What follows belongs to an exercise in optimizing a design on an open flow for small area, a short achievable clock period and few clock cycles; a production flow would make more cautious choices. RTL that was checked went through simulation tests only; none was proved equivalent to the original. The series may have gaps, and a smaller design here may also do less where the tests do not look. Function not checked in run 3: the RTL went through the layout flow alone.

### flow/design.v
package opcodes;
parameter TYPE_R = 7'b0110011;
parameter IMM_ARITH = 7'b0010011;
parameter ADDI  = 7'b0010011;
parameter SRLI  = 7'b0010011;
parameter SRAI  = 7'b0010011;
parameter SLLI  = 7'b0010011;
parameter SLTI  = 7'b0010011;
parameter JALR  = 7'b1100111;
parameter JAL   = 7'b1101111;
parameter SD    = 7'b0100011;
parameter LD    = 7'b0000011;
parameter LW    = 7'b0000011;
parameter LBU   = 7'b0000011;
parameter LH    = 7'b0000011;
parameter NOP   = 7'b0010011;
parameter BREAK = 7'b1110011;
parameter TYPE_S = 7'b0100011;
parameter TYPE_SB = 7'b1100011;
parameter TYPE_U = 7'b0110111;
parameter TYPE_UJ = 7'b1101111;
parameter F3_JALR = 3'b000;
parameter F3_BEQ  = 3'b000;
parameter F3_BNE  = 3'b001;
parameter F3_BGE  = 3'b101;
parameter F3_BLT  = 3'b100;
parameter F3_LD   = 3'b011;
parameter F3_LW   = 3'b010;
parameter F3_LH   = 3'b001;
parameter F3_LBU  = 3'b100;
parameter F3_SD   = 3'b111;
parameter F3_SW   = 3'b010;
parameter F3_SH   = 3'b001;
parameter F3_SB   = 3'b000;
parameter F3_ADDI = 3'b000;
parameter F3_SLTI = 3'b010;
parameter F3_SLLI = 3'b001;
parameter F3_SRLI = 3'b101;
parameter F3_SRAI = 3'b101;
parameter F3_ADD  = 3'b000;
parameter F3_SUB  = 3'b000;
parameter F3_SLL  = 3'b001;
parameter F3_SLT  = 3'b010;
parameter F3_AND  = 3'b111;
parameter F6_SLLI = 6'b000000;
parameter F6_SRLI = 6'b000000;
parameter F6_SRAI = 6'b010000;
parameter F7_ADD  = 7'b0000000;
parameter F7_SUB  = 7'b0100000;
parameter F7_SLL  = 7'b0000000;
parameter F7_SLT  = 7'b0000000;
parameter F7_AND  = 7'b0000000;
endpackage
package operations;
localparam int SUM = 0, SHIFT_LEFT = 1, SUB = 2, LOAD = 3, XOR = 4, SHIFT_RIGHT = 5, NOT = 6, AND = 7, SHIFT_LEFT_A = 8, SHIFT_RIGHT_A = 9, LESS = 10;
localparam int _ALB_REG_B = 0, _ALB_CONST4 = 1, _ALB_IMM = 2, _ALB_IMM2 = 3;
localparam int _ALA_PC = 0, _ALA_REG_A = 1, _ALA_ZERO = 2;
localparam int _PC_ALU_OUT = 0, _PC_ALU_REG = 1, _PC_EXCEPT = 2;
localparam int _CAUSE_OPCODE = 0, _CAUSE_OVERFLOW = 1;
localparam int _FW_ALU_OUT = 0, _FW_MEM_OUT = 1, _FW_PC_4 = 2;
localparam int SPL_LD = 0, SPL_LW = 1, SPL_LH = 2, SPL_LBU = 3;
localparam int SPL_SD = 0, SPL_SW = 1, SPL_SH = 2, SPL_SB = 3;
endpackage
import operations::*;
module alu #(
    parameter SIZE = 64
)(
    input wire [3:0] funct,
    input logic signed [SIZE-1:0] a,
    input logic signed [SIZE-1:0] b,
    output logic signed [SIZE-1:0] result,
    output logic overflow,
    output logic negative,
    output logic zero,
    output logic equal,
    output logic greater,
    output logic less
);
logic signed [SIZE-1:0] res;
logic signed [SIZE-1:0] res_add;
logic signed [SIZE-1:0] res_sub;
assign res_add = a + b;
assign res_sub = a - b;
assign result = res;
assign equal   = a == b;   
assign greater = a >= b;   
assign less    = a < b;    
assign zero = (result == 0);   
assign negative = result[SIZE-1];  
assign overflow = funct == 4'b000 ? ((a[SIZE-1] == b[SIZE-1]) & res_add[SIZE-1] != a[SIZE-1]) : ((a[SIZE-1] != b[SIZE-1]) & res_sub[SIZE-1] != a[SIZE-1]);
always_comb begin
    case (funct)
        operations::SUM:  
            res = res_add;
        operations::SUB:  
            res = res_sub;
        operations::SHIFT_LEFT:  
            res = a << b;
        operations::SHIFT_RIGHT:  
            res = a >> b;
        operations::SHIFT_LEFT_A:  
            res = a <<< b;
        operations::SHIFT_RIGHT_A:  
            res = a >>> b;
        operations::LOAD:  
            res = a;
        operations::AND:  
            res = a & b;
        operations::XOR:  
            res = a ^ b;
        operations::NOT:  
            res = ~a;
        operations::LESS:  
            res = a < b;
        default:
	        res = '0;
	endcase
end
endmodule
module instr_reg(
    input logic write_ir,
    input logic [31:0] instruction,
    output logic [31:0] instr_all,
    output logic [4:0]  instr_24_20,  
    output logic [4:0]  instr_19_15,  
    output logic [4:0]  instr_11_7,   
    output logic [6:0]  opcode,       
    input logic clk,
    input logic reset
);
assign instr_24_20 = instr_all[24:20];
assign instr_19_15 = instr_all[19:15];
assign instr_11_7  = instr_all[11:7];
assign opcode      = instr_all[6:0];
always_ff @(posedge clk, posedge reset) begin
    if (reset) begin
        instr_all <= 0;
    end
    else if (write_ir) begin
        instr_all <= instruction;
    end
end
endmodule
import operations::*;
module load_splicer (
    input logic [1:0] control,
    input logic [63:0] i_num,
    output logic [63:0] o_extended
);
always_comb begin
    case (control)
        operations::SPL_LD:
            o_extended = i_num;
        operations::SPL_LW:  
            o_extended = {i_num[63] == 1 ? 32'b1 : 32'b0, i_num[31:0]};
        operations::SPL_LH:
            o_extended = {i_num[63] == 1 ? 48'b1 : 48'b0, i_num[15:0]};
        operations::SPL_LBU:
            o_extended = {56'b0, i_num[7:0]};
    endcase
end
endmodule
module mux_2to1_64 (
    input wire i_select,
    input wire [63:0] i_0,
    input wire [63:0] i_1,
    output logic [63:0] o_select
);
enum {A, B} states;
always_comb begin
    case (i_select)
        A: o_select = i_0;
        B: o_select = i_1;
        default: o_select = 64'd0;
    endcase
end
endmodule
module mux_4to1_64 (
    input wire [1:0] i_select,
    input wire [63:0] i_0,
    input wire [63:0] i_1,
    input wire [63:0] i_2,
    input wire [63:0] i_3,
    output logic [63:0] o_select
);
enum {A, B, C, D} states;
always_comb begin
    case (i_select)
        A: o_select = i_0;
        B: o_select = i_1;
        C: o_select = i_2;
        D: o_select = i_3;
        default: o_select = 64'd0;
    endcase
end
endmodule
module reg_ld #(
    parameter SIZE = 64
)(
    input logic load,
    input  logic [SIZE-1:0] w_data,
    output logic [SIZE-1:0] r_data,
    input logic clk,
    input logic reset
);
always_ff @(posedge clk, posedge reset) begin
    if (reset) begin
        r_data <= 0;
    end
    else if (load) begin
        r_data <= w_data;
    end
end
endmodule
module regfile_64(
    input logic reg_write,
    input wire [4:0] r_reg1,  
    input wire [4:0] r_reg2,  
    input wire [4:0] w_reg,   
    input wire [63:0]  w_data,
    output wire [63:0] r_data1,
    output wire [63:0] r_data2,
    input logic clk,
    input logic reset
);
reg [63:0] registers [31:0];
assign r_data1 = registers[r_reg1];
assign r_data2 = registers[r_reg2];
always_ff @(posedge clk or posedge reset) begin
    if (reset) begin
        for (int i = 0; i < 32; i = i + 1)
            registers[i] <= 64'd0;
    end
    else if (reg_write && w_reg != 0)
        registers[w_reg] <= w_data;
end
endmodule
import opcodes::*;
module sign_extend #(
    parameter IN_WIDTH=32
)(
    input logic [IN_WIDTH-1:0] i_num,
    output logic [63:0] o_extended
);
logic [6:0] opcode;
logic [2:0] funct3;
assign funct3 = i_num[14:12];
assign opcode = i_num[6:0];
always_comb begin
    o_extended = 64'd0;
    case (opcode)
        opcodes::IMM_ARITH: begin
            if (i_num[14:12] == opcodes::F3_SRAI || i_num[14:12] == opcodes::F3_SLLI)
                o_extended = $signed(i_num[25:20]);
            else
                o_extended = $signed(i_num[31:20]);
        end
        opcodes::JALR, opcodes::TYPE_SB: begin
            case (funct3)
                opcodes::F3_JALR:
                    o_extended = $signed(i_num[31:20]);  
                opcodes::F3_BEQ, opcodes::F3_BNE, opcodes::F3_BGE, opcodes::F3_BLT:
                    o_extended = $signed({i_num[31], i_num[7], i_num[30:25], i_num[11:8]} << 2);
            endcase
        end
        opcodes::LD:
            if (i_num[14:12] == opcodes::F3_LBU)
                o_extended = {52'b0, i_num[31:20]};
            else
                o_extended = $signed(i_num[31:20]);
        opcodes::TYPE_S:
            o_extended = $signed({i_num[31:25], i_num[11:7]});
        opcodes::TYPE_U:
            o_extended = $signed({i_num[31:12], 12'd0});
        opcodes::TYPE_UJ:
            o_extended = $signed({i_num[31], i_num[19:12], i_num[20], i_num[30:21]} << 1);  
    endcase
end
endmodule
import operations::*;
module store_splicer (
    input logic [1:0] control,
    input logic [63:0] i_num,
    output logic [63:0] o_extended
);
always_comb begin
    case (control)
        operations::SPL_SD:
            o_extended = i_num;
        operations::SPL_SW:
            o_extended = {32'd0, i_num[31:0]};
        operations::SPL_SH:
            o_extended = {48'd0, i_num[15:0]};
        operations::SPL_SB:
            o_extended = i_num[7:0];
    endcase
end
endmodule
import opcodes::*;
import operations::*;
module processing(
    input logic PCWrite,
    input logic PCWriteCond,
    input logic PCWriteState,
    input logic [1:0] PCSource,
    input logic DataMemSrc,
    input logic IntCause,
    input logic EPCWrite,
    input logic CauseWrite,
    input logic [1:0] ALUSrcA,
    input logic [1:0] ALUSrcB,
    input logic [3:0] ALUOp,
    input logic LoadAOut,
    input logic RegWrite,
    input logic LoadRegA,
    input logic LoadRegB,
    input logic [1:0] MemToReg,
    input logic DMemOp,
    input logic LoadMDR,
    input logic [1:0] LoadSplice,
    input logic [1:0] StoreSplice,
    input logic IMemRead,
    input logic IRWrite,
    output logic [31:0] instruction_out,
    output logic alu_zero,
    output logic alu_equal,
    output logic alu_greater,
    output logic alu_less,
    output logic [15:0] imem_addr,
    input  logic [31:0] imem_rdata,
    output logic [15:0] dmem_addr,
    output logic [63:0] dmem_wdata,
    output logic dmem_we,
    input  logic [63:0] dmem_rdata,
    input logic clk,
    input logic reset
);
wire [63:0] rd_regfile_1;
wire [63:0] rd_regfile_2;
wire [63:0] rd_reg_a;
wire [63:0] rd_reg_b;
wire [31:0] rd_instr_all;
wire [4:0] rd_instr_24_20;
wire [4:0] rd_instr_19_15;
wire [4:0] rd_instr_11_7;
wire [6:0] opcode;
wire [63:0] alu_res;
wire [63:0] mux_alu_a;
wire [63:0] mux_alu_b;
wire [63:0] mux_mem_src_out;
wire [63:0] reg_alu_out;
wire [31:0] pc_data;
wire [63:0] mux_pc_out;
wire [31:0] mem_rd_instr;
wire [63:0] mem_rd_data;
wire [63:0] reg_mem_rd_data;
wire [63:0] ext_mem_rd_data;
wire [63:0] ext_mem_w_data;
wire [63:0] instr_extended;
wire [63:0] mux_reg_file_data;
wire [63:0] mux_cause_out;
assign instruction_out = rd_instr_all;
reg_ld #(.SIZE(32)) program_counter (
    .load(PCWriteState),
    .w_data(mux_pc_out[31:0]),
    .r_data(pc_data),
    .clk(clk),
    .reset(reset)
);
assign imem_addr = mux_mem_src_out[15:0];
assign mem_rd_instr = imem_rdata;
instr_reg instr_reg (
    .write_ir(IRWrite),
    .instruction(mem_rd_instr),
    .instr_all(rd_instr_all),
    .instr_24_20(rd_instr_24_20),
    .instr_19_15(rd_instr_19_15),
    .instr_11_7(rd_instr_11_7),
    .opcode(opcode),
    .clk(clk),
    .reset(reset)
);
regfile_64 reg_file (
    .reg_write(RegWrite),
    .r_reg1(rd_instr_19_15),
    .r_reg2(rd_instr_24_20),
    .w_reg(rd_instr_11_7),
    .r_data1(rd_regfile_1),
    .r_data2(rd_regfile_2),
    .w_data(mux_reg_file_data),
    .clk(clk),
    .reset(reset)
);
reg_ld reg_ALU_a (
    .load(LoadRegA),
    .w_data(rd_regfile_1),
    .r_data(rd_reg_a),
    .clk(clk),
    .reset(reset)
);
reg_ld reg_ALU_b (
    .load(LoadRegB),
    .w_data(rd_regfile_2),
    .r_data(rd_reg_b),
    .clk(clk),
    .reset(reset)
);
mux_4to1_64 mux_ALU_A (
    .i_select(ALUSrcA),
    .i_0({32'd0, pc_data}),
    .i_1(rd_reg_a),
    .i_2(64'd0),
    .i_3(64'd0),
    .o_select(mux_alu_a)
);
mux_4to1_64 mux_ALU_B (
    .i_select(ALUSrcB),
    .i_0(rd_reg_b),
    .i_1(64'd4),
    .i_2(instr_extended),
    .i_3(instr_extended <<< 2),
    .o_select(mux_alu_b)
);
alu alu (
    .funct(ALUOp),
    .a(mux_alu_a),
    .b(mux_alu_b),
    .result(alu_res),
    .zero(alu_zero),
    .equal(alu_equal),
    .greater(alu_greater),
    .less(alu_less)
);
reg_ld alu_out (
    .load(LoadAOut),
    .w_data(alu_res),
    .r_data(reg_alu_out),
    .clk(clk),
    .reset(reset)
);
mux_4to1_64 mux_PC (
    .i_select(PCSource),
    .i_0(alu_res),
    .i_1(reg_alu_out),
    .i_2({32'd0, mem_rd_instr}),
    .i_3(64'd0),
    .o_select(mux_pc_out)
);
sign_extend sign_extend (
    .i_num(rd_instr_all),
    .o_extended(instr_extended)
);
store_splicer store_splicer (
    .control(StoreSplice),
    .i_num(rd_reg_b),
    .o_extended(ext_mem_w_data)
);
assign dmem_addr = reg_alu_out[15:0];
assign dmem_wdata = ext_mem_w_data;
assign dmem_we = DMemOp;
assign mem_rd_data = dmem_rdata;
reg_ld reg_mem_data (
    .load(LoadMDR),
    .w_data(mem_rd_data),
    .r_data(reg_mem_rd_data),
    .clk(clk),
    .reset(reset)
);
mux_2to1_64 mux_mem_src (
    .i_select(DataMemSrc),
    .i_0(pc_data),
    .i_1(mux_cause_out + 254),  
    .o_select(mux_mem_src_out)
);
mux_2to1_64 mux_cause (
    .i_select(IntCause),
    .i_0(64'd0),
    .i_1(64'd1),
    .o_select(mux_cause_out)
);
reg_ld reg_epc (
    .load(EPCWrite),
    .w_data({32'd0, pc_data - 4}),
    .clk(clk),
    .reset(reset)
);
reg_ld reg_cause (
    .load(CauseWrite),
    .w_data(mux_cause_out),
    .clk(clk),
    .reset(reset)
);
load_splicer load_splicer (
    .control(LoadSplice),
    .i_num(reg_mem_rd_data),
    .o_extended(ext_mem_rd_data)
);
mux_4to1_64 mux_reg_file (
    .i_select(MemToReg),
    .i_0(reg_alu_out),
    .i_1(ext_mem_rd_data),
    .i_2({32'd0, pc_data}),
    .o_select(mux_reg_file_data)
);
endmodule
import opcodes::*;
import operations::*;
module control_top(
    output logic [15:0] imem_addr,
    input  logic [31:0] imem_rdata,
    output logic [15:0] dmem_addr,
    output logic [63:0] dmem_wdata,
    output logic dmem_we,
    input  logic [63:0] dmem_rdata,
    output logic halted,
    input logic clk,
    input logic reset
);
logic PCWrite;
logic [1:0] PCSource;
logic PCWriteCond;
logic PCStateOut;
logic PCWriteState;
logic DataMemSrc;
logic IntCause;
logic EPCWrite;
logic CauseWrite;
logic [1:0] ALUSrcA;
logic [1:0] ALUSrcB;
logic [3:0] ALUOp;
logic LoadAOut;
logic RegWrite;
logic LoadRegA;
logic LoadRegB;
logic [1:0] MemToReg;
logic DMemOp;
logic LoadMDR;
logic [1:0] LoadSplice;
logic [1:0] StoreSplice;
logic IMemRead;
logic IRWrite;
logic [31:0] instruction;
logic alu_zero;
logic alu_equal;
logic alu_greater;
logic alu_less;
processing processor (
    .PCWrite(PCWrite),
    .PCSource(PCSource),
    .PCWriteState(PCWriteState),
    .PCWriteCond(PCWriteCond),
    .DataMemSrc(DataMemSrc),
    .IntCause(IntCause),
    .CauseWrite(CauseWrite),
    .EPCWrite(EPCWrite),
    .ALUSrcA(ALUSrcA),
    .ALUSrcB(ALUSrcB),
    .ALUOp(ALUOp),
    .LoadAOut(LoadAOut),
    .RegWrite(RegWrite),
    .LoadRegA(LoadRegA),
    .LoadRegB(LoadRegB),
    .MemToReg(MemToReg),
    .DMemOp(DMemOp),
    .LoadMDR(LoadMDR),
    .LoadSplice(LoadSplice),
    .StoreSplice(StoreSplice),
    .IMemRead(IMemRead),
    .IRWrite(IRWrite),
    .instruction_out(instruction),
    .alu_zero(alu_zero),
    .alu_equal(alu_equal),
    .alu_greater(alu_greater),
    .alu_less(alu_less),
    .imem_addr(imem_addr),
    .imem_rdata(imem_rdata),
    .dmem_addr(dmem_addr),
    .dmem_wdata(dmem_wdata),
    .dmem_we(dmem_we),
    .dmem_rdata(dmem_rdata),
    .clk(clk),
    .reset(reset)
);
logic [6:0] funct7;
logic [5:0] funct6;
logic [2:0] funct3;
logic [6:0] opcode;
logic branch_cond;
assign funct7 = instruction[31:25];
assign funct6 = instruction[31:24];
assign funct3 = instruction[14:12];
assign opcode = instruction[6:0];
assign branch_cond = funct3 == opcodes::F3_BEQ ?  alu_equal   :
                     funct3 == opcodes::F3_BNE ? ~alu_equal   :
                     funct3 == opcodes::F3_BGE ?  alu_greater :
                     funct3 == opcodes::F3_BLT ?  alu_less    : 0;
assign PCWriteState = (PCWrite || (branch_cond && PCWriteCond));
enum {
    START,
    INSTR_FETCH,
    INSTR_DECODE,
    MEM_ADDRESS_COMP,
    EXEC_IMM_ARITH,
    EXECUTION_TYPE_R,
    EXECUTION_TYPE_U,
    ARITH_COMPL,
    BRANCH_COMPL,
    MEM_ACC_LD,
    WAIT_READ_DATA_MEM,
    WAIT_READ_INSTR_MEM,
    MEM_ACC_SD,
    WRITE_BACK,
    JUMP_COMPL_JAL,
    JUMP_COMPL_JALR,
    JUMP_EXEC,
    TREAT_BREAK,
    END,
    EXCEPT_OPCODE,
    WAIT_READ_EXCEPT
} state, next_state;
always_ff @(posedge clk, posedge reset) begin
    if (reset)
        state <= START;
    else
        state <= next_state;
end
assign halted = (state == END);
always_comb begin
    PCWrite     = 0;
    PCSource    = '0;
    PCWriteCond = 0;
    PCStateOut  = 0;
    ALUSrcA     = '0;
    ALUSrcB     = '0;
    ALUOp       = operations::SUM;
    LoadAOut    = 0;
    RegWrite    = 0;
    LoadRegA    = 0;
    LoadRegB    = 0;
    MemToReg    = '0;
    DMemOp      = 0;
    LoadMDR     = 0;
    IMemRead    = 0;
    IRWrite     = 0;
    LoadSplice  = 0;
    StoreSplice = 0;
    DataMemSrc  = 0;
    IntCause    = 0;
    EPCWrite    = 0;
    CauseWrite  = 0;
    next_state  = state;
    case (state)
        START: begin
            next_state = INSTR_FETCH;
        end
        INSTR_FETCH: begin
            IMemRead = 1;
            IRWrite  = 1;
            PCWrite  = 1;
            PCSource = operations::_PC_ALU_OUT;
            ALUSrcA  = operations::_ALA_PC;
            ALUSrcB  = operations::_ALB_CONST4;
            ALUOp    = operations::SUM;
            next_state = INSTR_DECODE;
        end
        INSTR_DECODE: begin
            LoadRegA = 1;
            LoadRegB = 1;
            LoadAOut = 1;
            ALUSrcA  = operations::_ALA_PC;
            ALUSrcB  = operations::_ALB_IMM;  
            ALUOp    = operations::SUM;
            case (opcode)
                opcodes::LD, opcodes::TYPE_S: next_state = MEM_ADDRESS_COMP;
                opcodes::IMM_ARITH: next_state = EXEC_IMM_ARITH;
                opcodes::TYPE_R: next_state = EXECUTION_TYPE_R;
                opcodes::TYPE_U: next_state = EXECUTION_TYPE_U;
                opcodes::TYPE_SB, opcodes::JALR: next_state = BRANCH_COMPL;
                opcodes::TYPE_UJ: next_state = JUMP_EXEC;
                opcodes::BREAK: next_state = TREAT_BREAK;
                default: next_state = EXCEPT_OPCODE;
            endcase
        end
        TREAT_BREAK: begin
            if ({instruction[31:21], instruction[19:7]} == 'b0 && instruction[20] == 1)
                next_state = END;
        end
        MEM_ADDRESS_COMP: begin
            ALUSrcA  = operations::_ALA_REG_A;
            ALUSrcB  = operations::_ALB_IMM;
            ALUOp    = operations::SUM;
            LoadAOut = 1;
            case (opcode)
                opcodes::LD: next_state = MEM_ACC_LD;
                opcodes::TYPE_S: next_state = MEM_ACC_SD;
            endcase  
        end
        EXECUTION_TYPE_R: begin
            LoadAOut = 1;
            ALUSrcA  = operations::_ALA_REG_A;
            ALUSrcB  = operations::_ALB_REG_B;
            case (funct3)
                opcodes::F3_ADD: ALUOp = funct7[6:4] == 3'b000 ? operations::SUM : operations::SUB;
                opcodes::F3_SLT: ALUOp = operations::LESS;
                opcodes::F3_AND: ALUOp = operations::AND;
            endcase
            next_state = ARITH_COMPL;
        end
        EXEC_IMM_ARITH: begin
            LoadAOut = 1;
            ALUSrcA  = operations::_ALA_REG_A;
            ALUSrcB  = operations::_ALB_IMM;
            case (funct3)
                opcodes::F3_ADDI: ALUOp = operations::SUM;
                opcodes::F3_SRLI: ALUOp = funct6 == opcodes::F6_SRAI ? operations::SHIFT_RIGHT_A : operations::SHIFT_RIGHT;
                opcodes::F3_SLLI: ALUOp = operations::SHIFT_LEFT;
                opcodes::F3_SLTI: ALUOp = operations::LESS;
            endcase
            next_state = ARITH_COMPL;
        end
        EXECUTION_TYPE_U: begin
            LoadAOut = 1;
            ALUSrcA = operations::_ALA_ZERO;
            ALUSrcB = operations::_ALB_IMM;
            ALUOp = operations::SUM;
            next_state = ARITH_COMPL;
        end
        BRANCH_COMPL: begin
            case (funct3)
                opcodes::F3_BNE, opcodes::F3_BGE, opcodes::F3_BLT: begin
                    PCWriteCond = 1;
                    PCSource = operations::_PC_ALU_REG;
                    ALUSrcA  = operations::_ALA_REG_A;
                    ALUSrcB  = operations::_ALB_REG_B;
                    next_state = WAIT_READ_INSTR_MEM;
                end
                opcodes::F3_JALR, opcodes::F3_BEQ: begin
                    if (opcode == opcodes::JALR)
                        next_state = JUMP_EXEC;
                    else begin
                        PCWriteCond = 1;
                        PCSource = operations::_PC_ALU_REG;
                        ALUSrcA  = operations::_ALA_REG_A;
                        ALUSrcB  = operations::_ALB_REG_B;
                        next_state = WAIT_READ_INSTR_MEM;
                    end
                end
            endcase
        end
        JUMP_EXEC: begin
            RegWrite = 1;
            MemToReg = operations::_FW_PC_4;
            case (opcode)
                opcodes::JALR: next_state = JUMP_COMPL_JALR;
                opcodes::JAL: next_state = JUMP_COMPL_JAL;
            endcase
        end
        JUMP_COMPL_JAL: begin
            PCWrite = 1;
            PCSource = operations::_PC_ALU_REG;
            next_state = WAIT_READ_INSTR_MEM;
        end
        JUMP_COMPL_JALR: begin
            PCWrite = 1;
            PCSource = operations::_PC_ALU_OUT;
            ALUSrcA  = operations::_ALA_REG_A;
            ALUSrcB  = operations::_ALB_IMM;
            next_state = WAIT_READ_INSTR_MEM;
        end
        MEM_ACC_LD: begin
            DMemOp  = 0;
            next_state = WAIT_READ_DATA_MEM;
        end
        WAIT_READ_DATA_MEM: begin
            LoadMDR = 1;
            next_state = WRITE_BACK;
        end
        WAIT_READ_INSTR_MEM: begin
            next_state = INSTR_FETCH;
        end
        MEM_ACC_SD: begin
            DMemOp = 1;
             case (funct3)
                opcodes::F3_SD: StoreSplice = operations::SPL_SD;
                opcodes::F3_SW: StoreSplice = operations::SPL_SW;
                opcodes::F3_SH: StoreSplice = operations::SPL_SH;
                opcodes::F3_SB: StoreSplice = operations::SPL_SB;
            endcase
            next_state = INSTR_FETCH;
        end
        WRITE_BACK: begin
            RegWrite = 1;
            MemToReg = 2'b01;
            case (funct3)
                opcodes::F3_LD : LoadSplice = operations::SPL_LD;
                opcodes::F3_LW : LoadSplice = operations::SPL_LW;
                opcodes::F3_LH : LoadSplice = operations::SPL_LH;
                opcodes::F3_LBU: LoadSplice = operations::SPL_LBU;
            endcase
            next_state = INSTR_FETCH;
        end
        ARITH_COMPL: begin
            RegWrite = 1;
            MemToReg = operations::_FW_ALU_OUT;
            next_state = INSTR_FETCH;
        end
        EXCEPT_OPCODE: begin
            IntCause = 0;
            CauseWrite = 1;
            EPCWrite = 1;
            DataMemSrc = 1;
            DMemOp = 0;
            next_state = WAIT_READ_EXCEPT;
        end
        WAIT_READ_EXCEPT: begin
            PCSource = 2'b10;
            PCWrite = 1;
            next_state = WAIT_READ_INSTR_MEM;
        end
        END: begin
        end
        default: begin
            next_state = INSTR_FETCH;
        end
    endcase
end
endmodule
### flow/constraint.sdc
create_clock -name core_clock -period 10.0 [get_ports {clk}]
set_input_delay 2.0000 -clock core_clock [delete_from_list [all_inputs] [get_ports {clk}]]
set_output_delay 2.0000 -clock core_clock [all_outputs]
set_load 0.01 [all_outputs]
### flow/config.mk
export PLATFORM = sky130hd
export DESIGN_NAME = control_top
export DESIGN_NICKNAME = control_top
export VERILOG_FILES = /design/flow/design.v
export SDC_FILE = /design/flow/constraint.sdc
export NUM_CORES = 8
export LEC_CHECK = 0
export CAP_MARGIN = 20
export CORE_MARGIN = 2
export CORE_UTILIZATION = 30
export SLEW_MARGIN = 20
### flow/run.sh
#!/bin/bash
# synth_recipe.tcl (not shown) runs the flow's synth.tcl, then flattens the netlist and writes it again
# the make line also repeats each setting of config.mk as NAME=value (left out here)
make -C /OpenROAD-flow-scripts/flow DESIGN_CONFIG=/design/flow/config.mk WORK_HOME=/design/flow/orfs CLKGATE_MAP_FILE= SYNTH_SCRIPT=/design/flow/synth_recipe.tcl finish
Fig. 1: run 1, sequential cells coloured by netlist name
The bar under the picture is 200 µm long. Other sequential cells in the stronger grey, the rest of the logic in the fainter grey.
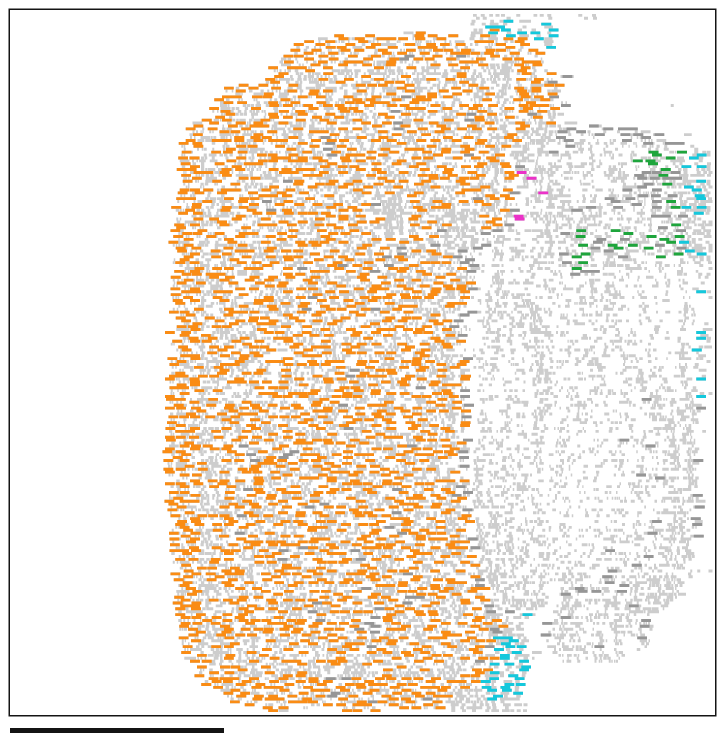
[magenta] state | placed flops: 5 | where: north-east
[cyan] processor.reg_mem_data.r_data | placed flops: 64
[orange] processor.reg_file.registers | placed flops: 2,048
[green] processor.program_counter.r_data | placed flops: 32
register area: 0.0594 mm²
register share of the cell area: 40.7%

Fig. 2: run 1, pin placement
Pins as bars across the die edge, other pins in grey.
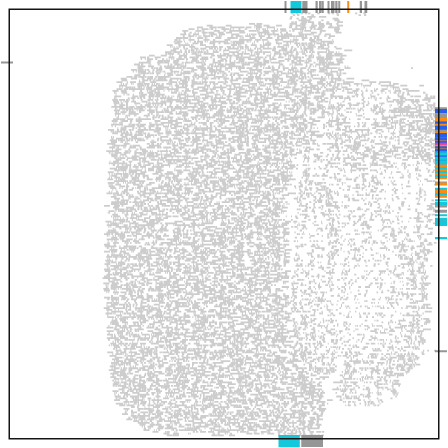
[blue] imem_addr | pins: 16 | direction: output | edge: east
[cyan] dmem_wdata | pins: 64 | direction: output | edge: 31 south, 22 east, 11 north
[orange] imem_rdata | pins: 32 | direction: input | edge: 31 east, 1 north
[magenta] halted | pins: 1 | direction: output | edge: east
all pins by edge: 105 east, 61 south, 29 north, 1 west
Die Wd: 659 µm
Die Ht: 659 µm

==> summary.txt, run 1 <==
Run status
  • Status: no timing/DRC/antenna violations

Synthesis
  • Register area share after synthesis: 46.1%
  • Post-Synth Adder-Cell Area: 1.27%
  • Yosys reg bits: 2,373
  • Mapped Cells: 14,595
  • Number of synthesized flops with an enable pin: 0
  • Post-synthesis mux area share: 2.03%
  • Synth top area share: 46.1%

Min path
  • Hold path endpoint: processor.reg_file.registers[0][42]$_DFFE_PP0P_
  • Hold Crit Class: reg2reg

Layout
  • Final-stage net count: 14,191
  • Buffers outside the clock class: 675
  • Most frequent cells in the layout: dfrtp_1, nand2_1, o21ai_0, a21oi_1, nor2_1
  • Finished Layout Cells: 19,918
  • Antenna Cells: 72
  • Post-route cell area: 0.146 mm²
  • Commonest non-fill, non-tap cell in the layout: dfrtp_1

Critical path
  • Crit path max-delay cell type: dfrtp_1
  • Most common cell on crit path: buf_4
  • CP Depth: 21

Global routing
  • Vias in the first global route: 124,313
  • Grt peak-use layer: met2
  • Initial antenna violation count: 81
  • First-pass GRT wire length: 1,070,000 µm

Detailed routing
  • First drt pass iteration count: 9
  • Highest routed layer: met5
  • Initial detailed-routing violation count: 26,218
  • Met3 wire length: 118,000 µm

CTS
  • CTS buffer count: 244

Floorplanning
  • Core Footprint: 0.427 mm²

Timing
  • Max_slew headroom: 6.22%
  • RSZ-0062 raised after global routing: no
  • Final worst setup slack: 1.38 ns
Testbench counts for the RTL of run 1, summed over its fixed seeds: cycles 121,803.
Fig. 3: run 1, wiring by layer
The bar under the picture is 200 µm long. Two of the layers only.
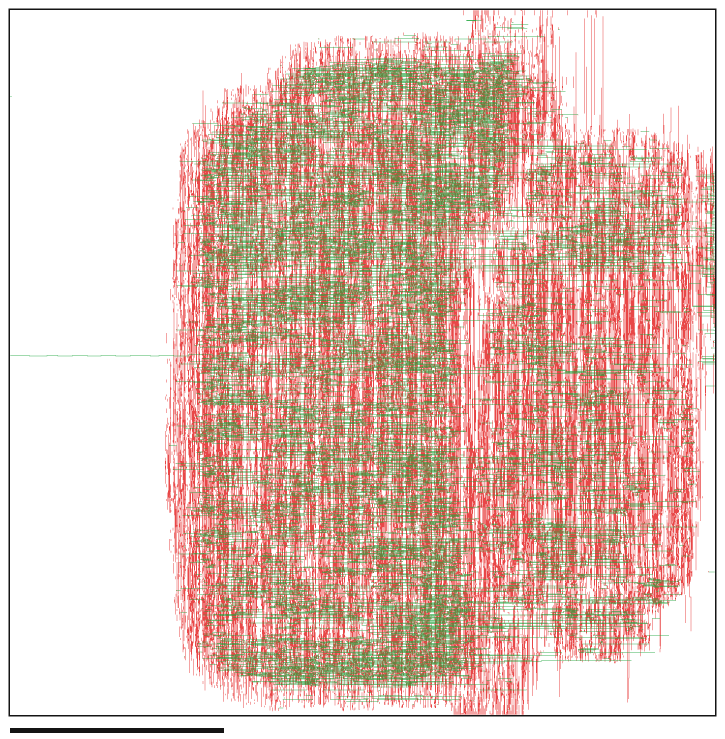
[green] metal 3 | wire length: 118 mm
[red] metal 2 | wire length: 316 mm
Vias: 137,011
gr usage total: 34.9%

Fig. 4: run 1, placed cells, one colour a class
The bar under the picture is 200 µm long.
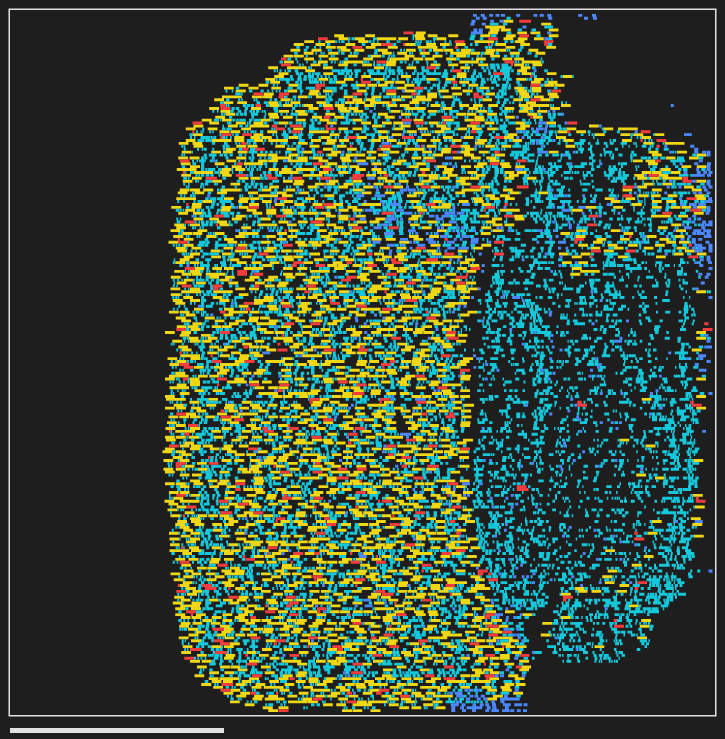

--- run 2 (changed files replaced; the others as in run 1) ---
==> flow/design.v <==
module control_top(
    output logic [15:0] imem_addr,
    input  logic [31:0] imem_rdata,
    output logic [15:0] dmem_addr,
    output logic [63:0] dmem_wdata,
    output logic dmem_we,
    input  logic [63:0] dmem_rdata,
    output logic halted,
    input logic clk,
    input logic reset
);
logic [31:0] pcF;
logic        vecF;           
logic [31:0] pcI;
logic        vI, vecI;
logic [31:0] IR, pcD;
logic        vD;
logic [63:0] opA, opB, sdE;
logic [31:0] altE;           
logic        vE;
logic [4:0]  rdE;            
logic        ldE, stE, brE, jalrE, excE, brkE, predE;
logic [2:0]  f3E;
logic        subE, selSumE, selAndE, selSltE, selShE, selLinkE;
logic        shLeftE, shArithE, shZeroE;
logic [4:0]  shamtE;
logic [63:0] resM;
logic [15:0] addrM;
logic [4:0]  rdM;
logic        ldM, stM;
logic [2:0]  f3M;
logic [63:0] resW;
logic [4:0]  rdW;
logic        ldW;
logic [2:0]  f3W;
logic [63:0] rf [1:31];
logic [31:1] rfv;            
logic        haltR;
logic [63:0] ldata, finalW;
always_comb begin
    case (f3W)
        3'b010:  ldata = {31'b0, dmem_rdata[63], dmem_rdata[31:0]};
        3'b001:  ldata = {47'b0, dmem_rdata[63], dmem_rdata[15:0]};
        3'b100:  ldata = {56'b0, dmem_rdata[7:0]};
        default: ldata = dmem_rdata;
    endcase
end
assign finalW = ldW ? ldata : resW;
always_ff @(posedge clk or posedge reset) begin
    if (reset)
        rfv <= '0;
    else if (rdW != 5'd0)
        rfv[rdW] <= 1'b1;
end
always_ff @(posedge clk) begin
    for (int i = 1; i < 32; i++)
        if (rdW == 5'(i))
            rf[i] <= finalW;
end
logic [63:0] bx, sum, resE, shOut, shl, shr, sra;
logic        lt, eq, taken, mispred, redirE, excRedir;
logic [31:0] tgtE;
assign bx  = opB ^ {64{subE}};
assign sum = opA + bx + {63'b0, subE};
assign lt  = (opA[63] != opB[63]) ? opA[63] : sum[63];
assign eq  = (opA == opB);
assign shl = opA << shamtE;
assign sra = $signed(opA) >>> shamtE;
assign shr = shArithE ? sra : (opA >> shamtE);
assign shOut = shZeroE ? 64'd0 : (shLeftE ? shl : shr);
always_comb begin
    resE = ({64{selSumE}}  & sum)
         | ({64{selAndE}}  & (opA & opB))
         | ({64{selSltE}}  & {63'b0, lt})
         | ({64{selShE}}   & shOut)
         | ({64{selLinkE}} & {32'b0, altE});
end
always_comb begin
    case (f3E)
        3'b000:  taken = eq;
        3'b001:  taken = !eq;
        3'b100:  taken = lt;
        default: taken = !lt;    
    endcase
end
assign mispred = brE && (taken != predE);
assign redirE  = vE && (mispred || jalrE || excE);
assign excRedir = vE && excE;
assign tgtE = jalrE ? sum[31:0] : excE ? 32'd254 : altE;
logic brkNow, killAll;
assign brkNow  = vE && brkE;
assign killAll = brkNow || haltR;
logic [6:0] opc;
logic [2:0] f3;
logic [4:0] rs1, rs2, rdD;
assign opc = IR[6:0];
assign f3  = IR[14:12];
assign rs1 = IR[19:15];
assign rs2 = IR[24:20];
assign rdD = IR[11:7];
logic isR, isI, isU, isL, isS, isBop, isJRop, isJ, isSys;
assign isR    = opc == 7'b0110011;
assign isI    = opc == 7'b0010011;
assign isU    = opc == 7'b0110111;
assign isL    = opc == 7'b0000011;
assign isS    = opc == 7'b0100011;
assign isBop  = opc == 7'b1100011;
assign isJRop = opc == 7'b1100111;
assign isJ    = opc == 7'b1101111;
assign isSys  = opc == 7'b1110011;
logic isJalr, bf3, isBr, isExc, isBrk, writes, useRs1, useRs2;
assign isJalr = isJRop && f3 == 3'b000;
assign bf3    = (f3 == 3'b001) || (f3 == 3'b100) || (f3 == 3'b101);
assign isBr   = (isBop && (f3 == 3'b000 || bf3)) || (isJRop && bf3);
assign isExc  = !(isR || isI || isU || isL || isS || isBop || isJRop || isJ || isSys);
assign isBrk  = IR == 32'h00100073;
assign writes = isR || isI || isU || isL || isJ || isJalr;
assign useRs1 = isR || isI || isL || isS || isBr || isJalr;
assign useRs2 = isR || isS || isBr;
logic [31:0] offB, offJ, offD, tgtD, pcp4D;
logic        brZero, jZero, predD, redirD;
assign offB = (f3 == 3'b000) ? {{20{IR[31]}}, IR[31:20]}
                             : {{20{IR[30]}}, IR[30:25], IR[11:8], 2'b00};
assign offJ = {{12{IR[19]}}, IR[19:12], IR[20], IR[30:21], 1'b0};
assign brZero = (f3 == 3'b000) ? (IR[31:20] == 12'd0) : ({IR[30:25], IR[11:8]} == 10'd0);
assign jZero  = ({IR[19:12], IR[20], IR[30:21]} == 19'd0);
assign offD  = isJ ? offJ : offB;
assign pcp4D = pcD + 32'd4;
assign tgtD  = pcp4D + offD;
logic brD;       
assign brD   = isBr && !brZero;
assign predD = (brD && offB[31]) || (isJ && !jZero);
logic [63:0] immD;
always_comb begin
    if (isU)
        immD = {{32{IR[31]}}, IR[31:12], 12'b0};
    else if (isS)
        immD = {{52{IR[31]}}, IR[31:25], IR[11:7]};
    else if (isL && f3 == 3'b100)
        immD = {52'b0, IR[31:20]};
    else
        immD = {{52{IR[31]}}, IR[31:20]};
end
logic [63:0] rf1, rf2, v1, v2;
always_comb begin
    rf1 = '0;
    rf2 = '0;
    for (int i = 1; i < 32; i++) begin
        rf1 = rf1 | ({64{rs1 == 5'(i) && rfv[i]}} & rf[i]);
        rf2 = rf2 | ({64{rs2 == 5'(i) && rfv[i]}} & rf[i]);
    end
end
logic h1E, h1M, h1W, h2E, h2M, h2W;
assign h1E = rdE != 5'd0 && rs1 == rdE;
assign h1M = rdM != 5'd0 && rs1 == rdM;
assign h1W = rdW != 5'd0 && rs1 == rdW;
assign h2E = rdE != 5'd0 && rs2 == rdE;
assign h2M = rdM != 5'd0 && rs2 == rdM;
assign h2W = rdW != 5'd0 && rs2 == rdW;
assign v1 = h1E ? resE : h1M ? resM : h1W ? finalW : rf1;
assign v2 = h2E ? resE : h2M ? resM : h2W ? finalW : rf2;
logic stallD;
assign stallD = vD && ((useRs1 && ((h1E && ldE) || (h1M && ldM))) ||
                       (useRs2 && ((h2E && ldE) || (h2M && ldM))));
assign redirD = vD && !stallD && predD && !redirE && !killAll;
logic refetch, vecRedir;
assign refetch  = stallD && vI && !redirE && !killAll;
assign vecRedir = vI && vecI;
logic [31:0] pcF_next;
always_comb begin
    if (redirE)        pcF_next = tgtE;
    else if (redirD)   pcF_next = tgtD;
    else if (refetch)  pcF_next = pcI;
    else if (vecRedir) pcF_next = imem_rdata;
    else               pcF_next = pcF + 32'd4;
end
assign imem_addr = pcF[15:0];
always_ff @(posedge clk or posedge reset) begin
    if (reset) begin
        pcF  <= '0;
        vecF <= 1'b0;
        vI   <= 1'b0;
        vecI <= 1'b0;
        vD   <= 1'b0;
        vE   <= 1'b0;
        haltR <= 1'b0;
    end else begin
        pcF  <= pcF_next;
        vecF <= excRedir;
        vI   <= !(redirE || redirD || refetch || vecRedir || killAll);
        vecI <= vecF;
        if (stallD)
            vD <= vD && !redirE && !killAll;
        else
            vD <= vI && !vecI && !redirE && !redirD && !killAll;
        vE   <= vD && !stallD && !redirE && !killAll;
        if (brkNow)
            haltR <= 1'b1;
    end
end
always_ff @(posedge clk) begin
    pcI <= pcF;
    if (!stallD) begin
        IR  <= imem_rdata;
        pcD <= pcI;
    end
end
logic goE;
assign goE = vD && !stallD && !redirE && !killAll;
always_ff @(posedge clk or posedge reset) begin
    if (reset) begin
        rdE   <= '0;
        ldE   <= 1'b0;
        stE   <= 1'b0;
        brE   <= 1'b0;
        jalrE <= 1'b0;
        excE  <= 1'b0;
        brkE  <= 1'b0;
    end else begin
        rdE   <= (goE && writes) ? rdD : 5'd0;
        ldE   <= goE && isL;
        stE   <= goE && isS;
        brE   <= goE && brD;
        jalrE <= goE && isJalr;
        excE  <= goE && isExc;
        brkE  <= goE && isBrk;
    end
end
always_ff @(posedge clk) begin
    opA  <= isU ? 64'd0 : v1;
    opB  <= (isR || isBr) ? v2 : immD;
    sdE  <= v2;
    altE <= (brD && !predD) ? tgtD : pcp4D;
    predE <= predD;
    f3E  <= f3;
    subE <= isBr || ((isR || isI) && f3 == 3'b010) || (isR && f3 == 3'b000 && IR[31:29] != 3'b000);
    selLinkE <= isJ || isJalr;
    selSltE  <= (isR || isI) && f3 == 3'b010;
    selAndE  <= isR && f3 == 3'b111;
    selShE   <= isI && (f3 == 3'b001 || f3 == 3'b101);
    selSumE  <= !(isJ || isJalr || ((isR || isI) && f3 == 3'b010) || (isR && f3 == 3'b111) ||
                  (isI && (f3 == 3'b001 || f3 == 3'b101)));
    shLeftE  <= f3 == 3'b001;
    shArithE <= IR[29:24] == 6'b010000;
    shZeroE  <= IR[25];
    shamtE   <= IR[24:20];
end
logic [63:0] stData;
always_comb begin
    case (f3E)
        3'b010:  stData = {32'b0, sdE[31:0]};
        3'b001:  stData = {48'b0, sdE[15:0]};
        3'b000:  stData = {56'b0, sdE[7:0]};
        default: stData = sdE;
    endcase
end
always_ff @(posedge clk or posedge reset) begin
    if (reset) begin
        rdM <= '0;
        ldM <= 1'b0;
        stM <= 1'b0;
        rdW <= '0;
        ldW <= 1'b0;
    end else begin
        rdM <= rdE;
        ldM <= ldE;
        stM <= stE;
        rdW <= rdM;
        ldW <= ldM;
    end
end
always_ff @(posedge clk) begin
    resM  <= stE ? stData : resE;
    addrM <= sum[15:0];
    f3M   <= f3E;
    resW  <= resM;
    f3W   <= f3M;
end
assign dmem_addr  = addrM;
assign dmem_wdata = resM;
assign dmem_we    = stM;
assign halted     = haltR;
endmodule
Fig. 5: run 2, placed cells, one colour a class
The bar under the picture is 200 µm long.
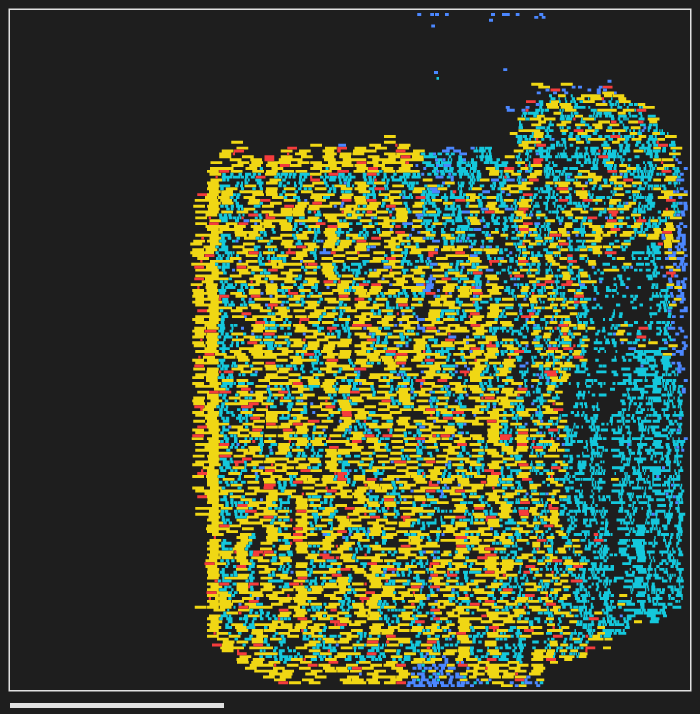
[blue] other buffers and delay cells | cells: 500
[red] clock drivers and dummy loads | cells: 478
[cyan] combinational and other logic | cells: 6,048
[yellow] flops | cells: 2,565
register share of the cell area: 52.6%
FP Rows: 232
post-layout util: 34.5%
Core Footprint: 0.399 mm²

Fig. 6: run 2, the clock tree on the layout
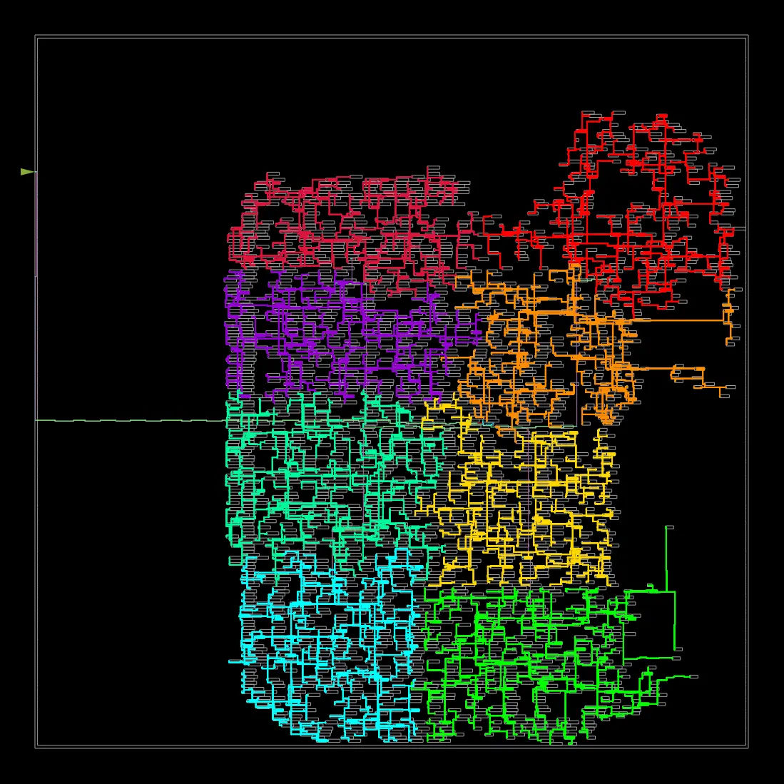
# clock sinks: 2,565
CTS buffer count: 268
Seq cells: 2,565
H-Tree Depth: 5

==> run 2 against run 1 <==
Net effect: still clean; sequential cell count rose by 192; register-to-register slack better by 2.6 ns; non-clock buffer count shrank 175; routed wire length decreased by 21%; final cell count down 25%; global-route usage decreased by 5.7 points; first-iteration DRC count down 13%; critical path type unchanged; critical endpoint is now pcF[17]$_DFF_PP0_; highest routed layer unchanged.
==> summary.txt, run 2 <==
Layout
  • Buffers outside the clock class: 500 (-26%)
  • Post-route cell area: 0.138 mm² (-5.8%)
  • Most frequent cells in the layout: edfxtp_1, a22o_1, a221oi_1, nor2_1, a22oi_1
  • Antenna Cells: 27 (-63%)
  • Finished Layout Cells: 14,883 (-25%)
  • Final-stage net count: 9,654 (-32%)

Synthesis
  • Mapped Cells: 9,420 (-35%)
  • Post-synthesis mux area share: 3.74% (+1.7 points)
  • Register area share after synthesis: 60.2% (+14 points)
  • Synth top area share: 51.2% (+5.1 points)
  • Post-Synth Adder-Cell Area: 1.82% (+0.54 points)

Global routing
  • Vias in the first global route: 96,630 (-22%)
  • First-pass GRT wire length: 828,000 µm (-23%)
  • Initial antenna violation count: 43 (-47%)

Detailed routing
  • Vias: 104,706 (-24%)
  • Highest routed layer: met5
  • Initial detailed-routing violation count: 22,931 (-13%)
  • First drt pass iteration count: 11 (+2)

Run status
  • Status: no timing/DRC/antenna violations

Timing
  • RSZ-0062 raised after global routing: no

Critical path
  • Most common cell on crit path: o21ai_0

Min path
  • Hold path endpoint: f3W[2]$_DFF_P_

Floorplanning
  • Die Ht: 637 µm (-3.4%)
  • Die Wd: 637 µm (-3.4%)
Testbench counts for the RTL of run 2, summed over its fixed seeds: cycles 37,344.
--- run 3 (changed files replaced; the others as in run 2) ---
removed: flow/run.sh
==> flow/design.v <==
module alu (
    input  logic [63:0] a,
    input  logic [63:0] b,
    input  logic        sub,
    input  logic        selSum,
    input  logic        selAnd,
    input  logic        selSlt,
    input  logic        selSh,
    input  logic        selLink,
    input  logic        shLeft,
    input  logic        shArith,
    input  logic        shZero,
    input  logic [4:0]  shamt,
    input  logic [31:0] link,
    input  logic [2:0]  f3,
    output logic [63:0] sum,
    output logic [63:0] res,
    output logic        taken
);
logic [63:0] shl, shr, sra, shOut;
logic        lt, eq;
logic [63:0] p, g, pp, gg;
always_comb begin
    p = a ^ b;
    g = a & b;
    g[0] = g[0] | (p[0] & sub);
    pp = p;
    gg = g;
    for (int l = 1; l < 64; l = l * 2)
        for (int j = 63; j >= l; j--) begin
            gg[j] = gg[j] | (pp[j] & gg[j-l]);
            pp[j] = pp[j] & pp[j-l];
        end
end
assign sum = p ^ {gg[62:0], sub};
assign lt  = (a[63] == b[63]) ? a[63] : sum[63];
assign eq  = &(a ^ b);
assign shl = a << shamt;
assign sra = $signed(a) >>> shamt;
assign shr = shArith ? sra : (a >> shamt);
assign shOut = shZero ? 64'd0 : (shLeft ? shl : shr);
assign res = ({64{selSum}}  & sum)
           | ({64{selAnd}}  & (a & b))
           | ({64{selSlt}}  & {63'b0, lt})
           | ({64{selSh}}   & shOut)
           | ({64{selLink}} & {32'b0, link});
always_comb begin
    case (f3)
        3'b000:  taken = eq;
        3'b001:  taken = !eq;
        3'b100:  taken = lt;
        default: taken = !lt;    
    endcase
end
endmodule
module ks16 (
    input  logic [15:0] a,
    input  logic [15:0] b,
    input  logic        ci,
    output logic [15:0] s,
    output logic        co
);
logic [15:0] p, g, pp, gg;
always_comb begin
    p = a ^ b;
    g = a & b;
    g[0] = g[0] | (p[0] & ci);
    pp = p;
    gg = g;
    for (int l = 1; l < 16; l = l * 2)
        for (int j = 15; j >= l; j--) begin
            gg[j] = gg[j] | (pp[j] & gg[j-l]);
            pp[j] = pp[j] & pp[j-l];
        end
end
assign s  = p ^ {gg[14:0], ci};
assign co = gg[15];
endmodule
module incdec16 (
    input  logic [15:0] a,
    output logic [15:0] inc,
    output logic [15:0] dec
);
assign inc = a + 16'd1;
assign dec = a - 16'd1;
endmodule
module pcsel (
    input  logic        taken,
    input  logic        predE,
    input  logic        brE,
    input  logic        jE,
    input  logic        jalrE,
    input  logic        excE,
    input  logic [31:0] jalrTgt,
    input  logic [31:0] tgtE,
    input  logic [31:0] pcp4E,
    input  logic [31:0] pcRest,
    output logic [31:0] pcNext,
    output logic        redirE
);
logic [31:0] tgt;
assign tgt    = jalrE ? jalrTgt : excE ? 32'd254 : predE ? pcp4E : tgtE;
assign redirE = (brE && (taken != predE)) || (jE && !predE) || jalrE || excE;
assign pcNext = redirE ? tgt : pcRest;
endmodule
module regread (
    input  logic [4:0]        rs,
    input  logic [31:1]       valid,
    input  logic [64*31-1:0]  data,
    output logic [63:0]       q
);
always_comb begin
    q = '0;
    for (int i = 1; i < 32; i++)
        q = q | ({64{rs == 5'(i) && valid[i]}} & data[64*(i-1) +: 64]);
end
endmodule
module tgtadd (
    input  logic [31:0] a,
    input  logic [19:0] off,
    output logic [31:0] s
);
logic [31:0] b, p, g, pp, gg;
always_comb begin
    b = {{12{off[19]}}, off};
    p = a ^ b;
    g = a & b;
    pp = p;
    gg = g;
    for (int l = 1; l < 32; l = l * 2)
        for (int j = 31; j >= l; j--) begin
            gg[j] = gg[j] | (pp[j] & gg[j-l]);
            pp[j] = pp[j] & pp[j-l];
        end
end
assign s = p ^ {gg[30:0], 1'b0};
endmodule
module control_top(
    output logic [15:0] imem_addr,
    input  logic [31:0] imem_rdata,
    output logic [15:0] dmem_addr,
    output logic [63:0] dmem_wdata,
    output logic dmem_we,
    input  logic [63:0] dmem_rdata,
    output logic halted,
    input logic clk,
    input logic reset
);
logic [31:0] pcF;
logic        vecF;           
logic [31:0] IR, pcD, pcp4D;
logic        vD, vecD, btbD;
logic [63:0] opA, opB, sdE;
logic [31:0] pcp4E;          
logic [19:0] offE;           
logic        allocE;         
logic        vE;             
logic [4:0]  rdE;            
logic        ldE, stE, brE, jE, jalrE, excE, brkE, predE;
logic [4:0]  rdEr;
logic        ldEr, stEr, brEr, jEr, allocEr, jalrEr, excEr, brkEr;
assign rdE    = vE ? rdEr : 5'd0;
assign ldE    = vE && ldEr;
assign stE    = vE && stEr;
assign brE    = vE && brEr;
assign jE     = vE && jEr;
assign allocE = vE && allocEr;
assign jalrE  = vE && jalrEr;
assign excE   = vE && excEr;
assign brkE   = brkEr;
logic [2:0]  f3E;
logic        subE, selSumE, selAndE, selSltE, selShE, selLinkE;
logic        shLeftE, shArithE, shZeroE;
logic [4:0]  shamtE;
logic [63:0] resM;
logic [15:0] addrM;
logic [4:0]  rdM;
logic        ldM, stM;
logic [2:0]  f3M;
logic [63:0] resW;
logic [4:0]  rdW;
logic [31:1] weW;            
logic        ldW;
logic [2:0]  f3W;
logic [63:0] rf [1:31];
logic [31:1] rfv;            
logic        haltR;
logic [63:0] ldata, finalW;
always_comb begin
    case (f3W)
        3'b010:  ldata = {31'b0, dmem_rdata[63], dmem_rdata[31:0]};
        3'b001:  ldata = {47'b0, dmem_rdata[63], dmem_rdata[15:0]};
        3'b100:  ldata = {56'b0, dmem_rdata[7:0]};
        default: ldata = dmem_rdata;
    endcase
end
assign finalW = ldW ? ldata : resW;
always_ff @(posedge clk or posedge reset) begin
    if (reset)
        rfv <= '0;
    else
        rfv <= rfv | weW;
end
always_ff @(posedge clk) begin
    for (int i = 1; i < 32; i++)
        if (weW[i])
            rf[i] <= finalW;
end
logic [63:0] sum, resE;
logic        taken, redirE, excRedir;
alu alu (
    .a(opA), .b(opB), .sub(subE),
    .selSum(selSumE), .selAnd(selAndE), .selSlt(selSltE), .selSh(selShE), .selLink(selLinkE),
    .shLeft(shLeftE), .shArith(shArithE), .shZero(shZeroE), .shamt(shamtE),
    .link(pcp4E), .f3(f3E),
    .sum(sum), .res(resE), .taken(taken)
);
assign excRedir = excE;
tgtadd tgtadd (.a(pcp4E), .off(offE), .s(tgtE));
logic brkNow, killAll;
assign brkNow  = vE && brkE;
assign killAll = brkNow || haltR;
logic [6:0] opc;
logic [2:0] f3;
logic [4:0] rs1, rs2, rdD;
assign IR  = imem_rdata;
assign opc = IR[6:0];
assign f3  = IR[14:12];
assign rs1 = IR[19:15];
assign rs2 = IR[24:20];
assign rdD = IR[11:7];
logic isR, isI, isU, isL, isS, isBop, isJRop, isJ, isSys;
assign isR    = opc == 7'b0110011;
assign isI    = opc == 7'b0010011;
assign isU    = opc == 7'b0110111;
assign isL    = opc == 7'b0000011;
assign isS    = opc == 7'b0100011;
assign isBop  = opc == 7'b1100011;
assign isJRop = opc == 7'b1100111;
assign isJ    = opc == 7'b1101111;
assign isSys  = opc == 7'b1110011;
logic isJalr, bf3, isBr, isExc, isBrk, writes, useRs1, useRs2;
assign isJalr = isJRop && f3 == 3'b000;
assign bf3    = (f3 == 3'b001) || (f3 == 3'b100) || (f3 == 3'b101);
assign isBr   = (isBop && (f3 == 3'b000 || bf3)) || (isJRop && bf3);
assign isExc  = !(isR || isI || isU || isL || isS || isBop || isJRop || isJ || isSys);
assign isBrk  = IR == 32'h00100073;
assign writes = isR || isI || isU || isL || isJ || isJalr;
assign useRs1 = isR || isI || isL || isS || isBr || isJalr;
assign useRs2 = isR || isS || isBr;
logic [31:0] offB;
logic        brZero, jZero, predD;
assign offB = (f3 == 3'b000) ? {{20{IR[31]}}, IR[31:20]}
                             : {{20{IR[30]}}, IR[30:25], IR[11:8], 2'b00};
assign brZero = (f3 == 3'b000) ? (IR[31:20] == 12'd0) : ({IR[30:25], IR[11:8]} == 10'd0);
assign jZero  = ({IR[19:12], IR[20], IR[30:21]} == 19'd0);
logic brD, jD;   
assign brD   = isBr && !brZero;
assign jD    = isJ && !jZero;
assign predD = (brD && offB[31]) || jD;
logic subD;
assign subD = isBr || ((isR || isI) && f3 == 3'b010) || (isR && f3 == 3'b000 && IR[31:29] != 3'b000);
logic [63:0] immD;
always_comb begin
    if (isU)
        immD = {{32{IR[31]}}, IR[31:12], 12'b0};
    else if (isS)
        immD = {{52{IR[31]}}, IR[31:25], IR[11:7]};
    else if (isL && f3 == 3'b100)
        immD = {52'b0, IR[31:20]};
    else
        immD = {{52{IR[31]}}, IR[31:20]};
end
logic [63:0] rf1, rf2, v1, v2;
logic [64*31-1:0] rfflat;
always_comb
    for (int i = 1; i < 32; i++)
        rfflat[64*(i-1) +: 64] = rf[i];
regread rd1 (.rs(rs1), .valid(rfv), .data(rfflat), .q(rf1));
regread rd2 (.rs(rs2), .valid(rfv), .data(rfflat), .q(rf2));
logic h1E, h1M, h1W, h2E, h2M, h2W;
assign h1E = rdE != 5'd0 && rs1 == rdE;
assign h1M = rdM != 5'd0 && rs1 == rdM;
assign h1W = rdW != 5'd0 && rs1 == rdW;
assign h2E = rdE != 5'd0 && rs2 == rdE;
assign h2M = rdM != 5'd0 && rs2 == rdM;
assign h2W = rdW != 5'd0 && rs2 == rdW;
assign v1 = h1E ? resE : h1M ? resM : h1W ? finalW : rf1;
assign v2 = h2E ? resE : h2M ? resM : h2W ? finalW : rf2;
logic stallD, vDi;
assign vDi = vD && !vecD;    
assign stallD = vDi && ((useRs1 && ((h1E && ldE) || (h1M && ldM))) ||
                       (useRs2 && ((h2E && ldE) || (h2M && ldM))));
logic refetch, vecRedir;
assign refetch  = stallD;
assign vecRedir = vD && vecD;
logic [31:0] btbTag, btbTgt, pcF4, tgtE;
logic        btbV, btbHit;
assign pcF4   = pcF + 32'd4;
assign btbHit = btbV && pcF4 == btbTag;    
logic [31:0] pcRest, pcF_next;
always_comb begin
    if (vecRedir)      pcRest = imem_rdata;
    else if (refetch)  pcRest = pcD;
    else if (btbHit)   pcRest = btbTgt;
    else               pcRest = pcF4;
end
pcsel pcsel (
    .taken(taken), .predE(predE), .brE(brE), .jE(jE), .jalrE(jalrE), .excE(excE),
    .jalrTgt(sum[31:0]), .tgtE(tgtE), .pcp4E(pcp4E), .pcRest(pcRest),
    .pcNext(pcF_next), .redirE(redirE)
);
assign imem_addr = pcF[15:0];
always_ff @(posedge clk or posedge reset) begin
    if (reset) begin
        pcF  <= '0;
        vecF <= 1'b0;
        vD   <= 1'b0;
        vecD <= 1'b0;
        btbD <= 1'b0;
        btbV <= 1'b0;
        vE   <= 1'b0;
        haltR <= 1'b0;
    end else begin
        pcF  <= pcF_next;
        vecF <= excRedir;
        vD   <= !(redirE || refetch || vecRedir || killAll);
        vecD <= vecF;
        btbD <= btbHit;
        if (allocE)
            btbV <= 1'b1;
        vE   <= vDi && !stallD && !redirE && !killAll;
        if (brkNow)
            haltR <= 1'b1;
    end
end
always_ff @(posedge clk) begin
    if (allocE) begin
        btbTag <= pcp4E;
        btbTgt <= tgtE;
    end
    pcD   <= pcF;
    pcp4D <= pcF + 32'd4;
end
logic goE;
assign goE = vDi && !stallD;
always_ff @(posedge clk or posedge reset) begin
    if (reset) begin
        rdEr   <= '0;
        ldEr   <= 1'b0;
        stEr   <= 1'b0;
        brEr   <= 1'b0;
        jEr    <= 1'b0;
        allocEr <= 1'b0;
        jalrEr <= 1'b0;
        excEr  <= 1'b0;
        brkEr  <= 1'b0;
    end else begin
        rdEr   <= (goE && writes) ? rdD : 5'd0;
        ldEr   <= goE && isL;
        stEr   <= goE && isS;
        brEr   <= goE && brD;
        jEr    <= goE && jD;
        allocEr <= goE && predD && !btbD;
        jalrEr <= goE && isJalr;
        excEr  <= goE && isExc;
        brkEr  <= goE && isBrk;
    end
end
always_ff @(posedge clk) begin
    opA  <= isU ? 64'd0 : v1;
    opB  <= ((isR || isBr) ? v2 : immD) ^ {64{subD}};
    sdE  <= v2;
    pcp4E <= pcp4D;
    offE <= isJ ? {IR[19:12], IR[20], IR[30:21], 1'b0} : {{8{offB[11]}}, offB[11:0]};
    predE <= btbD;
    f3E  <= f3;
    subE <= subD;
    selLinkE <= isJ || isJalr;
    selSltE  <= (isR || isI) && f3 == 3'b010;
    selAndE  <= isR && f3 == 3'b111;
    selShE   <= isI && (f3 == 3'b001 || f3 == 3'b101);
    selSumE  <= !(isJ || isJalr || ((isR || isI) && f3 == 3'b010) || (isR && f3 == 3'b111) ||
                  (isI && (f3 == 3'b001 || f3 == 3'b101)));
    shLeftE  <= f3 == 3'b001;
    shArithE <= IR[29:24] == 6'b010000;
    shZeroE  <= IR[25];
    shamtE   <= IR[24:20];
end
logic [63:0] stData;
always_comb begin
    case (f3E)
        3'b010:  stData = {32'b0, sdE[31:0]};
        3'b001:  stData = {48'b0, sdE[15:0]};
        3'b000:  stData = {56'b0, sdE[7:0]};
        default: stData = sdE;
    endcase
end
always_ff @(posedge clk or posedge reset) begin
    if (reset) begin
        rdM <= '0;
        ldM <= 1'b0;
        stM <= 1'b0;
        rdW <= '0;
        weW <= '0;
        ldW <= 1'b0;
    end else begin
        rdM <= rdE;
        ldM <= ldE;
        stM <= stE;
        rdW <= rdM;
        for (int i = 1; i < 32; i++)
            weW[i] <= rdM == 5'(i);
        ldW <= ldM;
    end
end
always_ff @(posedge clk) begin
    resM  <= stE ? stData : resE;
    addrM <= sum[15:0];
    f3M   <= f3E;
    resW  <= resM;
    f3W   <= f3M;
end
assign dmem_addr  = addrM;
assign dmem_wdata = resM;
assign dmem_we    = stM;
assign halted     = haltR;
endmodule
==> flow/flow/run.sh <==
#!/bin/bash
# The standard layout (standard.sh: ORFS synthesis to final layout) with
# one change: repair_timing aims for 6.5 ns of setup slack instead of 0, so the
# resizer keeps working on paths well below the 10 ns clock period.
# make's full output goes to flow.log in this folder; ORFS keeps each tool's
# own log under orfs/logs/.
set -euo pipefail
bash standard.sh SETUP_SLACK_MARGIN=6.5 finish > flow.log 2>&1
==> flow/standard.sh <==
#!/bin/bash
# synth_recipe.tcl (not shown) runs the flow's synth.tcl, then flattens the netlist and writes it again
# the make line also repeats each setting of config.mk as NAME=value (left out here)
make -C /OpenROAD-flow-scripts/flow DESIGN_CONFIG=/design/flow/config.mk WORK_HOME=/design/flow/orfs CLKGATE_MAP_FILE= SYNTH_SCRIPT=/design/flow/synth_recipe.tcl "${@:-finish}"
==> flow/config.mk <==
export PLATFORM = sky130hd
export DESIGN_NAME = control_top
export DESIGN_NICKNAME = control_top
export VERILOG_FILES = /design/flow/design.v
export SDC_FILE = /design/flow/constraint.sdc
export NUM_CORES = 8
export LEC_CHECK = 0
export CAP_MARGIN = 20
export CORE_MARGIN = 2
export CORE_UTILIZATION = 30
export SLEW_MARGIN = 20
export SYNTH_HIERARCHICAL = 1
==> run 3 against run 2 <==
Net effect: the run now fails in global routing (5_1_grt); synthesized area is 9.3% higher; synthesized cell count rose by 28%.
==> summary.txt, run 3 <==
CTS
  • Setup Buffers After CTS: 1,035
  • Hold-fix buffers, CTS: 0
  • Root Buffer: clkbuf_16
  • Clk buf depth: 4
  • H-Tree Depth: 5 (unchanged)
  • Post-CTS sizing: 2,666
  • CTS buffer count: 288 (+7.5%)
  • # clock sinks: 2,649 (+3.3%)

Global routing
  • Largest net degree at the start of global routing: 98
  • GR Layer Usage met2: 52.2%
  • Total grt overflow: 2
  • Grt peak-use layer: met2
  • Met3 Resource Use GR: 34.6%
  • Gr usage total: 42.4%
  • M1 GR Usage: 42.1%

Placed design
  • Placed insts: 17,262
  • Placed Area: 0.144 mm²
  • IO buf count: 195
  • HPWL after detailed placement: 468,000 µm
  • RD Place Congestion: 1.02
  • Worst slack at placement: 2.86 ns

Floorplanning
  • Initial cell density of the core: 30.2%
  • Number of I/O pins: 196
  • FP Rows: 242 (+4.3%)
  • Die Wd: 665 µm (+4.5%)
  • Die Ht: 665 µm (+4.5%)

Synthesis
  • Synthesized Nets: 12,256
  • Mapped Cells: 12,059 (+28%)
  • Synthesized area: 0.131 mm²
  • Synth Area per Inst: 10.9 µm²
  • Ys Warns: 11

Run status
  • Status: stopped before the end
  • Failed at: global routing (5_1_grt)
  • Stop err: [ERROR GRT-0232] Routing congestion too high. Check the congestion heatmap in the GUI.
==> run 3 -> run 4 <==
--- a/flow/design.v
+++ b/flow/design.v
@@ -18,5 +18,5 @@
     output logic        taken
 );
-logic [63:0] shl, shr, sra, shOut;
+logic [63:0] shOut;
 logic        lt, eq;
 logic [63:0] p, g, pp, gg;
@@ -34,10 +34,18 @@
 end
 assign sum = p ^ {gg[62:0], sub};
-assign lt  = (a[63] == b[63]) ? a[63] : sum[63];
-assign eq  = &(a ^ b);
-assign shl = a << shamt;
-assign sra = $signed(a) >>> shamt;
-assign shr = shArith ? sra : (a >> shamt);
-assign shOut = shZero ? 64'd0 : (shLeft ? shl : shr);
+cmp64 cmp (.a(a), .bn(b), .eq(eq), .lt(lt));
+logic [63:0] ain, x;
+logic        fill;
+always_comb begin
+    for (int i = 0; i < 64; i++)
+        ain[i] = shLeft ? a[63-i] : a[i];
+    fill = shArith && !shLeft && a[63];
+    x = ain;
+    for (int s = 0; s < 5; s++)
+        if (shamt[s])
+            x = ({64{fill}} << (64 - (1 << s))) | (x >> (1 << s));
+    for (int i = 0; i < 64; i++)
+        shOut[i] = !shZero && (shLeft ? x[63-i] : x[i]);
+end
 assign res = ({64{selSum}}  & sum)
            | ({64{selAnd}}  & (a & b))
@@ -54,4 +62,66 @@
 end
 endmodule
+module cmp64 (
+    input  logic [63:0] a,
+    input  logic [63:0] bn,
+    output logic        eq,
+    output logic        lt
+);
+logic [63:0] x, y;
+logic [63:0] gt0, eq0;
+logic [31:0] gt1, eq1;
+logic [15:0] gt2, eq2;
+logic [7:0]  gt3, eq3;
+logic [3:0]  gt4, eq4;
+logic [1:0]  gt5, eq5;
+always_comb begin
+    x = {~a[63], a[62:0]};
+    y = {bn[63], ~bn[62:0]};
+    for (int i = 0; i < 64; i++) begin
+        gt0[i] = x[i] & ~y[i];
+        eq0[i] = ~(x[i] ^ y[i]);
+    end
+    for (int i = 0; i < 32; i++) begin
+        gt1[i] = gt0[2*i+1] | (eq0[2*i+1] & gt0[2*i]);
+        eq1[i] = eq0[2*i+1] & eq0[2*i];
+    end
+    for (int i = 0; i < 16; i++) begin
+        gt2[i] = gt1[2*i+1] | (eq1[2*i+1] & gt1[2*i]);
+        eq2[i] = eq1[2*i+1] & eq1[2*i];
+    end
+    for (int i = 0; i < 8; i++) begin
+        gt3[i] = gt2[2*i+1] | (eq2[2*i+1] & gt2[2*i]);
+        eq3[i] = eq2[2*i+1] & eq2[2*i];
+    end
+    for (int i = 0; i < 4; i++) begin
+        gt4[i] = gt3[2*i+1] | (eq3[2*i+1] & gt3[2*i]);
+        eq4[i] = eq3[2*i+1] & eq3[2*i];
+    end
+    for (int i = 0; i < 2; i++) begin
+        gt5[i] = gt4[2*i+1] | (eq4[2*i+1] & gt4[2*i]);
+        eq5[i] = eq4[2*i+1] & eq4[2*i];
+    end
+    eq = eq5[1] & eq5[0];
+    lt = ~(gt5[1] | (eq5[1] & gt5[0])) & ~eq;
+end
+endmodule
+module wbsel (
+    input  logic [63:0] mem,
+    input  logic [63:0] res,
+    input  logic        ld,
+    input  logic [2:0]  f3,
+    output logic [63:0] q
+);
+logic [63:0] ldata;
+always_comb begin
+    case (f3)
+        3'b010:  ldata = {31'b0, mem[63], mem[31:0]};
+        3'b001:  ldata = {47'b0, mem[63], mem[15:0]};
+        3'b100:  ldata = {56'b0, mem[7:0]};
+        default: ldata = mem;
+    endcase
+end
+assign q = ld ? ldata : res;
+endmodule
 module ks16 (
     input  logic [15:0] a,
@@ -85,4 +155,10 @@
 assign dec = a - 16'd1;
 endmodule
+module inc4_32 (
+    input  logic [31:0] a,
+    output logic [31:0] s
+);
+assign s = a + 32'd4;
+endmodule
 module pcsel (
     input  logic        taken,
@@ -110,9 +186,42 @@
     output logic [63:0]       q
 );
-always_comb begin
-    q = '0;
+logic [31:1] s;
+always_comb
     for (int i = 1; i < 32; i++)
-        q = q | ({64{rs == 5'(i) && valid[i]}} & data[64*(i-1) +: 64]);
-end
+        s[i] = rs == 5'(i) && valid[i];
+logic [63:0] t [0:10];
+genvar k;
+generate
+    for (k = 0; k < 9; k++) begin : g3
+        aoi222_64 g (
+            .d0(data[64*(3*k)   +: 64]), .s0(s[3*k+1]),
+            .d1(data[64*(3*k+1) +: 64]), .s1(s[3*k+2]),
+            .d2(data[64*(3*k+2) +: 64]), .s2(s[3*k+3]),
+            .y(t[k])
+        );
+    end
+    for (k = 0; k < 2; k++) begin : g2
+        aoi22_64 g (
+            .d0(data[64*(27+2*k) +: 64]), .s0(s[28+2*k]),
+            .d1(data[64*(28+2*k) +: 64]), .s1(s[29+2*k]),
+            .y(t[9+k])
+        );
+    end
+endgenerate
+assign q = ~(t[0] & t[1] & t[2] & t[3] & t[4] & t[5] & t[6] & t[7] & t[8] & t[9] & t[10]);
+endmodule
+module aoi222_64 (
+    input  logic [63:0] d0, d1, d2,
+    input  logic        s0, s1, s2,
+    output logic [63:0] y
+);
+assign y = ~(({64{s0}} & d0) | ({64{s1}} & d1) | ({64{s2}} & d2));
+endmodule
+module aoi22_64 (
+    input  logic [63:0] d0, d1,
+    input  logic        s0, s1,
+    output logic [63:0] y
+);
+assign y = ~(({64{s0}} & d0) | ({64{s1}} & d1));
 endmodule
 module tgtadd (
@@ -136,4 +245,20 @@
 assign s = p ^ {gg[30:0], 1'b0};
 endmodule
+module opselA (
+    input  logic [63:0] d0, d1, d2, d3,
+    input  logic        s0, s1, s2, s3,
+    output logic [63:0] q
+);
+assign q = ({64{s0}} & d0) | ({64{s1}} & d1) | ({64{s2}} & d2) | ({64{s3}} & d3);
+endmodule
+module opselB (
+    input  logic [63:0] d0, d1, d2, d3, d4,
+    input  logic        s0, s1, s2, s3, s4,
+    input  logic        inv,
+    output logic [63:0] q
+);
+assign q = (({64{s0}} & d0) | ({64{s1}} & d1) | ({64{s2}} & d2) | ({64{s3}} & d3) |
+            ({64{s4}} & d4)) ^ {64{inv}};
+endmodule
 module control_top(
     output logic [15:0] imem_addr,
@@ -151,5 +276,6 @@
 logic [31:0] IR, pcD, pcp4D;
 logic        vD, vecD, btbD;
-logic [63:0] opA, opB, sdE;
+logic [63:0] opA, opB;       
+logic [15:0] immE;           
 logic [31:0] pcp4E;          
 logic [19:0] offE;           
@@ -186,14 +312,6 @@
 logic [31:1] rfv;            
 logic        haltR;
-logic [63:0] ldata, finalW;
-always_comb begin
-    case (f3W)
-        3'b010:  ldata = {31'b0, dmem_rdata[63], dmem_rdata[31:0]};
-        3'b001:  ldata = {47'b0, dmem_rdata[63], dmem_rdata[15:0]};
-        3'b100:  ldata = {56'b0, dmem_rdata[7:0]};
-        default: ldata = dmem_rdata;
-    endcase
-end
-assign finalW = ldW ? ldata : resW;
+logic [63:0] finalW;
+wbsel wbsel (.mem(dmem_rdata), .res(resW), .ld(ldW), .f3(f3W), .q(finalW));
 always_ff @(posedge clk or posedge reset) begin
     if (reset)
@@ -272,5 +390,5 @@
         immD = {{52{IR[31]}}, IR[31:20]};
 end
-logic [63:0] rf1, rf2, v1, v2;
+logic [63:0] rf1, rf2;
 logic [64*31-1:0] rfflat;
 always_comb
@@ -286,6 +404,20 @@
 assign h2M = rdM != 5'd0 && rs2 == rdM;
 assign h2W = rdW != 5'd0 && rs2 == rdW;
-assign v1 = h1E ? resE : h1M ? resM : h1W ? finalW : rf1;
-assign v2 = h2E ? resE : h2M ? resM : h2W ? finalW : rf2;
+logic [63:0] opAn, opBn;
+logic        a0, a1, a2, a3, b0, b1, b2, b3, b4, useImm;
+assign useImm = !(isR || isBr || isS);
+assign a0 = !isU && h1E;
+assign a1 = !isU && !h1E && h1M;
+assign a2 = !isU && !h1E && !h1M && h1W;
+assign a3 = !isU && !h1E && !h1M && !h1W;
+assign b0 = !useImm && h2E;
+assign b1 = !useImm && !h2E && h2M;
+assign b2 = !useImm && !h2E && !h2M && h2W;
+assign b3 = !useImm && !h2E && !h2M && !h2W;
+assign b4 = useImm;
+opselA osA (.d0(resE), .d1(resM), .d2(finalW), .d3(rf1), .s0(a0), .s1(a1), .s2(a2), .s3(a3),
+            .q(opAn));
+opselB osB (.d0(resE), .d1(resM), .d2(finalW), .d3(rf2), .d4(immD),
+            .s0(b0), .s1(b1), .s2(b2), .s3(b3), .s4(b4), .inv(subD), .q(opBn));
 logic stallD, vDi;
 assign vDi = vD && !vecD;    
@@ -297,5 +429,5 @@
 logic [31:0] btbTag, btbTgt, pcF4, tgtE;
 logic        btbV, btbHit;
-assign pcF4   = pcF + 32'd4;
+inc4_32 incF (.a(pcF), .s(pcF4));
 assign btbHit = btbV && pcF4 == btbTag;    
 logic [31:0] pcRest, pcF_next;
@@ -341,5 +473,5 @@
     end
     pcD   <= pcF;
-    pcp4D <= pcF + 32'd4;
+    pcp4D <= pcF4;
 end
 logic goE;
@@ -369,7 +501,7 @@
 end
 always_ff @(posedge clk) begin
-    opA  <= isU ? 64'd0 : v1;
-    opB  <= ((isR || isBr) ? v2 : immD) ^ {64{subD}};
-    sdE  <= v2;
+    opA  <= opAn;
+    opB  <= opBn;
+    immE <= immD[15:0];
     pcp4E <= pcp4D;
     offE <= isJ ? {IR[19:12], IR[20], IR[30:21], 1'b0} : {{8{offB[11]}}, offB[11:0]};
@@ -391,8 +523,8 @@
 always_comb begin
     case (f3E)
-        3'b010:  stData = {32'b0, sdE[31:0]};
-        3'b001:  stData = {48'b0, sdE[15:0]};
-        3'b000:  stData = {56'b0, sdE[7:0]};
-        default: stData = sdE;
+        3'b010:  stData = {32'b0, opB[31:0]};
+        3'b001:  stData = {48'b0, opB[15:0]};
+        3'b000:  stData = {56'b0, opB[7:0]};
+        default: stData = opB;
     endcase
 end
@@ -417,5 +549,5 @@
 always_ff @(posedge clk) begin
     resM  <= stE ? stData : resE;
-    addrM <= sum[15:0];
+    addrM <= opA[15:0] + immE;
     f3M   <= f3E;
     resW  <= resM;
==> flow/flow/run.sh (replaced) <==
#!/bin/bash
# The standard layout (standard.sh: ORFS synthesis to final layout) with
# one change: repair_timing aims for 6.2 ns of setup slack instead of 0, so the
# resizer keeps working on paths well below the 10 ns clock period.
# Should the incremental reroute after the post-global-route repair stop on an
# overflowing gcell, global routing is redone without that repair.
# make's full output goes to the flow_*.log files in this folder; ORFS keeps
# each tool's own log under orfs/logs/.
set -uo pipefail
M=SETUP_SLACK_MARGIN=6.2
bash standard.sh $M cts > flow_cts.log 2>&1 || exit 1
if ! bash standard.sh $M grt > flow_grt.log 2>&1; then
    bash standard.sh $M SKIP_INCREMENTAL_REPAIR=1 grt > flow_grt2.log 2>&1 || exit 1
fi
bash standard.sh $M finish > flow_finish.log 2>&1 || exit 1
--- a/flow/config.mk
+++ b/flow/config.mk
@@ -9,4 +9,5 @@
 export CORE_MARGIN = 2
 export CORE_UTILIZATION = 30
+export PLACE_DENSITY = 0.5
 export SLEW_MARGIN = 20
 export SYNTH_HIERARCHICAL = 1
Fig. 7: run 4, the clock tree on the layout
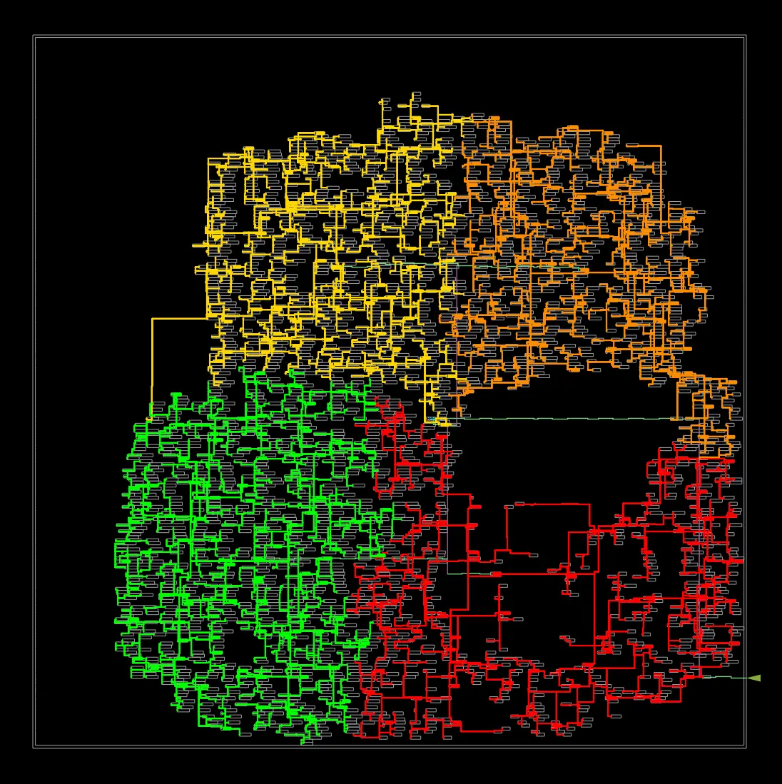
# clock sinks: 2,603
CTS buffer count: 296
Root Buffer: clkbuf_16

==> run 4 against run 3 <==
Net effect: now clean on timing, DRC and antenna; synthesized cell count decreased by 30%; synthesized area decreased by 7.9%.
==> summary.txt, run 4 <==
Run status
  • Status: no timing/DRC/antenna violations

CTS
  • Post-CTS sizing: 1,022 (-62%)
  • Setup Buffers After CTS: 343 (-67%)
  • Hold-fix buffers, CTS: 0 (unchanged)
  • H-Tree Depth: 5 (unchanged)
  • Clk buf depth: 4 (unchanged)

Global routing
  • GR Layer Usage met2: 43.4%
  • Total grt overflow: 0
  • Met3 Resource Use GR: 9.79%
  • Gr usage total: 28.9%
  • Initial antenna violation count: 93
  • M1 GR Usage: 34.6%
  • Largest net degree at the start of global routing: 97
  • Grt peak-use layer: met2

Synthesis
  • Synth Area per Inst: 14.3 µm² (+31%)
  • Ys Warns: 14 (+3)
  • Mapped Cells: 8,474 (-30%)

Floorplanning
  • FP Rows: 233 (-3.7%)
  • Number of I/O pins: 196 (unchanged)
  • Die Ht: 639 µm (-4.0%)
  • Initial cell density of the core: 30.1% (-0.094 points)

Placed design
  • Worst slack at placement: 3.76 ns (+0.900 ns)
  • RD Place Congestion: 0.962 (-6.0%)
  • Placed insts: 13,466 (-22%)
  • IO buf count: 195 (unchanged)

Detailed routing
  • WL/cell: 42.5 µm
Testbench counts for the RTL of run 4, summed over its fixed seeds: cycles 33,615.
Fig. 8: run 4, sequential cells coloured by netlist name
The bar under the picture is 200 µm long. Other sequential cells in the stronger grey, the rest of the logic in the fainter grey.
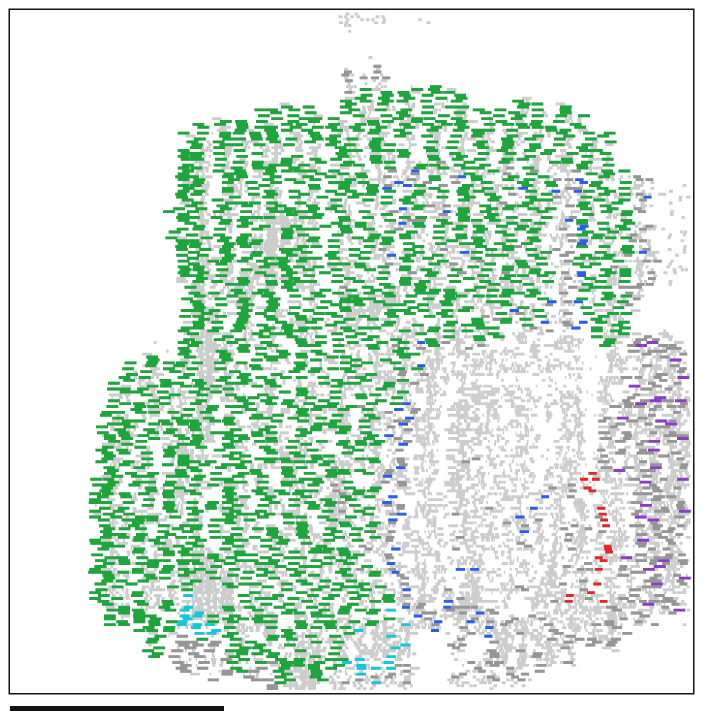
[red] offE | placed flops: 20 | where: south-east
[cyan] rfv | placed flops: 31 | where: south
[purple] btbTag | placed flops: 32
[green] rf | placed flops: 1,984
[blue] resM | placed flops: 64
post-layout util: 36.6%
register share of the cell area: 50.1%

Fig. 9: run 4, pin placement
Pins as bars across the die edge, other pins in grey.
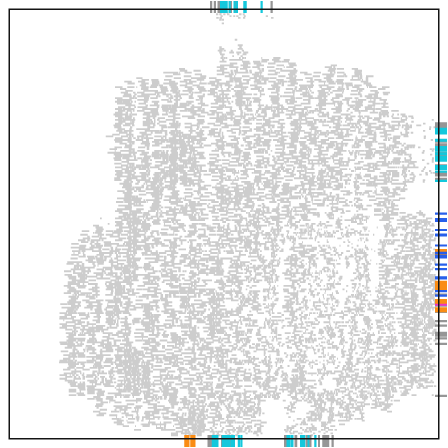

==> run 4 -> run 5 <==
--- a/flow/design.v
+++ b/flow/design.v
@@ -20,18 +20,5 @@
 logic [63:0] shOut;
 logic        lt, eq;
-logic [63:0] p, g, pp, gg;
-always_comb begin
-    p = a ^ b;
-    g = a & b;
-    g[0] = g[0] | (p[0] & sub);
-    pp = p;
-    gg = g;
-    for (int l = 1; l < 64; l = l * 2)
-        for (int j = 63; j >= l; j--) begin
-            gg[j] = gg[j] | (pp[j] & gg[j-l]);
-            pp[j] = pp[j] & pp[j-l];
-        end
-end
-assign sum = p ^ {gg[62:0], sub};
+add64 add (.a(a), .b(b), .ci(sub), .s(sum));
 cmp64 cmp (.a(a), .bn(b), .eq(eq), .lt(lt));
 logic [63:0] ain, x;
@@ -106,4 +93,39 @@
 end
 endmodule
+module add64 (
+    input  logic [63:0] a,
+    input  logic [63:0] b,
+    input  logic        ci,
+    output logic [63:0] s
+);
+logic [63:0] p, g, g1, p1, g2, p2, g4, p4, g8, p8, g16, p16, g32, p32;
+assign p = a ^ b;
+assign g = (a & b) | {63'b0, p[0] & ci};
+kslvl #(.L(1))  l1 (.gi(g),   .pi(p),   .go(g1),  .po(p1));
+kslvl #(.L(2))  l2 (.gi(g1),  .pi(p1),  .go(g2),  .po(p2));
+kslvl #(.L(4))  l3 (.gi(g2),  .pi(p2),  .go(g4),  .po(p4));
+kslvl #(.L(8))  l4 (.gi(g4),  .pi(p4),  .go(g8),  .po(p8));
+kslvl #(.L(16)) l5 (.gi(g8),  .pi(p8),  .go(g16), .po(p16));
+kslvl #(.L(32)) l6 (.gi(g16), .pi(p16), .go(g32), .po(p32));
+assign s = p ^ {g32[62:0], ci};
+endmodule
+module kslvl #(
+    parameter L = 1
+)(
+    input  logic [63:0] gi,
+    input  logic [63:0] pi,
+    output logic [63:0] go,
+    output logic [63:0] po
+);
+always_comb
+    for (int j = 0; j < 64; j++)
+        if (j >= L) begin
+            go[j] = gi[j] | (pi[j] & gi[j-L]);
+            po[j] = pi[j] & pi[j-L];
+        end else begin
+            go[j] = gi[j];
+            po[j] = pi[j];
+        end
+endmodule
 module wbsel (
     input  logic [63:0] mem,
@@ -184,5 +206,5 @@
     input  logic [31:1]       valid,
     input  logic [64*31-1:0]  data,
-    output logic [63:0]       q
+    output logic [63:0]       qn        
 );
 logic [31:1] s;
@@ -209,5 +231,5 @@
     end
 endgenerate
-assign q = ~(t[0] & t[1] & t[2] & t[3] & t[4] & t[5] & t[6] & t[7] & t[8] & t[9] & t[10]);
+assign qn = ~(~(t[0] & t[1] & t[2] & t[3]) | ~(t[4] & t[5] & t[6] & t[7]) | ~(t[8] & t[9] & t[10]));
 endmodule
 module aoi222_64 (
@@ -246,17 +268,17 @@
 endmodule
 module opselA (
-    input  logic [63:0] d0, d1, d2, d3,
+    input  logic [63:0] d0, d1, d2, d3n,
     input  logic        s0, s1, s2, s3,
     output logic [63:0] q
 );
-assign q = ({64{s0}} & d0) | ({64{s1}} & d1) | ({64{s2}} & d2) | ({64{s3}} & d3);
+assign q = ({64{s0}} & d0) | ({64{s1}} & d1) | ({64{s2}} & d2) | ({64{s3}} & ~d3n);
 endmodule
 module opselB (
-    input  logic [63:0] d0, d1, d2, d3, d4,
+    input  logic [63:0] d0, d1, d2, d3n, d4,
     input  logic        s0, s1, s2, s3, s4,
     input  logic        inv,
     output logic [63:0] q
 );
-assign q = (({64{s0}} & d0) | ({64{s1}} & d1) | ({64{s2}} & d2) | ({64{s3}} & d3) |
+assign q = (({64{s0}} & d0) | ({64{s1}} & d1) | ({64{s2}} & d2) | ({64{s3}} & ~d3n) |
             ({64{s4}} & d4)) ^ {64{inv}};
 endmodule
@@ -274,6 +296,8 @@
 logic [31:0] pcF;
 logic        vecF;           
+logic [31:0] pcI, pcp4I;
+logic        vI, vecI, btbI;
 logic [31:0] IR, pcD, pcp4D;
-logic        vD, vecD, btbD;
+logic        vD, btbD;
 logic [63:0] opA, opB;       
 logic [15:0] immE;           
@@ -342,5 +366,4 @@
 logic [2:0] f3;
 logic [4:0] rs1, rs2, rdD;
-assign IR  = imem_rdata;
 assign opc = IR[6:0];
 assign f3  = IR[14:12];
@@ -390,11 +413,11 @@
         immD = {{52{IR[31]}}, IR[31:20]};
 end
-logic [63:0] rf1, rf2;
+logic [63:0] rf1n, rf2n;      
 logic [64*31-1:0] rfflat;
 always_comb
     for (int i = 1; i < 32; i++)
         rfflat[64*(i-1) +: 64] = rf[i];
-regread rd1 (.rs(rs1), .valid(rfv), .data(rfflat), .q(rf1));
-regread rd2 (.rs(rs2), .valid(rfv), .data(rfflat), .q(rf2));
+regread rd1 (.rs(rs1), .valid(rfv), .data(rfflat), .qn(rf1n));
+regread rd2 (.rs(rs2), .valid(rfv), .data(rfflat), .qn(rf2n));
 logic h1E, h1M, h1W, h2E, h2M, h2W;
 assign h1E = rdE != 5'd0 && rs1 == rdE;
@@ -416,23 +439,22 @@
 assign b3 = !useImm && !h2E && !h2M && !h2W;
 assign b4 = useImm;
-opselA osA (.d0(resE), .d1(resM), .d2(finalW), .d3(rf1), .s0(a0), .s1(a1), .s2(a2), .s3(a3),
+opselA osA (.d0(resE), .d1(resM), .d2(finalW), .d3n(rf1n), .s0(a0), .s1(a1), .s2(a2), .s3(a3),
             .q(opAn));
-opselB osB (.d0(resE), .d1(resM), .d2(finalW), .d3(rf2), .d4(immD),
+opselB osB (.d0(resE), .d1(resM), .d2(finalW), .d3n(rf2n), .d4(immD),
             .s0(b0), .s1(b1), .s2(b2), .s3(b3), .s4(b4), .inv(subD), .q(opBn));
-logic stallD, vDi;
-assign vDi = vD && !vecD;    
-assign stallD = vDi && ((useRs1 && ((h1E && ldE) || (h1M && ldM))) ||
+logic stallD;
+assign stallD = vD && ((useRs1 && ((h1E && ldE) || (h1M && ldM))) ||
                        (useRs2 && ((h2E && ldE) || (h2M && ldM))));
 logic refetch, vecRedir;
-assign refetch  = stallD;
-assign vecRedir = vD && vecD;
+assign refetch  = stallD && vI;      
+assign vecRedir = vI && vecI;
 logic [31:0] btbTag, btbTgt, pcF4, tgtE;
 logic        btbV, btbHit;
 inc4_32 incF (.a(pcF), .s(pcF4));
-assign btbHit = btbV && pcF4 == btbTag;    
+assign btbHit = btbV && pcF == btbTag;
 logic [31:0] pcRest, pcF_next;
 always_comb begin
     if (vecRedir)      pcRest = imem_rdata;
-    else if (refetch)  pcRest = pcD;
+    else if (refetch)  pcRest = pcI;
     else if (btbHit)   pcRest = btbTgt;
     else               pcRest = pcF4;
@@ -448,6 +470,8 @@
         pcF  <= '0;
         vecF <= 1'b0;
+        vI   <= 1'b0;
+        vecI <= 1'b0;
+        btbI <= 1'b0;
         vD   <= 1'b0;
-        vecD <= 1'b0;
         btbD <= 1'b0;
         btbV <= 1'b0;
@@ -457,10 +481,16 @@
         pcF  <= pcF_next;
         vecF <= excRedir;
-        vD   <= !(redirE || refetch || vecRedir || killAll);
-        vecD <= vecF;
-        btbD <= btbHit;
+        vI   <= !(redirE || refetch || vecRedir || killAll);
+        vecI <= vecF;
+        btbI <= btbHit;
+        if (stallD)
+            vD <= vD && !redirE && !killAll;
+        else begin
+            vD   <= vI && !vecI && !redirE && !killAll;
+            btbD <= btbI;
+        end
         if (allocE)
             btbV <= 1'b1;
-        vE   <= vDi && !stallD && !redirE && !killAll;
+        vE   <= vD && !stallD && !redirE && !killAll;
         if (brkNow)
             haltR <= 1'b1;
@@ -469,12 +499,17 @@
 always_ff @(posedge clk) begin
     if (allocE) begin
-        btbTag <= pcp4E;
+        btbTag <= pcp4E - 32'd4;
         btbTgt <= tgtE;
     end
-    pcD   <= pcF;
-    pcp4D <= pcF4;
+    pcI   <= pcF;
+    pcp4I <= pcF4;
+    if (!stallD) begin
+        IR    <= imem_rdata;
+        pcD   <= pcI;
+        pcp4D <= pcp4I;
+    end
 end
 logic goE;
-assign goE = vDi && !stallD;
+assign goE = vD && !stallD;
 always_ff @(posedge clk or posedge reset) begin
     if (reset) begin
Fig. 10: run 5, pin placement
Pins as bars across the die edge, other pins in grey.
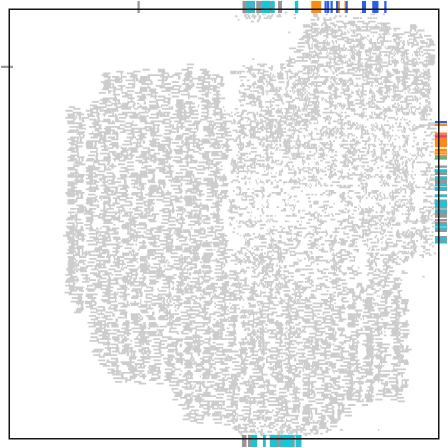
[cyan] dmem_wdata | pins: 64 | direction: output | edge: 30 south, 19 north, 15 east
[blue] imem_addr | pins: 16 | direction: output | edge: 15 north, 1 east
[magenta] halted | pins: 1 | direction: output | edge: east
[orange] imem_rdata | pins: 32 | direction: input | edge: 20 east, 12 north
all pins by edge: 70 east, 67 north, 58 south, 1 west
IO buf count: 195
Die Ht: 653 µm
Die Wd: 653 µm

==> run 5 against run 4 <==
Net effect: critical path type is now reg2reg; sequential share of layout area grew 1.2 points; critical path depth decreased by 3; non-clock buffer count shrank 244; final cell count grew 2.8%; synthesized cell count increased by 6.2%; register-to-register slack gained 0.08 ns; die area rose by 4.4%; core utilization fell by 1.5 points; global-route usage rose by 0.84 points.
==> summary.txt, run 5 <==
Run status
  • Status: no timing/DRC/antenna violations

Synthesis
  • Mapped Cells: 9,002 (+6.2%)
  • Ys Warns: 20 (+6)
  • Synthesized Nets: 9,278
  • Synth Area per Inst: 14.0 µm² (-1.6%)

Detailed routing
  • WL/cell: 44.2 µm (+4.0%)
  • M1 WL: 236,000 µm
  • Initial detailed-routing violation count: 22,615
  • Vias per std cell: 6.78

Timing
  • Pins over their slew limit: 0
  • Post-route clock period utilization: 40.6%
  • RSZ-0062 raised after global routing: yes
  • Crit path time final: 4.06 ns
  • TNS Setup: 0 ns
  • Final worst setup slack: 5.94 ns

Placed design
  • Worst slack at placement: 4.51 ns (+0.752 ns)
  • Placed insts: 14,301 (+6.2%)
  • RD Place Congestion: 1.05 (+9.6%)

Min path
  • Hold path endpoint: pcp4E[8]$_DFF_P_

Global routing
  • Grt peak-use layer: met2
  • Gr usage total: 29.8% (+0.84 points)
  • Initial antenna violation count: 80 (-14%)
  • GR Layer Usage met2: 44.1% (+0.73 points)
  • Total grt overflow: 0 (unchanged)
  • M1 GR Usage: 36.0% (+1.5 points)
  • Met3 Resource Use GR: 10.3% (+0.47 points)
  • Largest net degree at the start of global routing: 67 (-31%)

CTS
  • Hold-fix buffers, CTS: 0 (unchanged)
  • Clk buf depth: 4 (unchanged)
  • # clock sinks: 2,669 (+2.5%)
  • H-Tree Depth: 5 (unchanged)
  • Setup Buffers After CTS: 91 (-73%)
  • CTS tree: built
  • Root Buffer: clkbuf_16
  • Post-CTS sizing: 682 (-33%)
  • CTS buffer count: 301 (+1.7%)

Layout
  • Final-stage net count: 9,580
  • Most frequent cells in the layout: edfxtp_1, a222oi_1, buf_4, a21o_1, nand2_1

Floorplanning
  • Number of I/O pins: 196 (unchanged)
  • Initial cell density of the core: 30.1% (+0.032 points)

Critical path
  • Max incr delay on CP: 0.92 ns
  • FF-to-FF path depth: 9
  • CP Depth: 9
  • Delay-heaviest family, CP: simple AND/OR/NAND/NOR gates
Testbench counts for the RTL of run 5, summed over its fixed seeds: cycles 35,955.
Fig. 11: run 5, placed cells, one colour a class
The bar under the picture is 200 µm long.
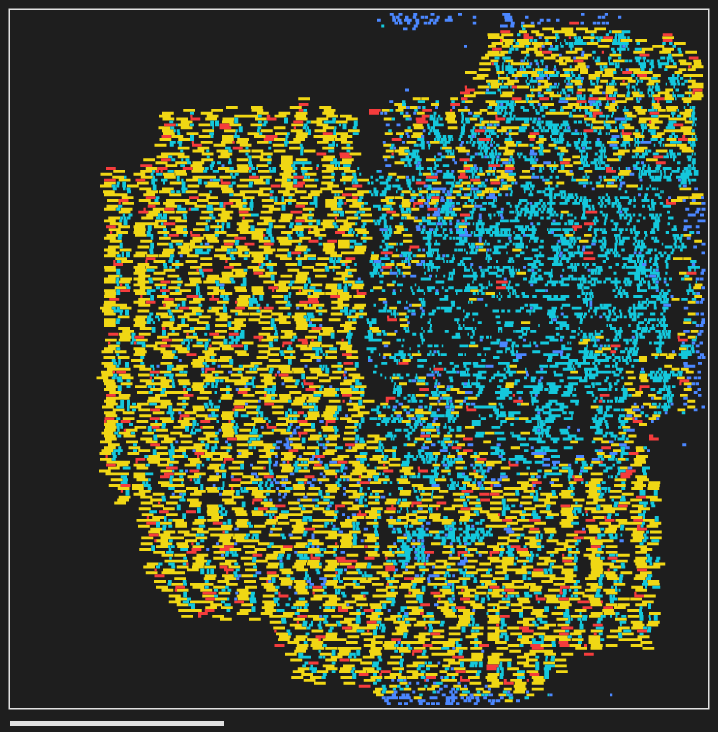
[cyan] combinational and other logic | cells: 5,567
[red] clock drivers and dummy loads | cells: 547
[blue] other buffers and delay cells | cells: 765
[yellow] flops | cells: 2,669
register share of the cell area: 51.3%
FP Rows: 238
Core Footprint: 0.420 mm²
post-layout util: 35.1%
post-route cell area: 0.147 mm²

Fig. 12: run 5, the clock tree on the layout
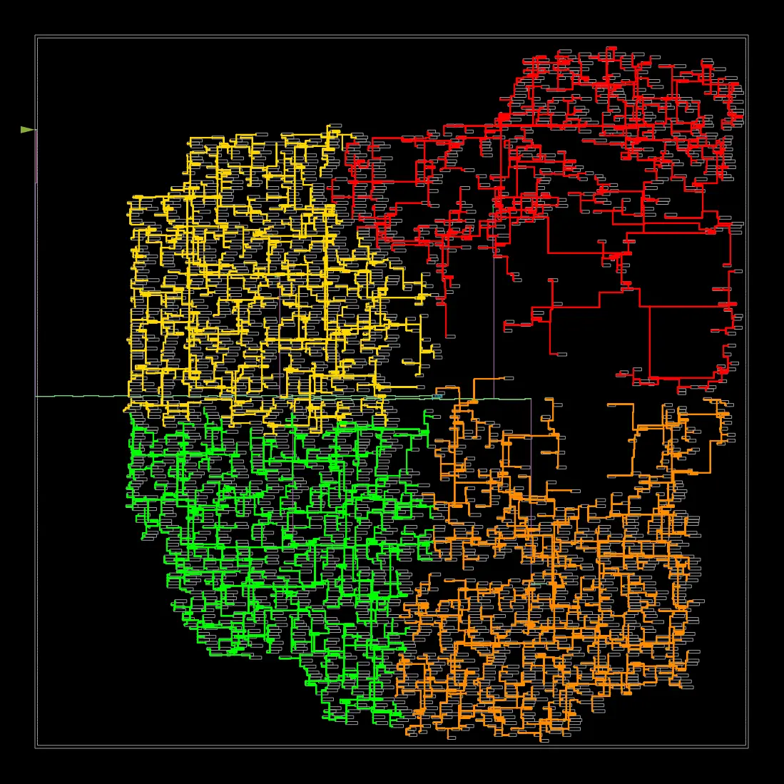

==> run 5 -> run 6 <==
==> flow/flow/run.sh (replaced) <==
#!/bin/bash
# The standard layout (standard.sh: ORFS synthesis to final layout) with
# two changes: repair_timing aims for 6.2 ns of setup slack instead of 0, so the
# resizer keeps working on paths well below the 10 ns clock period; and it may
# resize cells to other drive strengths before global routing too
# (MATCH_CELL_FOOTPRINT=0; the platform's default allows only same-footprint
# swaps there).
# Should the incremental reroute after the post-global-route repair stop on an
# overflowing gcell, global routing is redone without that repair.
# make's full output goes to the flow_*.log files in this folder; ORFS keeps
# each tool's own log under orfs/logs/.
set -uo pipefail
M="SETUP_SLACK_MARGIN=6.2 MATCH_CELL_FOOTPRINT=0"
bash standard.sh $M cts > flow_cts.log 2>&1 || exit 1
if ! bash standard.sh $M grt > flow_grt.log 2>&1; then
    bash standard.sh $M SKIP_INCREMENTAL_REPAIR=1 grt > flow_grt2.log 2>&1 || exit 1
fi
bash standard.sh $M finish > flow_finish.log 2>&1 || exit 1
Fig. 13: run 6, the clock tree on the layout
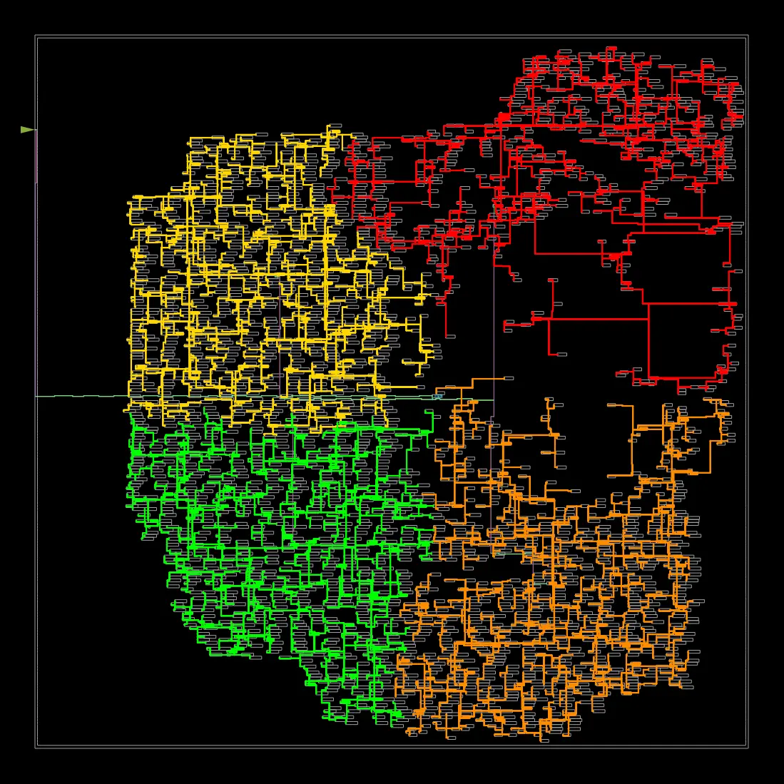
# clock sinks: 2,669
CTS buffer count: 301
Seq cells: 2,669

==> run 6 against run 5 <==
Net effect: non-clock buffer count down 27; cell area down 0.28%; clock-buffer cell count stayed put; critical path depth is 1 higher; synthesized cell count is the same; register-to-register slack hardly changed; sequential share of layout area up 0.13 points; via count is 0.55% lower.
==> summary.txt, run 6 <==
Timing
  • RSZ-0062 raised after global routing: yes
  • TNS Setup: 0 ns (unchanged)
  • Final worst setup slack: 5.93 ns (-0.0146 ns)
  • Crit path time final: 4.07 ns (+0.0146 ns)
  • Post-route clock period utilization: 40.7% (+0.15 points)

Floorplanning
  • Die Wd: 653 µm (unchanged)
  • Number of I/O pins: 196 (unchanged)
  • Core Footprint: 0.420 mm² (unchanged)
  • Initial cell density of the core: 30.1% (unchanged)

Synthesis
  • Synth Area per Inst: 14.0 µm² (unchanged)
  • Ys Warns: 20 (unchanged)
  • Mapped Cells: 9,002 (unchanged)

Critical path
  • Max incr delay on CP: 0.58 ns (-0.34 ns)
  • CP Depth: 10 (+1)

Layout
  • Most frequent cells in the layout: edfxtp_1, a222oi_1, buf_4, nand2_1, a21o_1
  • Final-stage net count: 9,547 (-0.34%)

Detailed routing
  • WL/cell: 44.0 µm (-0.51%)
  • Vias per std cell: 6.76 (-0.33%)
  • Initial detailed-routing violation count: 22,755 (+0.62%)

Global routing
  • Gr usage total: 29.7% (-0.12 points)
  • M1 GR Usage: 36.1% (+0.054 points)
  • GR Layer Usage met2: 44.1% (about the same)
  • Largest net degree at the start of global routing: 67 (unchanged)
  • Met3 Resource Use GR: 9.97% (-0.29 points)
  • Initial antenna violation count: 77 (-3.8%)

Min path
  • Hold path endpoint: pcp4E[8]$_DFF_P_

Run status
  • Status: no timing/DRC/antenna violations

Placed design
  • Worst slack at placement: 4.51 ns (unchanged)
  • RD Place Congestion: 1.05 (unchanged)
  • Placed insts: 14,301 (unchanged)
  • IO buf count: 195 (unchanged)

CTS
  • Root Buffer: clkbuf_16
  • H-Tree Depth: 5 (unchanged)
Fig. 14: run 6, placed cells, one colour a class
The bar under the picture is 200 µm long.
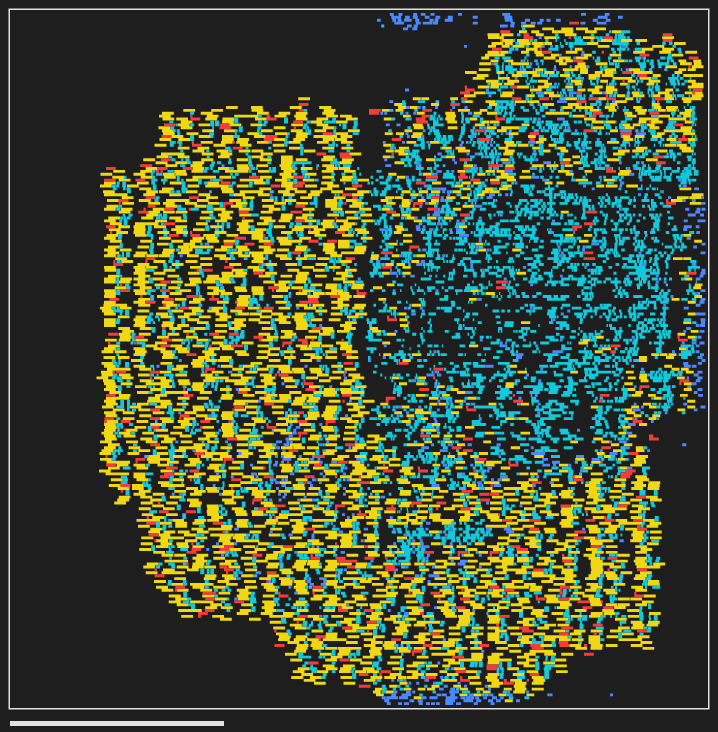
[blue] other buffers and delay cells | cells: 738
[red] clock drivers and dummy loads | cells: 547
[cyan] combinational and other logic | cells: 5,561
[yellow] flops | cells: 2,669
post-layout util: 35.0%
post-route cell area: 0.147 mm²
register share of the cell area: 51.5%

Fig. 15: run 6, wiring by layer
The bar under the picture is 200 µm long. Two of the layers only.
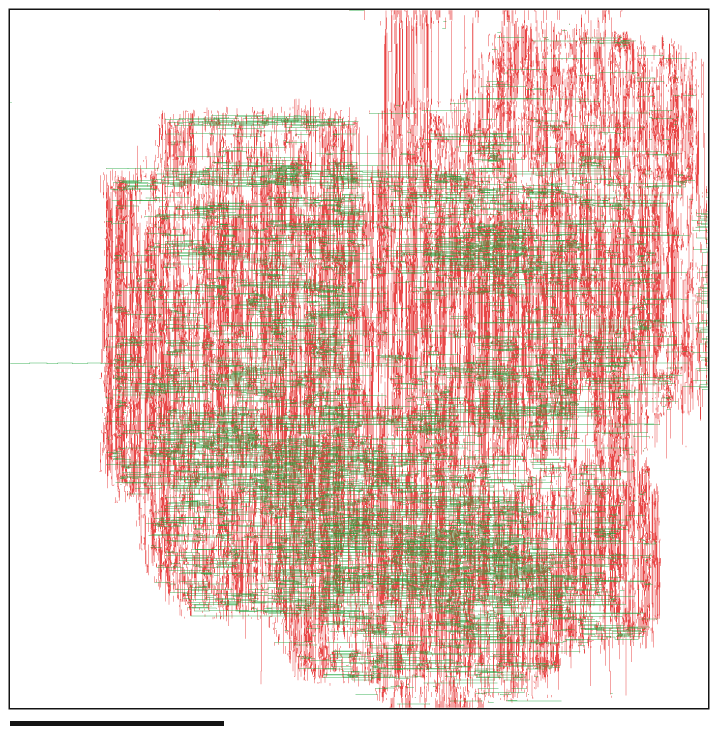

==> run 6 -> run 7 <==
--- a/flow/design.v
+++ b/flow/design.v
@@ -203,5 +203,5 @@
 endmodule
 module regread (
-    input  logic [4:0]        rs,
+    input  logic [31:1]       oh,
     input  logic [31:1]       valid,
     input  logic [64*31-1:0]  data,
@@ -211,5 +211,5 @@
 always_comb
     for (int i = 1; i < 32; i++)
-        s[i] = rs == 5'(i) && valid[i];
+        s[i] = oh[i] && valid[i];
 logic [63:0] t [0:10];
 genvar k;
@@ -299,4 +299,5 @@
 logic        vI, vecI, btbI;
 logic [31:0] IR, pcD, pcp4D;
+logic [31:1] oh1D, oh2D;     
 logic        vD, btbD;
 logic [63:0] opA, opB;       
@@ -418,6 +419,6 @@
     for (int i = 1; i < 32; i++)
         rfflat[64*(i-1) +: 64] = rf[i];
-regread rd1 (.rs(rs1), .valid(rfv), .data(rfflat), .qn(rf1n));
-regread rd2 (.rs(rs2), .valid(rfv), .data(rfflat), .qn(rf2n));
+regread rd1 (.oh(oh1D), .valid(rfv), .data(rfflat), .qn(rf1n));
+regread rd2 (.oh(oh2D), .valid(rfv), .data(rfflat), .qn(rf2n));
 logic h1E, h1M, h1W, h2E, h2M, h2W;
 assign h1E = rdE != 5'd0 && rs1 == rdE;
@@ -447,5 +448,5 @@
                        (useRs2 && ((h2E && ldE) || (h2M && ldM))));
 logic refetch, vecRedir;
-assign refetch  = stallD && vI;      
+assign refetch  = stallD;             
 assign vecRedir = vI && vecI;
 logic [31:0] btbTag, btbTgt, pcF4, tgtE;
@@ -456,5 +457,5 @@
 always_comb begin
     if (vecRedir)      pcRest = imem_rdata;
-    else if (refetch)  pcRest = pcI;
+    else if (refetch)  pcRest = pcD;
     else if (btbHit)   pcRest = btbTgt;
     else               pcRest = pcF4;
@@ -484,10 +485,6 @@
         vecI <= vecF;
         btbI <= btbHit;
-        if (stallD)
-            vD <= vD && !redirE && !killAll;
-        else begin
-            vD   <= vI && !vecI && !redirE && !killAll;
-            btbD <= btbI;
-        end
+        vD   <= vI && !vecI && !redirE && !refetch && !killAll;
+        btbD <= btbI;
         if (allocE)
             btbV <= 1'b1;
@@ -504,6 +501,10 @@
     pcI   <= pcF;
     pcp4I <= pcF4;
-    if (!stallD) begin
+    begin
         IR    <= imem_rdata;
+        for (int i = 1; i < 32; i++) begin
+            oh1D[i] <= imem_rdata[19:15] == 5'(i);
+            oh2D[i] <= imem_rdata[24:20] == 5'(i);
+        end
         pcD   <= pcI;
         pcp4D <= pcp4I;
Fig. 16: run 7, wiring by layer
The bar under the picture is 200 µm long. Two of the layers only.
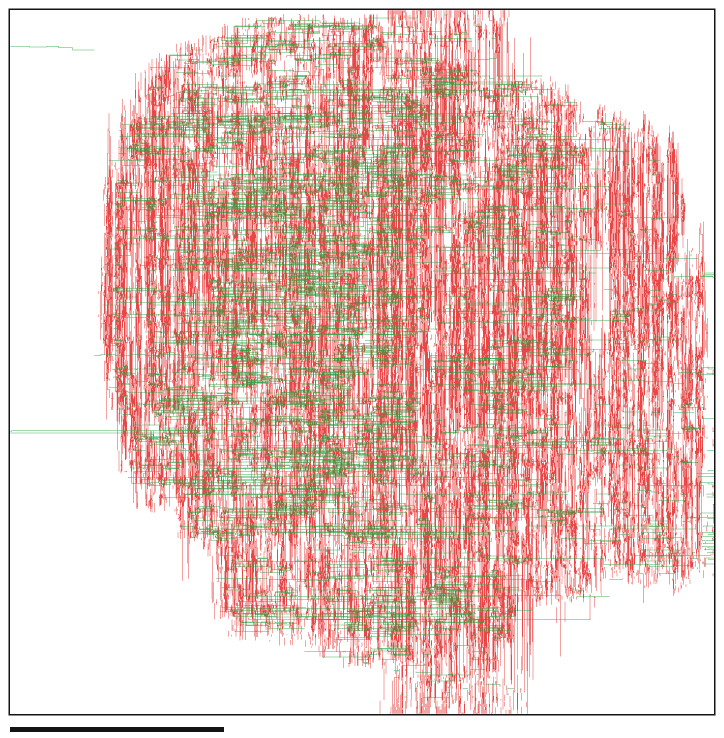
[red] metal 2 | wire length: 291 mm
[green] metal 3 | wire length: 74.4 mm
DRT Wirelength: 642,000 µm
Vias: 100,233

==> run 7 against run 6 <==
Net effect: synthesized area increased by 1.8%; largest cell class unchanged; still clean; non-clock buffer count down 30; routed wire length fell by 3.2%.
==> summary.txt, run 7 <==
Synthesis
  • Mapped Cells: 9,142 (+1.6%)
  • Ys Warns: 20 (unchanged)
  • Synthesized area: 0.129 mm²
  • Synthesized Nets: 9,418

Min path
  • Min-Delay Path Depth: 0
  • Hold path endpoint: pcp4D[31]$_DFF_P_
  • Worst Min Path Start: pcp4I[31]$_DFF_P_

Placed design
  • IO buf count: 195 (unchanged)
  • Placed insts: 14,534 (+1.6%)
  • Worst slack at placement: 4.11 ns (-0.398 ns)
  • RD Place Congestion: 0.998 (-5.4%)

Floorplanning
  • Core Footprint: 0.427 mm² (+1.8%)
  • Initial cell density of the core: 30.1% (about the same)
  • Tap cells: 5,687
  • Die Wd: 658 µm (+0.87%)
  • Number of I/O pins: 196 (unchanged)

Global routing
  • Vias in the first global route: 96,515
  • Initial antenna violation count: 63 (-18%)
  • GR Layer Usage met2: 45.1% (+0.97 points)
  • M1 GR Usage: 33.6% (-2.5 points)
  • Met3 Resource Use GR: 7.72% (-2.2 points)

Timing
  • Final Skew: 0.100 ns
  • Crit path time final: 3.99 ns (-0.0756 ns)
  • Max_slew headroom: 15.8%
  • RSZ-0062 raised after global routing: yes
  • Final worst setup slack: 6.01 ns (+0.0756 ns)
  • Slew @ Worst Pin: 1.26 ns
  • TNS Setup: 0 ns (unchanged)
  • Post-route clock period utilization: 39.9% (-0.76 points)

Layout
  • Most frequent cells in the layout: edfxtp_1, a222oi_1, buf_4, dfxtp_1, a21o_1
  • Final-stage net count: 9,627 (+0.84%)
  • Register share of the cell area: 51.7% (+0.25 points)
  • Post-layout util: 34.9% (-0.14 points)
  • Post-route cell area: 0.149 mm² (+1.4%)

Detailed routing
  • Vias per std cell: 6.54 (-3.3%)
  • WL met2: 291,000 µm
  • Initial detailed-routing violation count: 21,204 (-6.8%)
  • WL/cell: 41.9 µm (-4.8%)
  • DRC: 0
  • Met3 wire length: 74,400 µm

CTS
  • H-Tree Depth: 5 (unchanged)
  • Root Buffer: clkbuf_16

Critical path
  • Max incr delay on CP: 0.51 ns (-0.07 ns)
  • Crit-path cells: buf_16 > nand2b_2 > o22ai_1 > a211o_1 > mux2_2 > o21ai_0 > a21oi_1 > o31ai_4 > a22oi_2 > o211ai_2 > xor2_1
  • CP Depth: 11 (+1)
  • Nature of the critical path startpoint: flip-flop
  • R2R Path Start: shLeftE$_DFF_P_

Run status
  • Status: no timing/DRC/antenna violations
Testbench counts for the RTL of run 7, summed over its fixed seeds: cycles 36,338.
Fig. 17: run 7, the clock tree on the layout
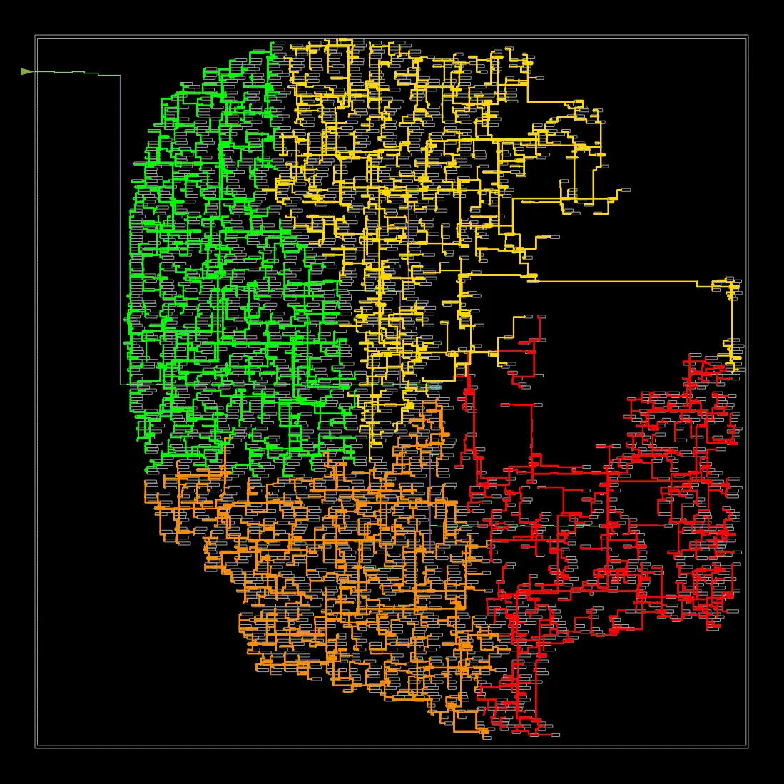
# clock sinks: 2,763
Seq cells: 2,763
CTS buffer count: 305

Fig. 18: run 7, placed cells, one colour a class
The bar under the picture is 200 µm long.
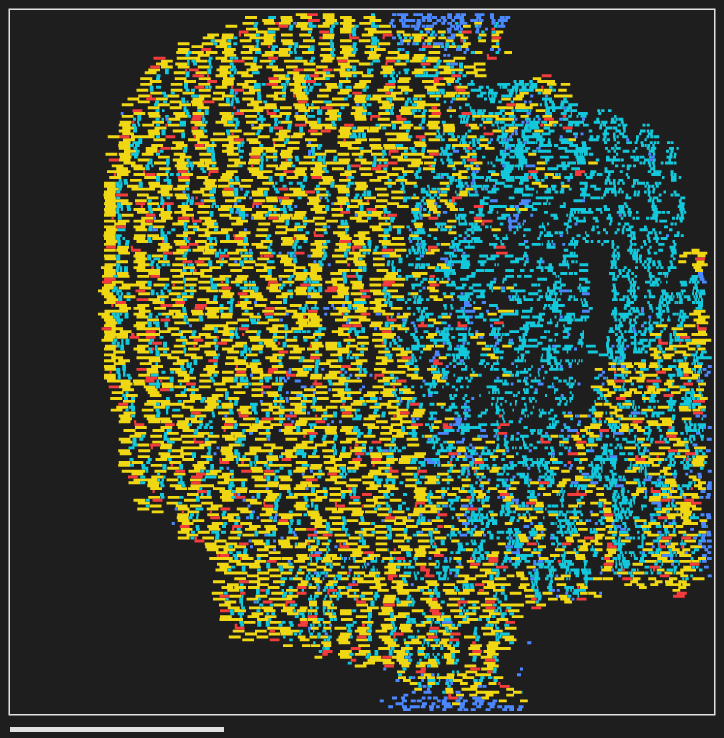

==> run 7 -> run 8 <==
--- a/flow/design.v
+++ b/flow/design.v
@@ -22,17 +22,15 @@
 add64 add (.a(a), .b(b), .ci(sub), .s(sum));
 cmp64 cmp (.a(a), .bn(b), .eq(eq), .lt(lt));
-logic [63:0] ain, x;
+logic [63:0] x0, x1, x2, x3, x4, x5, xr;
 logic        fill;
-always_comb begin
-    for (int i = 0; i < 64; i++)
-        ain[i] = shLeft ? a[63-i] : a[i];
-    fill = shArith && !shLeft && a[63];
-    x = ain;
-    for (int s = 0; s < 5; s++)
-        if (shamt[s])
-            x = ({64{fill}} << (64 - (1 << s))) | (x >> (1 << s));
-    for (int i = 0; i < 64; i++)
-        shOut[i] = !shZero && (shLeft ? x[63-i] : x[i]);
-end
+assign fill = shArith && !shLeft && a[63];
+shrev   r0 (.a(a),  .sel(shLeft),   .y(x0));
+shlvl #(.S(1))  l0 (.a(x0), .sel(shamt[0]), .fill(fill), .y(x1));
+shlvl #(.S(2))  l1 (.a(x1), .sel(shamt[1]), .fill(fill), .y(x2));
+shlvl #(.S(4))  l2 (.a(x2), .sel(shamt[2]), .fill(fill), .y(x3));
+shlvl #(.S(8))  l3 (.a(x3), .sel(shamt[3]), .fill(fill), .y(x4));
+shlvl #(.S(16)) l4 (.a(x4), .sel(shamt[4]), .fill(fill), .y(x5));
+shrev   r1 (.a(x5), .sel(shLeft),   .y(xr));
+assign shOut = xr & {64{!shZero}};
 assign res = ({64{selSum}}  & sum)
            | ({64{selAnd}}  & (a & b))
@@ -128,4 +126,23 @@
         end
 endmodule
+module shrev (
+    input  logic [63:0] a,
+    input  logic        sel,
+    output logic [63:0] y
+);
+always_comb
+    for (int i = 0; i < 64; i++)
+        y[i] = sel ? a[63-i] : a[i];
+endmodule
+module shlvl #(
+    parameter S = 1
+)(
+    input  logic [63:0] a,
+    input  logic        sel,
+    input  logic        fill,
+    output logic [63:0] y
+);
+assign y = sel ? {{S{fill}}, a[63:S]} : a;
+endmodule
 module wbsel (
     input  logic [63:0] mem,
@@ -296,7 +313,7 @@
 logic [31:0] pcF;
 logic        vecF;           
-logic [31:0] pcI, pcp4I;
+logic [31:0] pcI;
 logic        vI, vecI, btbI;
-logic [31:0] IR, pcD, pcp4D;
+logic [31:0] IR, pcD, pcp4D;    
 logic [31:1] oh1D, oh2D;     
 logic        vD, btbD;
@@ -500,5 +517,4 @@
     end
     pcI   <= pcF;
-    pcp4I <= pcF4;
     begin
         IR    <= imem_rdata;
@@ -508,5 +524,4 @@
         end
         pcD   <= pcI;
-        pcp4D <= pcp4I;
     end
 end
@@ -541,4 +556,7 @@
     immE <= immD[15:0];
     pcp4E <= pcp4D;
+end
+inc4_32 incD (.a(pcD), .s(pcp4D));
+always_ff @(posedge clk) begin
     offE <= isJ ? {IR[19:12], IR[20], IR[30:21], 1'b0} : {{8{offB[11]}}, offB[11:0]};
     predE <= btbD;
Fig. 19: run 8, placed cells, one colour a class
The bar under the picture is 200 µm long.
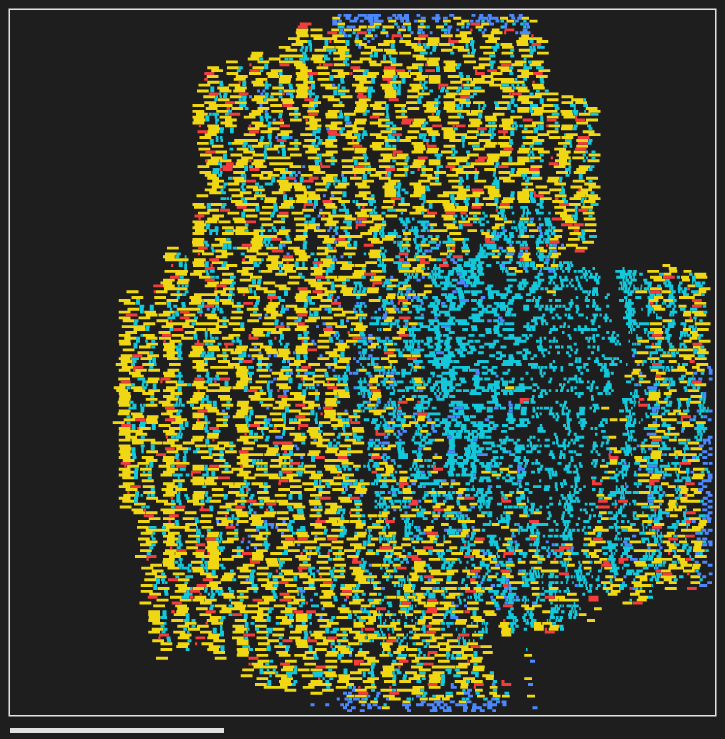
[cyan] combinational and other logic | cells: 5,453
[red] clock drivers and dummy loads | cells: 531
[blue] other buffers and delay cells | cells: 617
[yellow] flops | cells: 2,699
Core Footprint: 0.427 mm²
post-route cell area: 0.146 mm²

==> run 8 against run 7 <==
Net effect: critical path type unchanged; via count down 3.6%; sequential share of layout area grew 0.078 points; first-iteration DRC count increased by 0.54%; final cell count shrank 2.0%; maximum frequency decreased by 16%; hold slack better by 0.055 ns; still clean; synthesized cell count shrank 2.4%.
==> summary.txt, run 8 <==
Synthesis
  • Synthesized Nets: 9,200 (-2.3%)

Critical path
  • Nature of the critical path startpoint: flip-flop
  • CP Depth: 15 (+4)
  • Crit-path cells: buf_12 > buf_16 > mux2_4 > mux2_4 > mux2_4 > mux2_4 > mux2_4 > mux2_4 > mux2_4 > a222oi_1 > nand2_1 > buf_4 > a22oi_2 > o211ai_2 > xor2_1
  • R2R Path Start: shLeftE$_DFF_P_

Min path
  • Hold path endpoint: pcD[16]$_DFF_P_
  • Min-Delay Path Depth: 0 (unchanged)

Timing
  • Final Skew: 0.0754 ns (-0.0247 ns)
  • Final worst setup slack: 5.23 ns (-0.780 ns)
  • Slew @ Worst Pin: 1.24 ns (-0.0129 ns)
  • Crit path time final: 4.77 ns (+0.780 ns)
  • Max_slew headroom: 17.1% (+1.3 points)
  • Post-route clock period utilization: 47.7% (+7.8 points)

Layout
  • Register share of the cell area: 51.8% (+0.078 points)
  • Most frequent cells in the layout: edfxtp_1, a222oi_1, mux2_4, dfxtp_1, a21o_1
  • Final-stage net count: 9,343 (-3.0%)

Placed design
  • Worst slack at placement: 4.57 ns (+0.460 ns)
  • IO buf count: 195 (unchanged)

Run status
  • Status: no timing/DRC/antenna violations

Detailed routing
  • Vias per std cell: 6.43 (-1.6%)
  • WL met2: 270,000 µm (-7.0%)
  • Initial detailed-routing violation count: 21,318 (+0.54%)
  • DRC: 0 (unchanged)

Global routing
  • Initial antenna violation count: 41 (-35%)
  • M1 GR Usage: 31.9% (-1.7 points)

CTS
  • H-Tree Depth: 5 (unchanged)

Floorplanning
  • Tap cells: 5,687 (unchanged)
Testbench counts for the RTL of run 8, summed over its fixed seeds: cycles 36,338.
Fig. 20: run 8, the clock tree on the layout
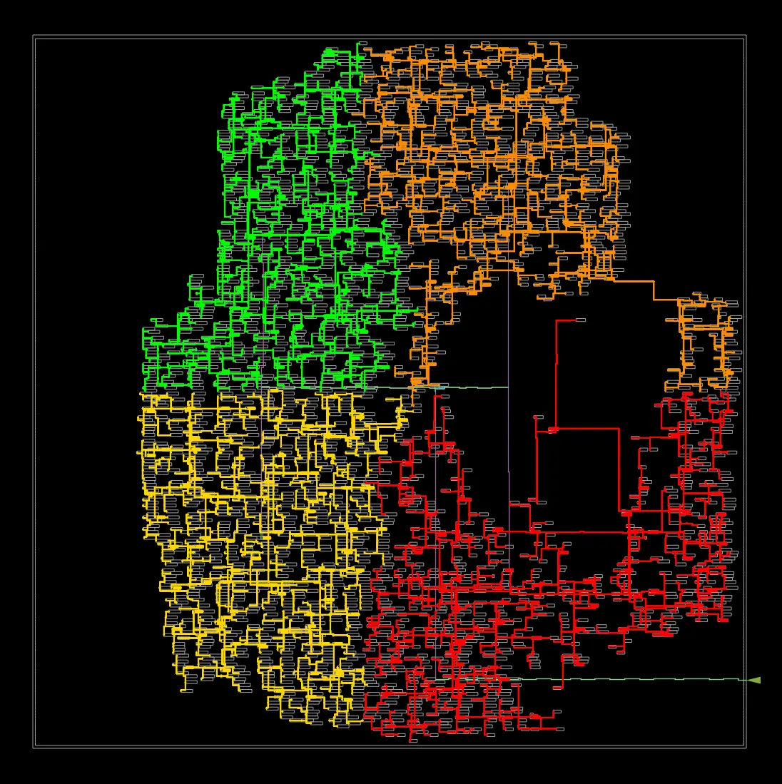
Seq cells: 2,699
# clock sinks: 2,699
CTS buffer count: 295


==> notes/layouts.md <==
Pictures saved along the way, in no particular order.

Pin placement.
Pins as bars across the die edge, other pins in grey.
(a)
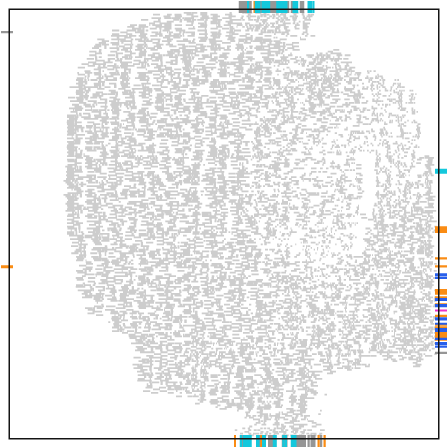
(b)
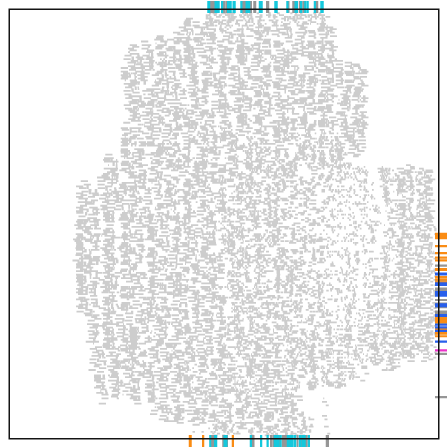
(c)
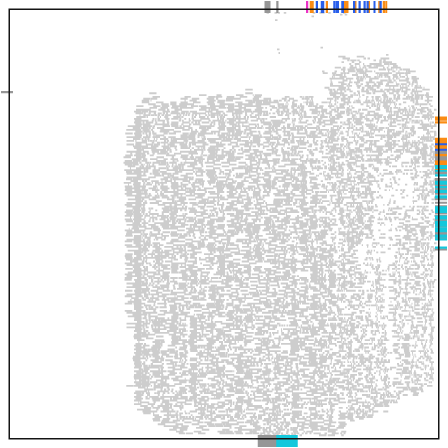
(d)
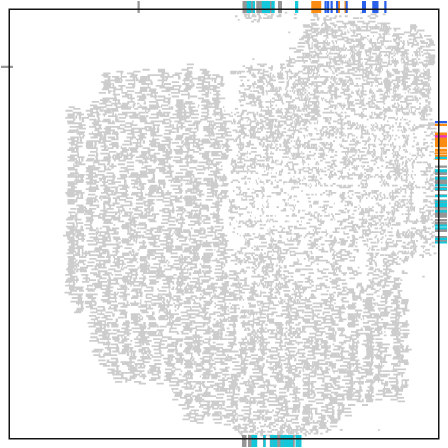
(c) -> run 2
(a) -> run 7
(d) -> run 6
(b) -> run 8

[port drivers added, routing unchanged]
How much do the figures lean on ideal ports? The routed layouts below were timed once more, with nothing changed but the port constraints.
Step 1, drivers: a clkbuf_16 drives clk and a buf_2 each remaining input, both assumed.
Step 2 adds t to the input delays and takes it off the output delays; t is the mean of the earliest and latest rising clock arrival at the registers after step 1. Input paths then give back, and output paths get back, about the clock's delay inside the block.
Slacks: no drivers / after step 1 / after step 2; pairs: no drivers / after step 1.
| run | t (ns) | slack for setup (ns) | worst hold slack (ns) |
|---|---|---|---|
| run 1 | 1.099 | 1.376 / 1.376 / 1.376 | 0.405 / 0.405 / 0.405 |
| run 2 | 1.008 | 3.948 / 3.948 / 3.948 | 0.336 / 0.336 / 0.336 |
| run 4 | 1.028 | 5.394 / 5.457 / 4.429 | 0.315 / 0.315 / 0.315 |
| run 5 | 1.051 | 5.944 / 5.944 / 5.475 | 0.322 / 0.322 / 0.322 |
| run 6 | 1.053 | 5.930 / 5.930 / 5.465 | 0.321 / 0.321 / 0.321 |
| run 7 | 1.056 | 6.005 / 6.005 / 5.463 | 0.266 / 0.266 / 0.266 |
| run 8 | 1.054 | 5.225 / 5.225 / 5.225 | 0.322 / 0.322 / 0.322 |
After both steps every run listed still meets setup and hold. For run 4, which loses most, drivers alone change the setup slack by +0.063 ns; drivers and shift together by -0.965 ns.
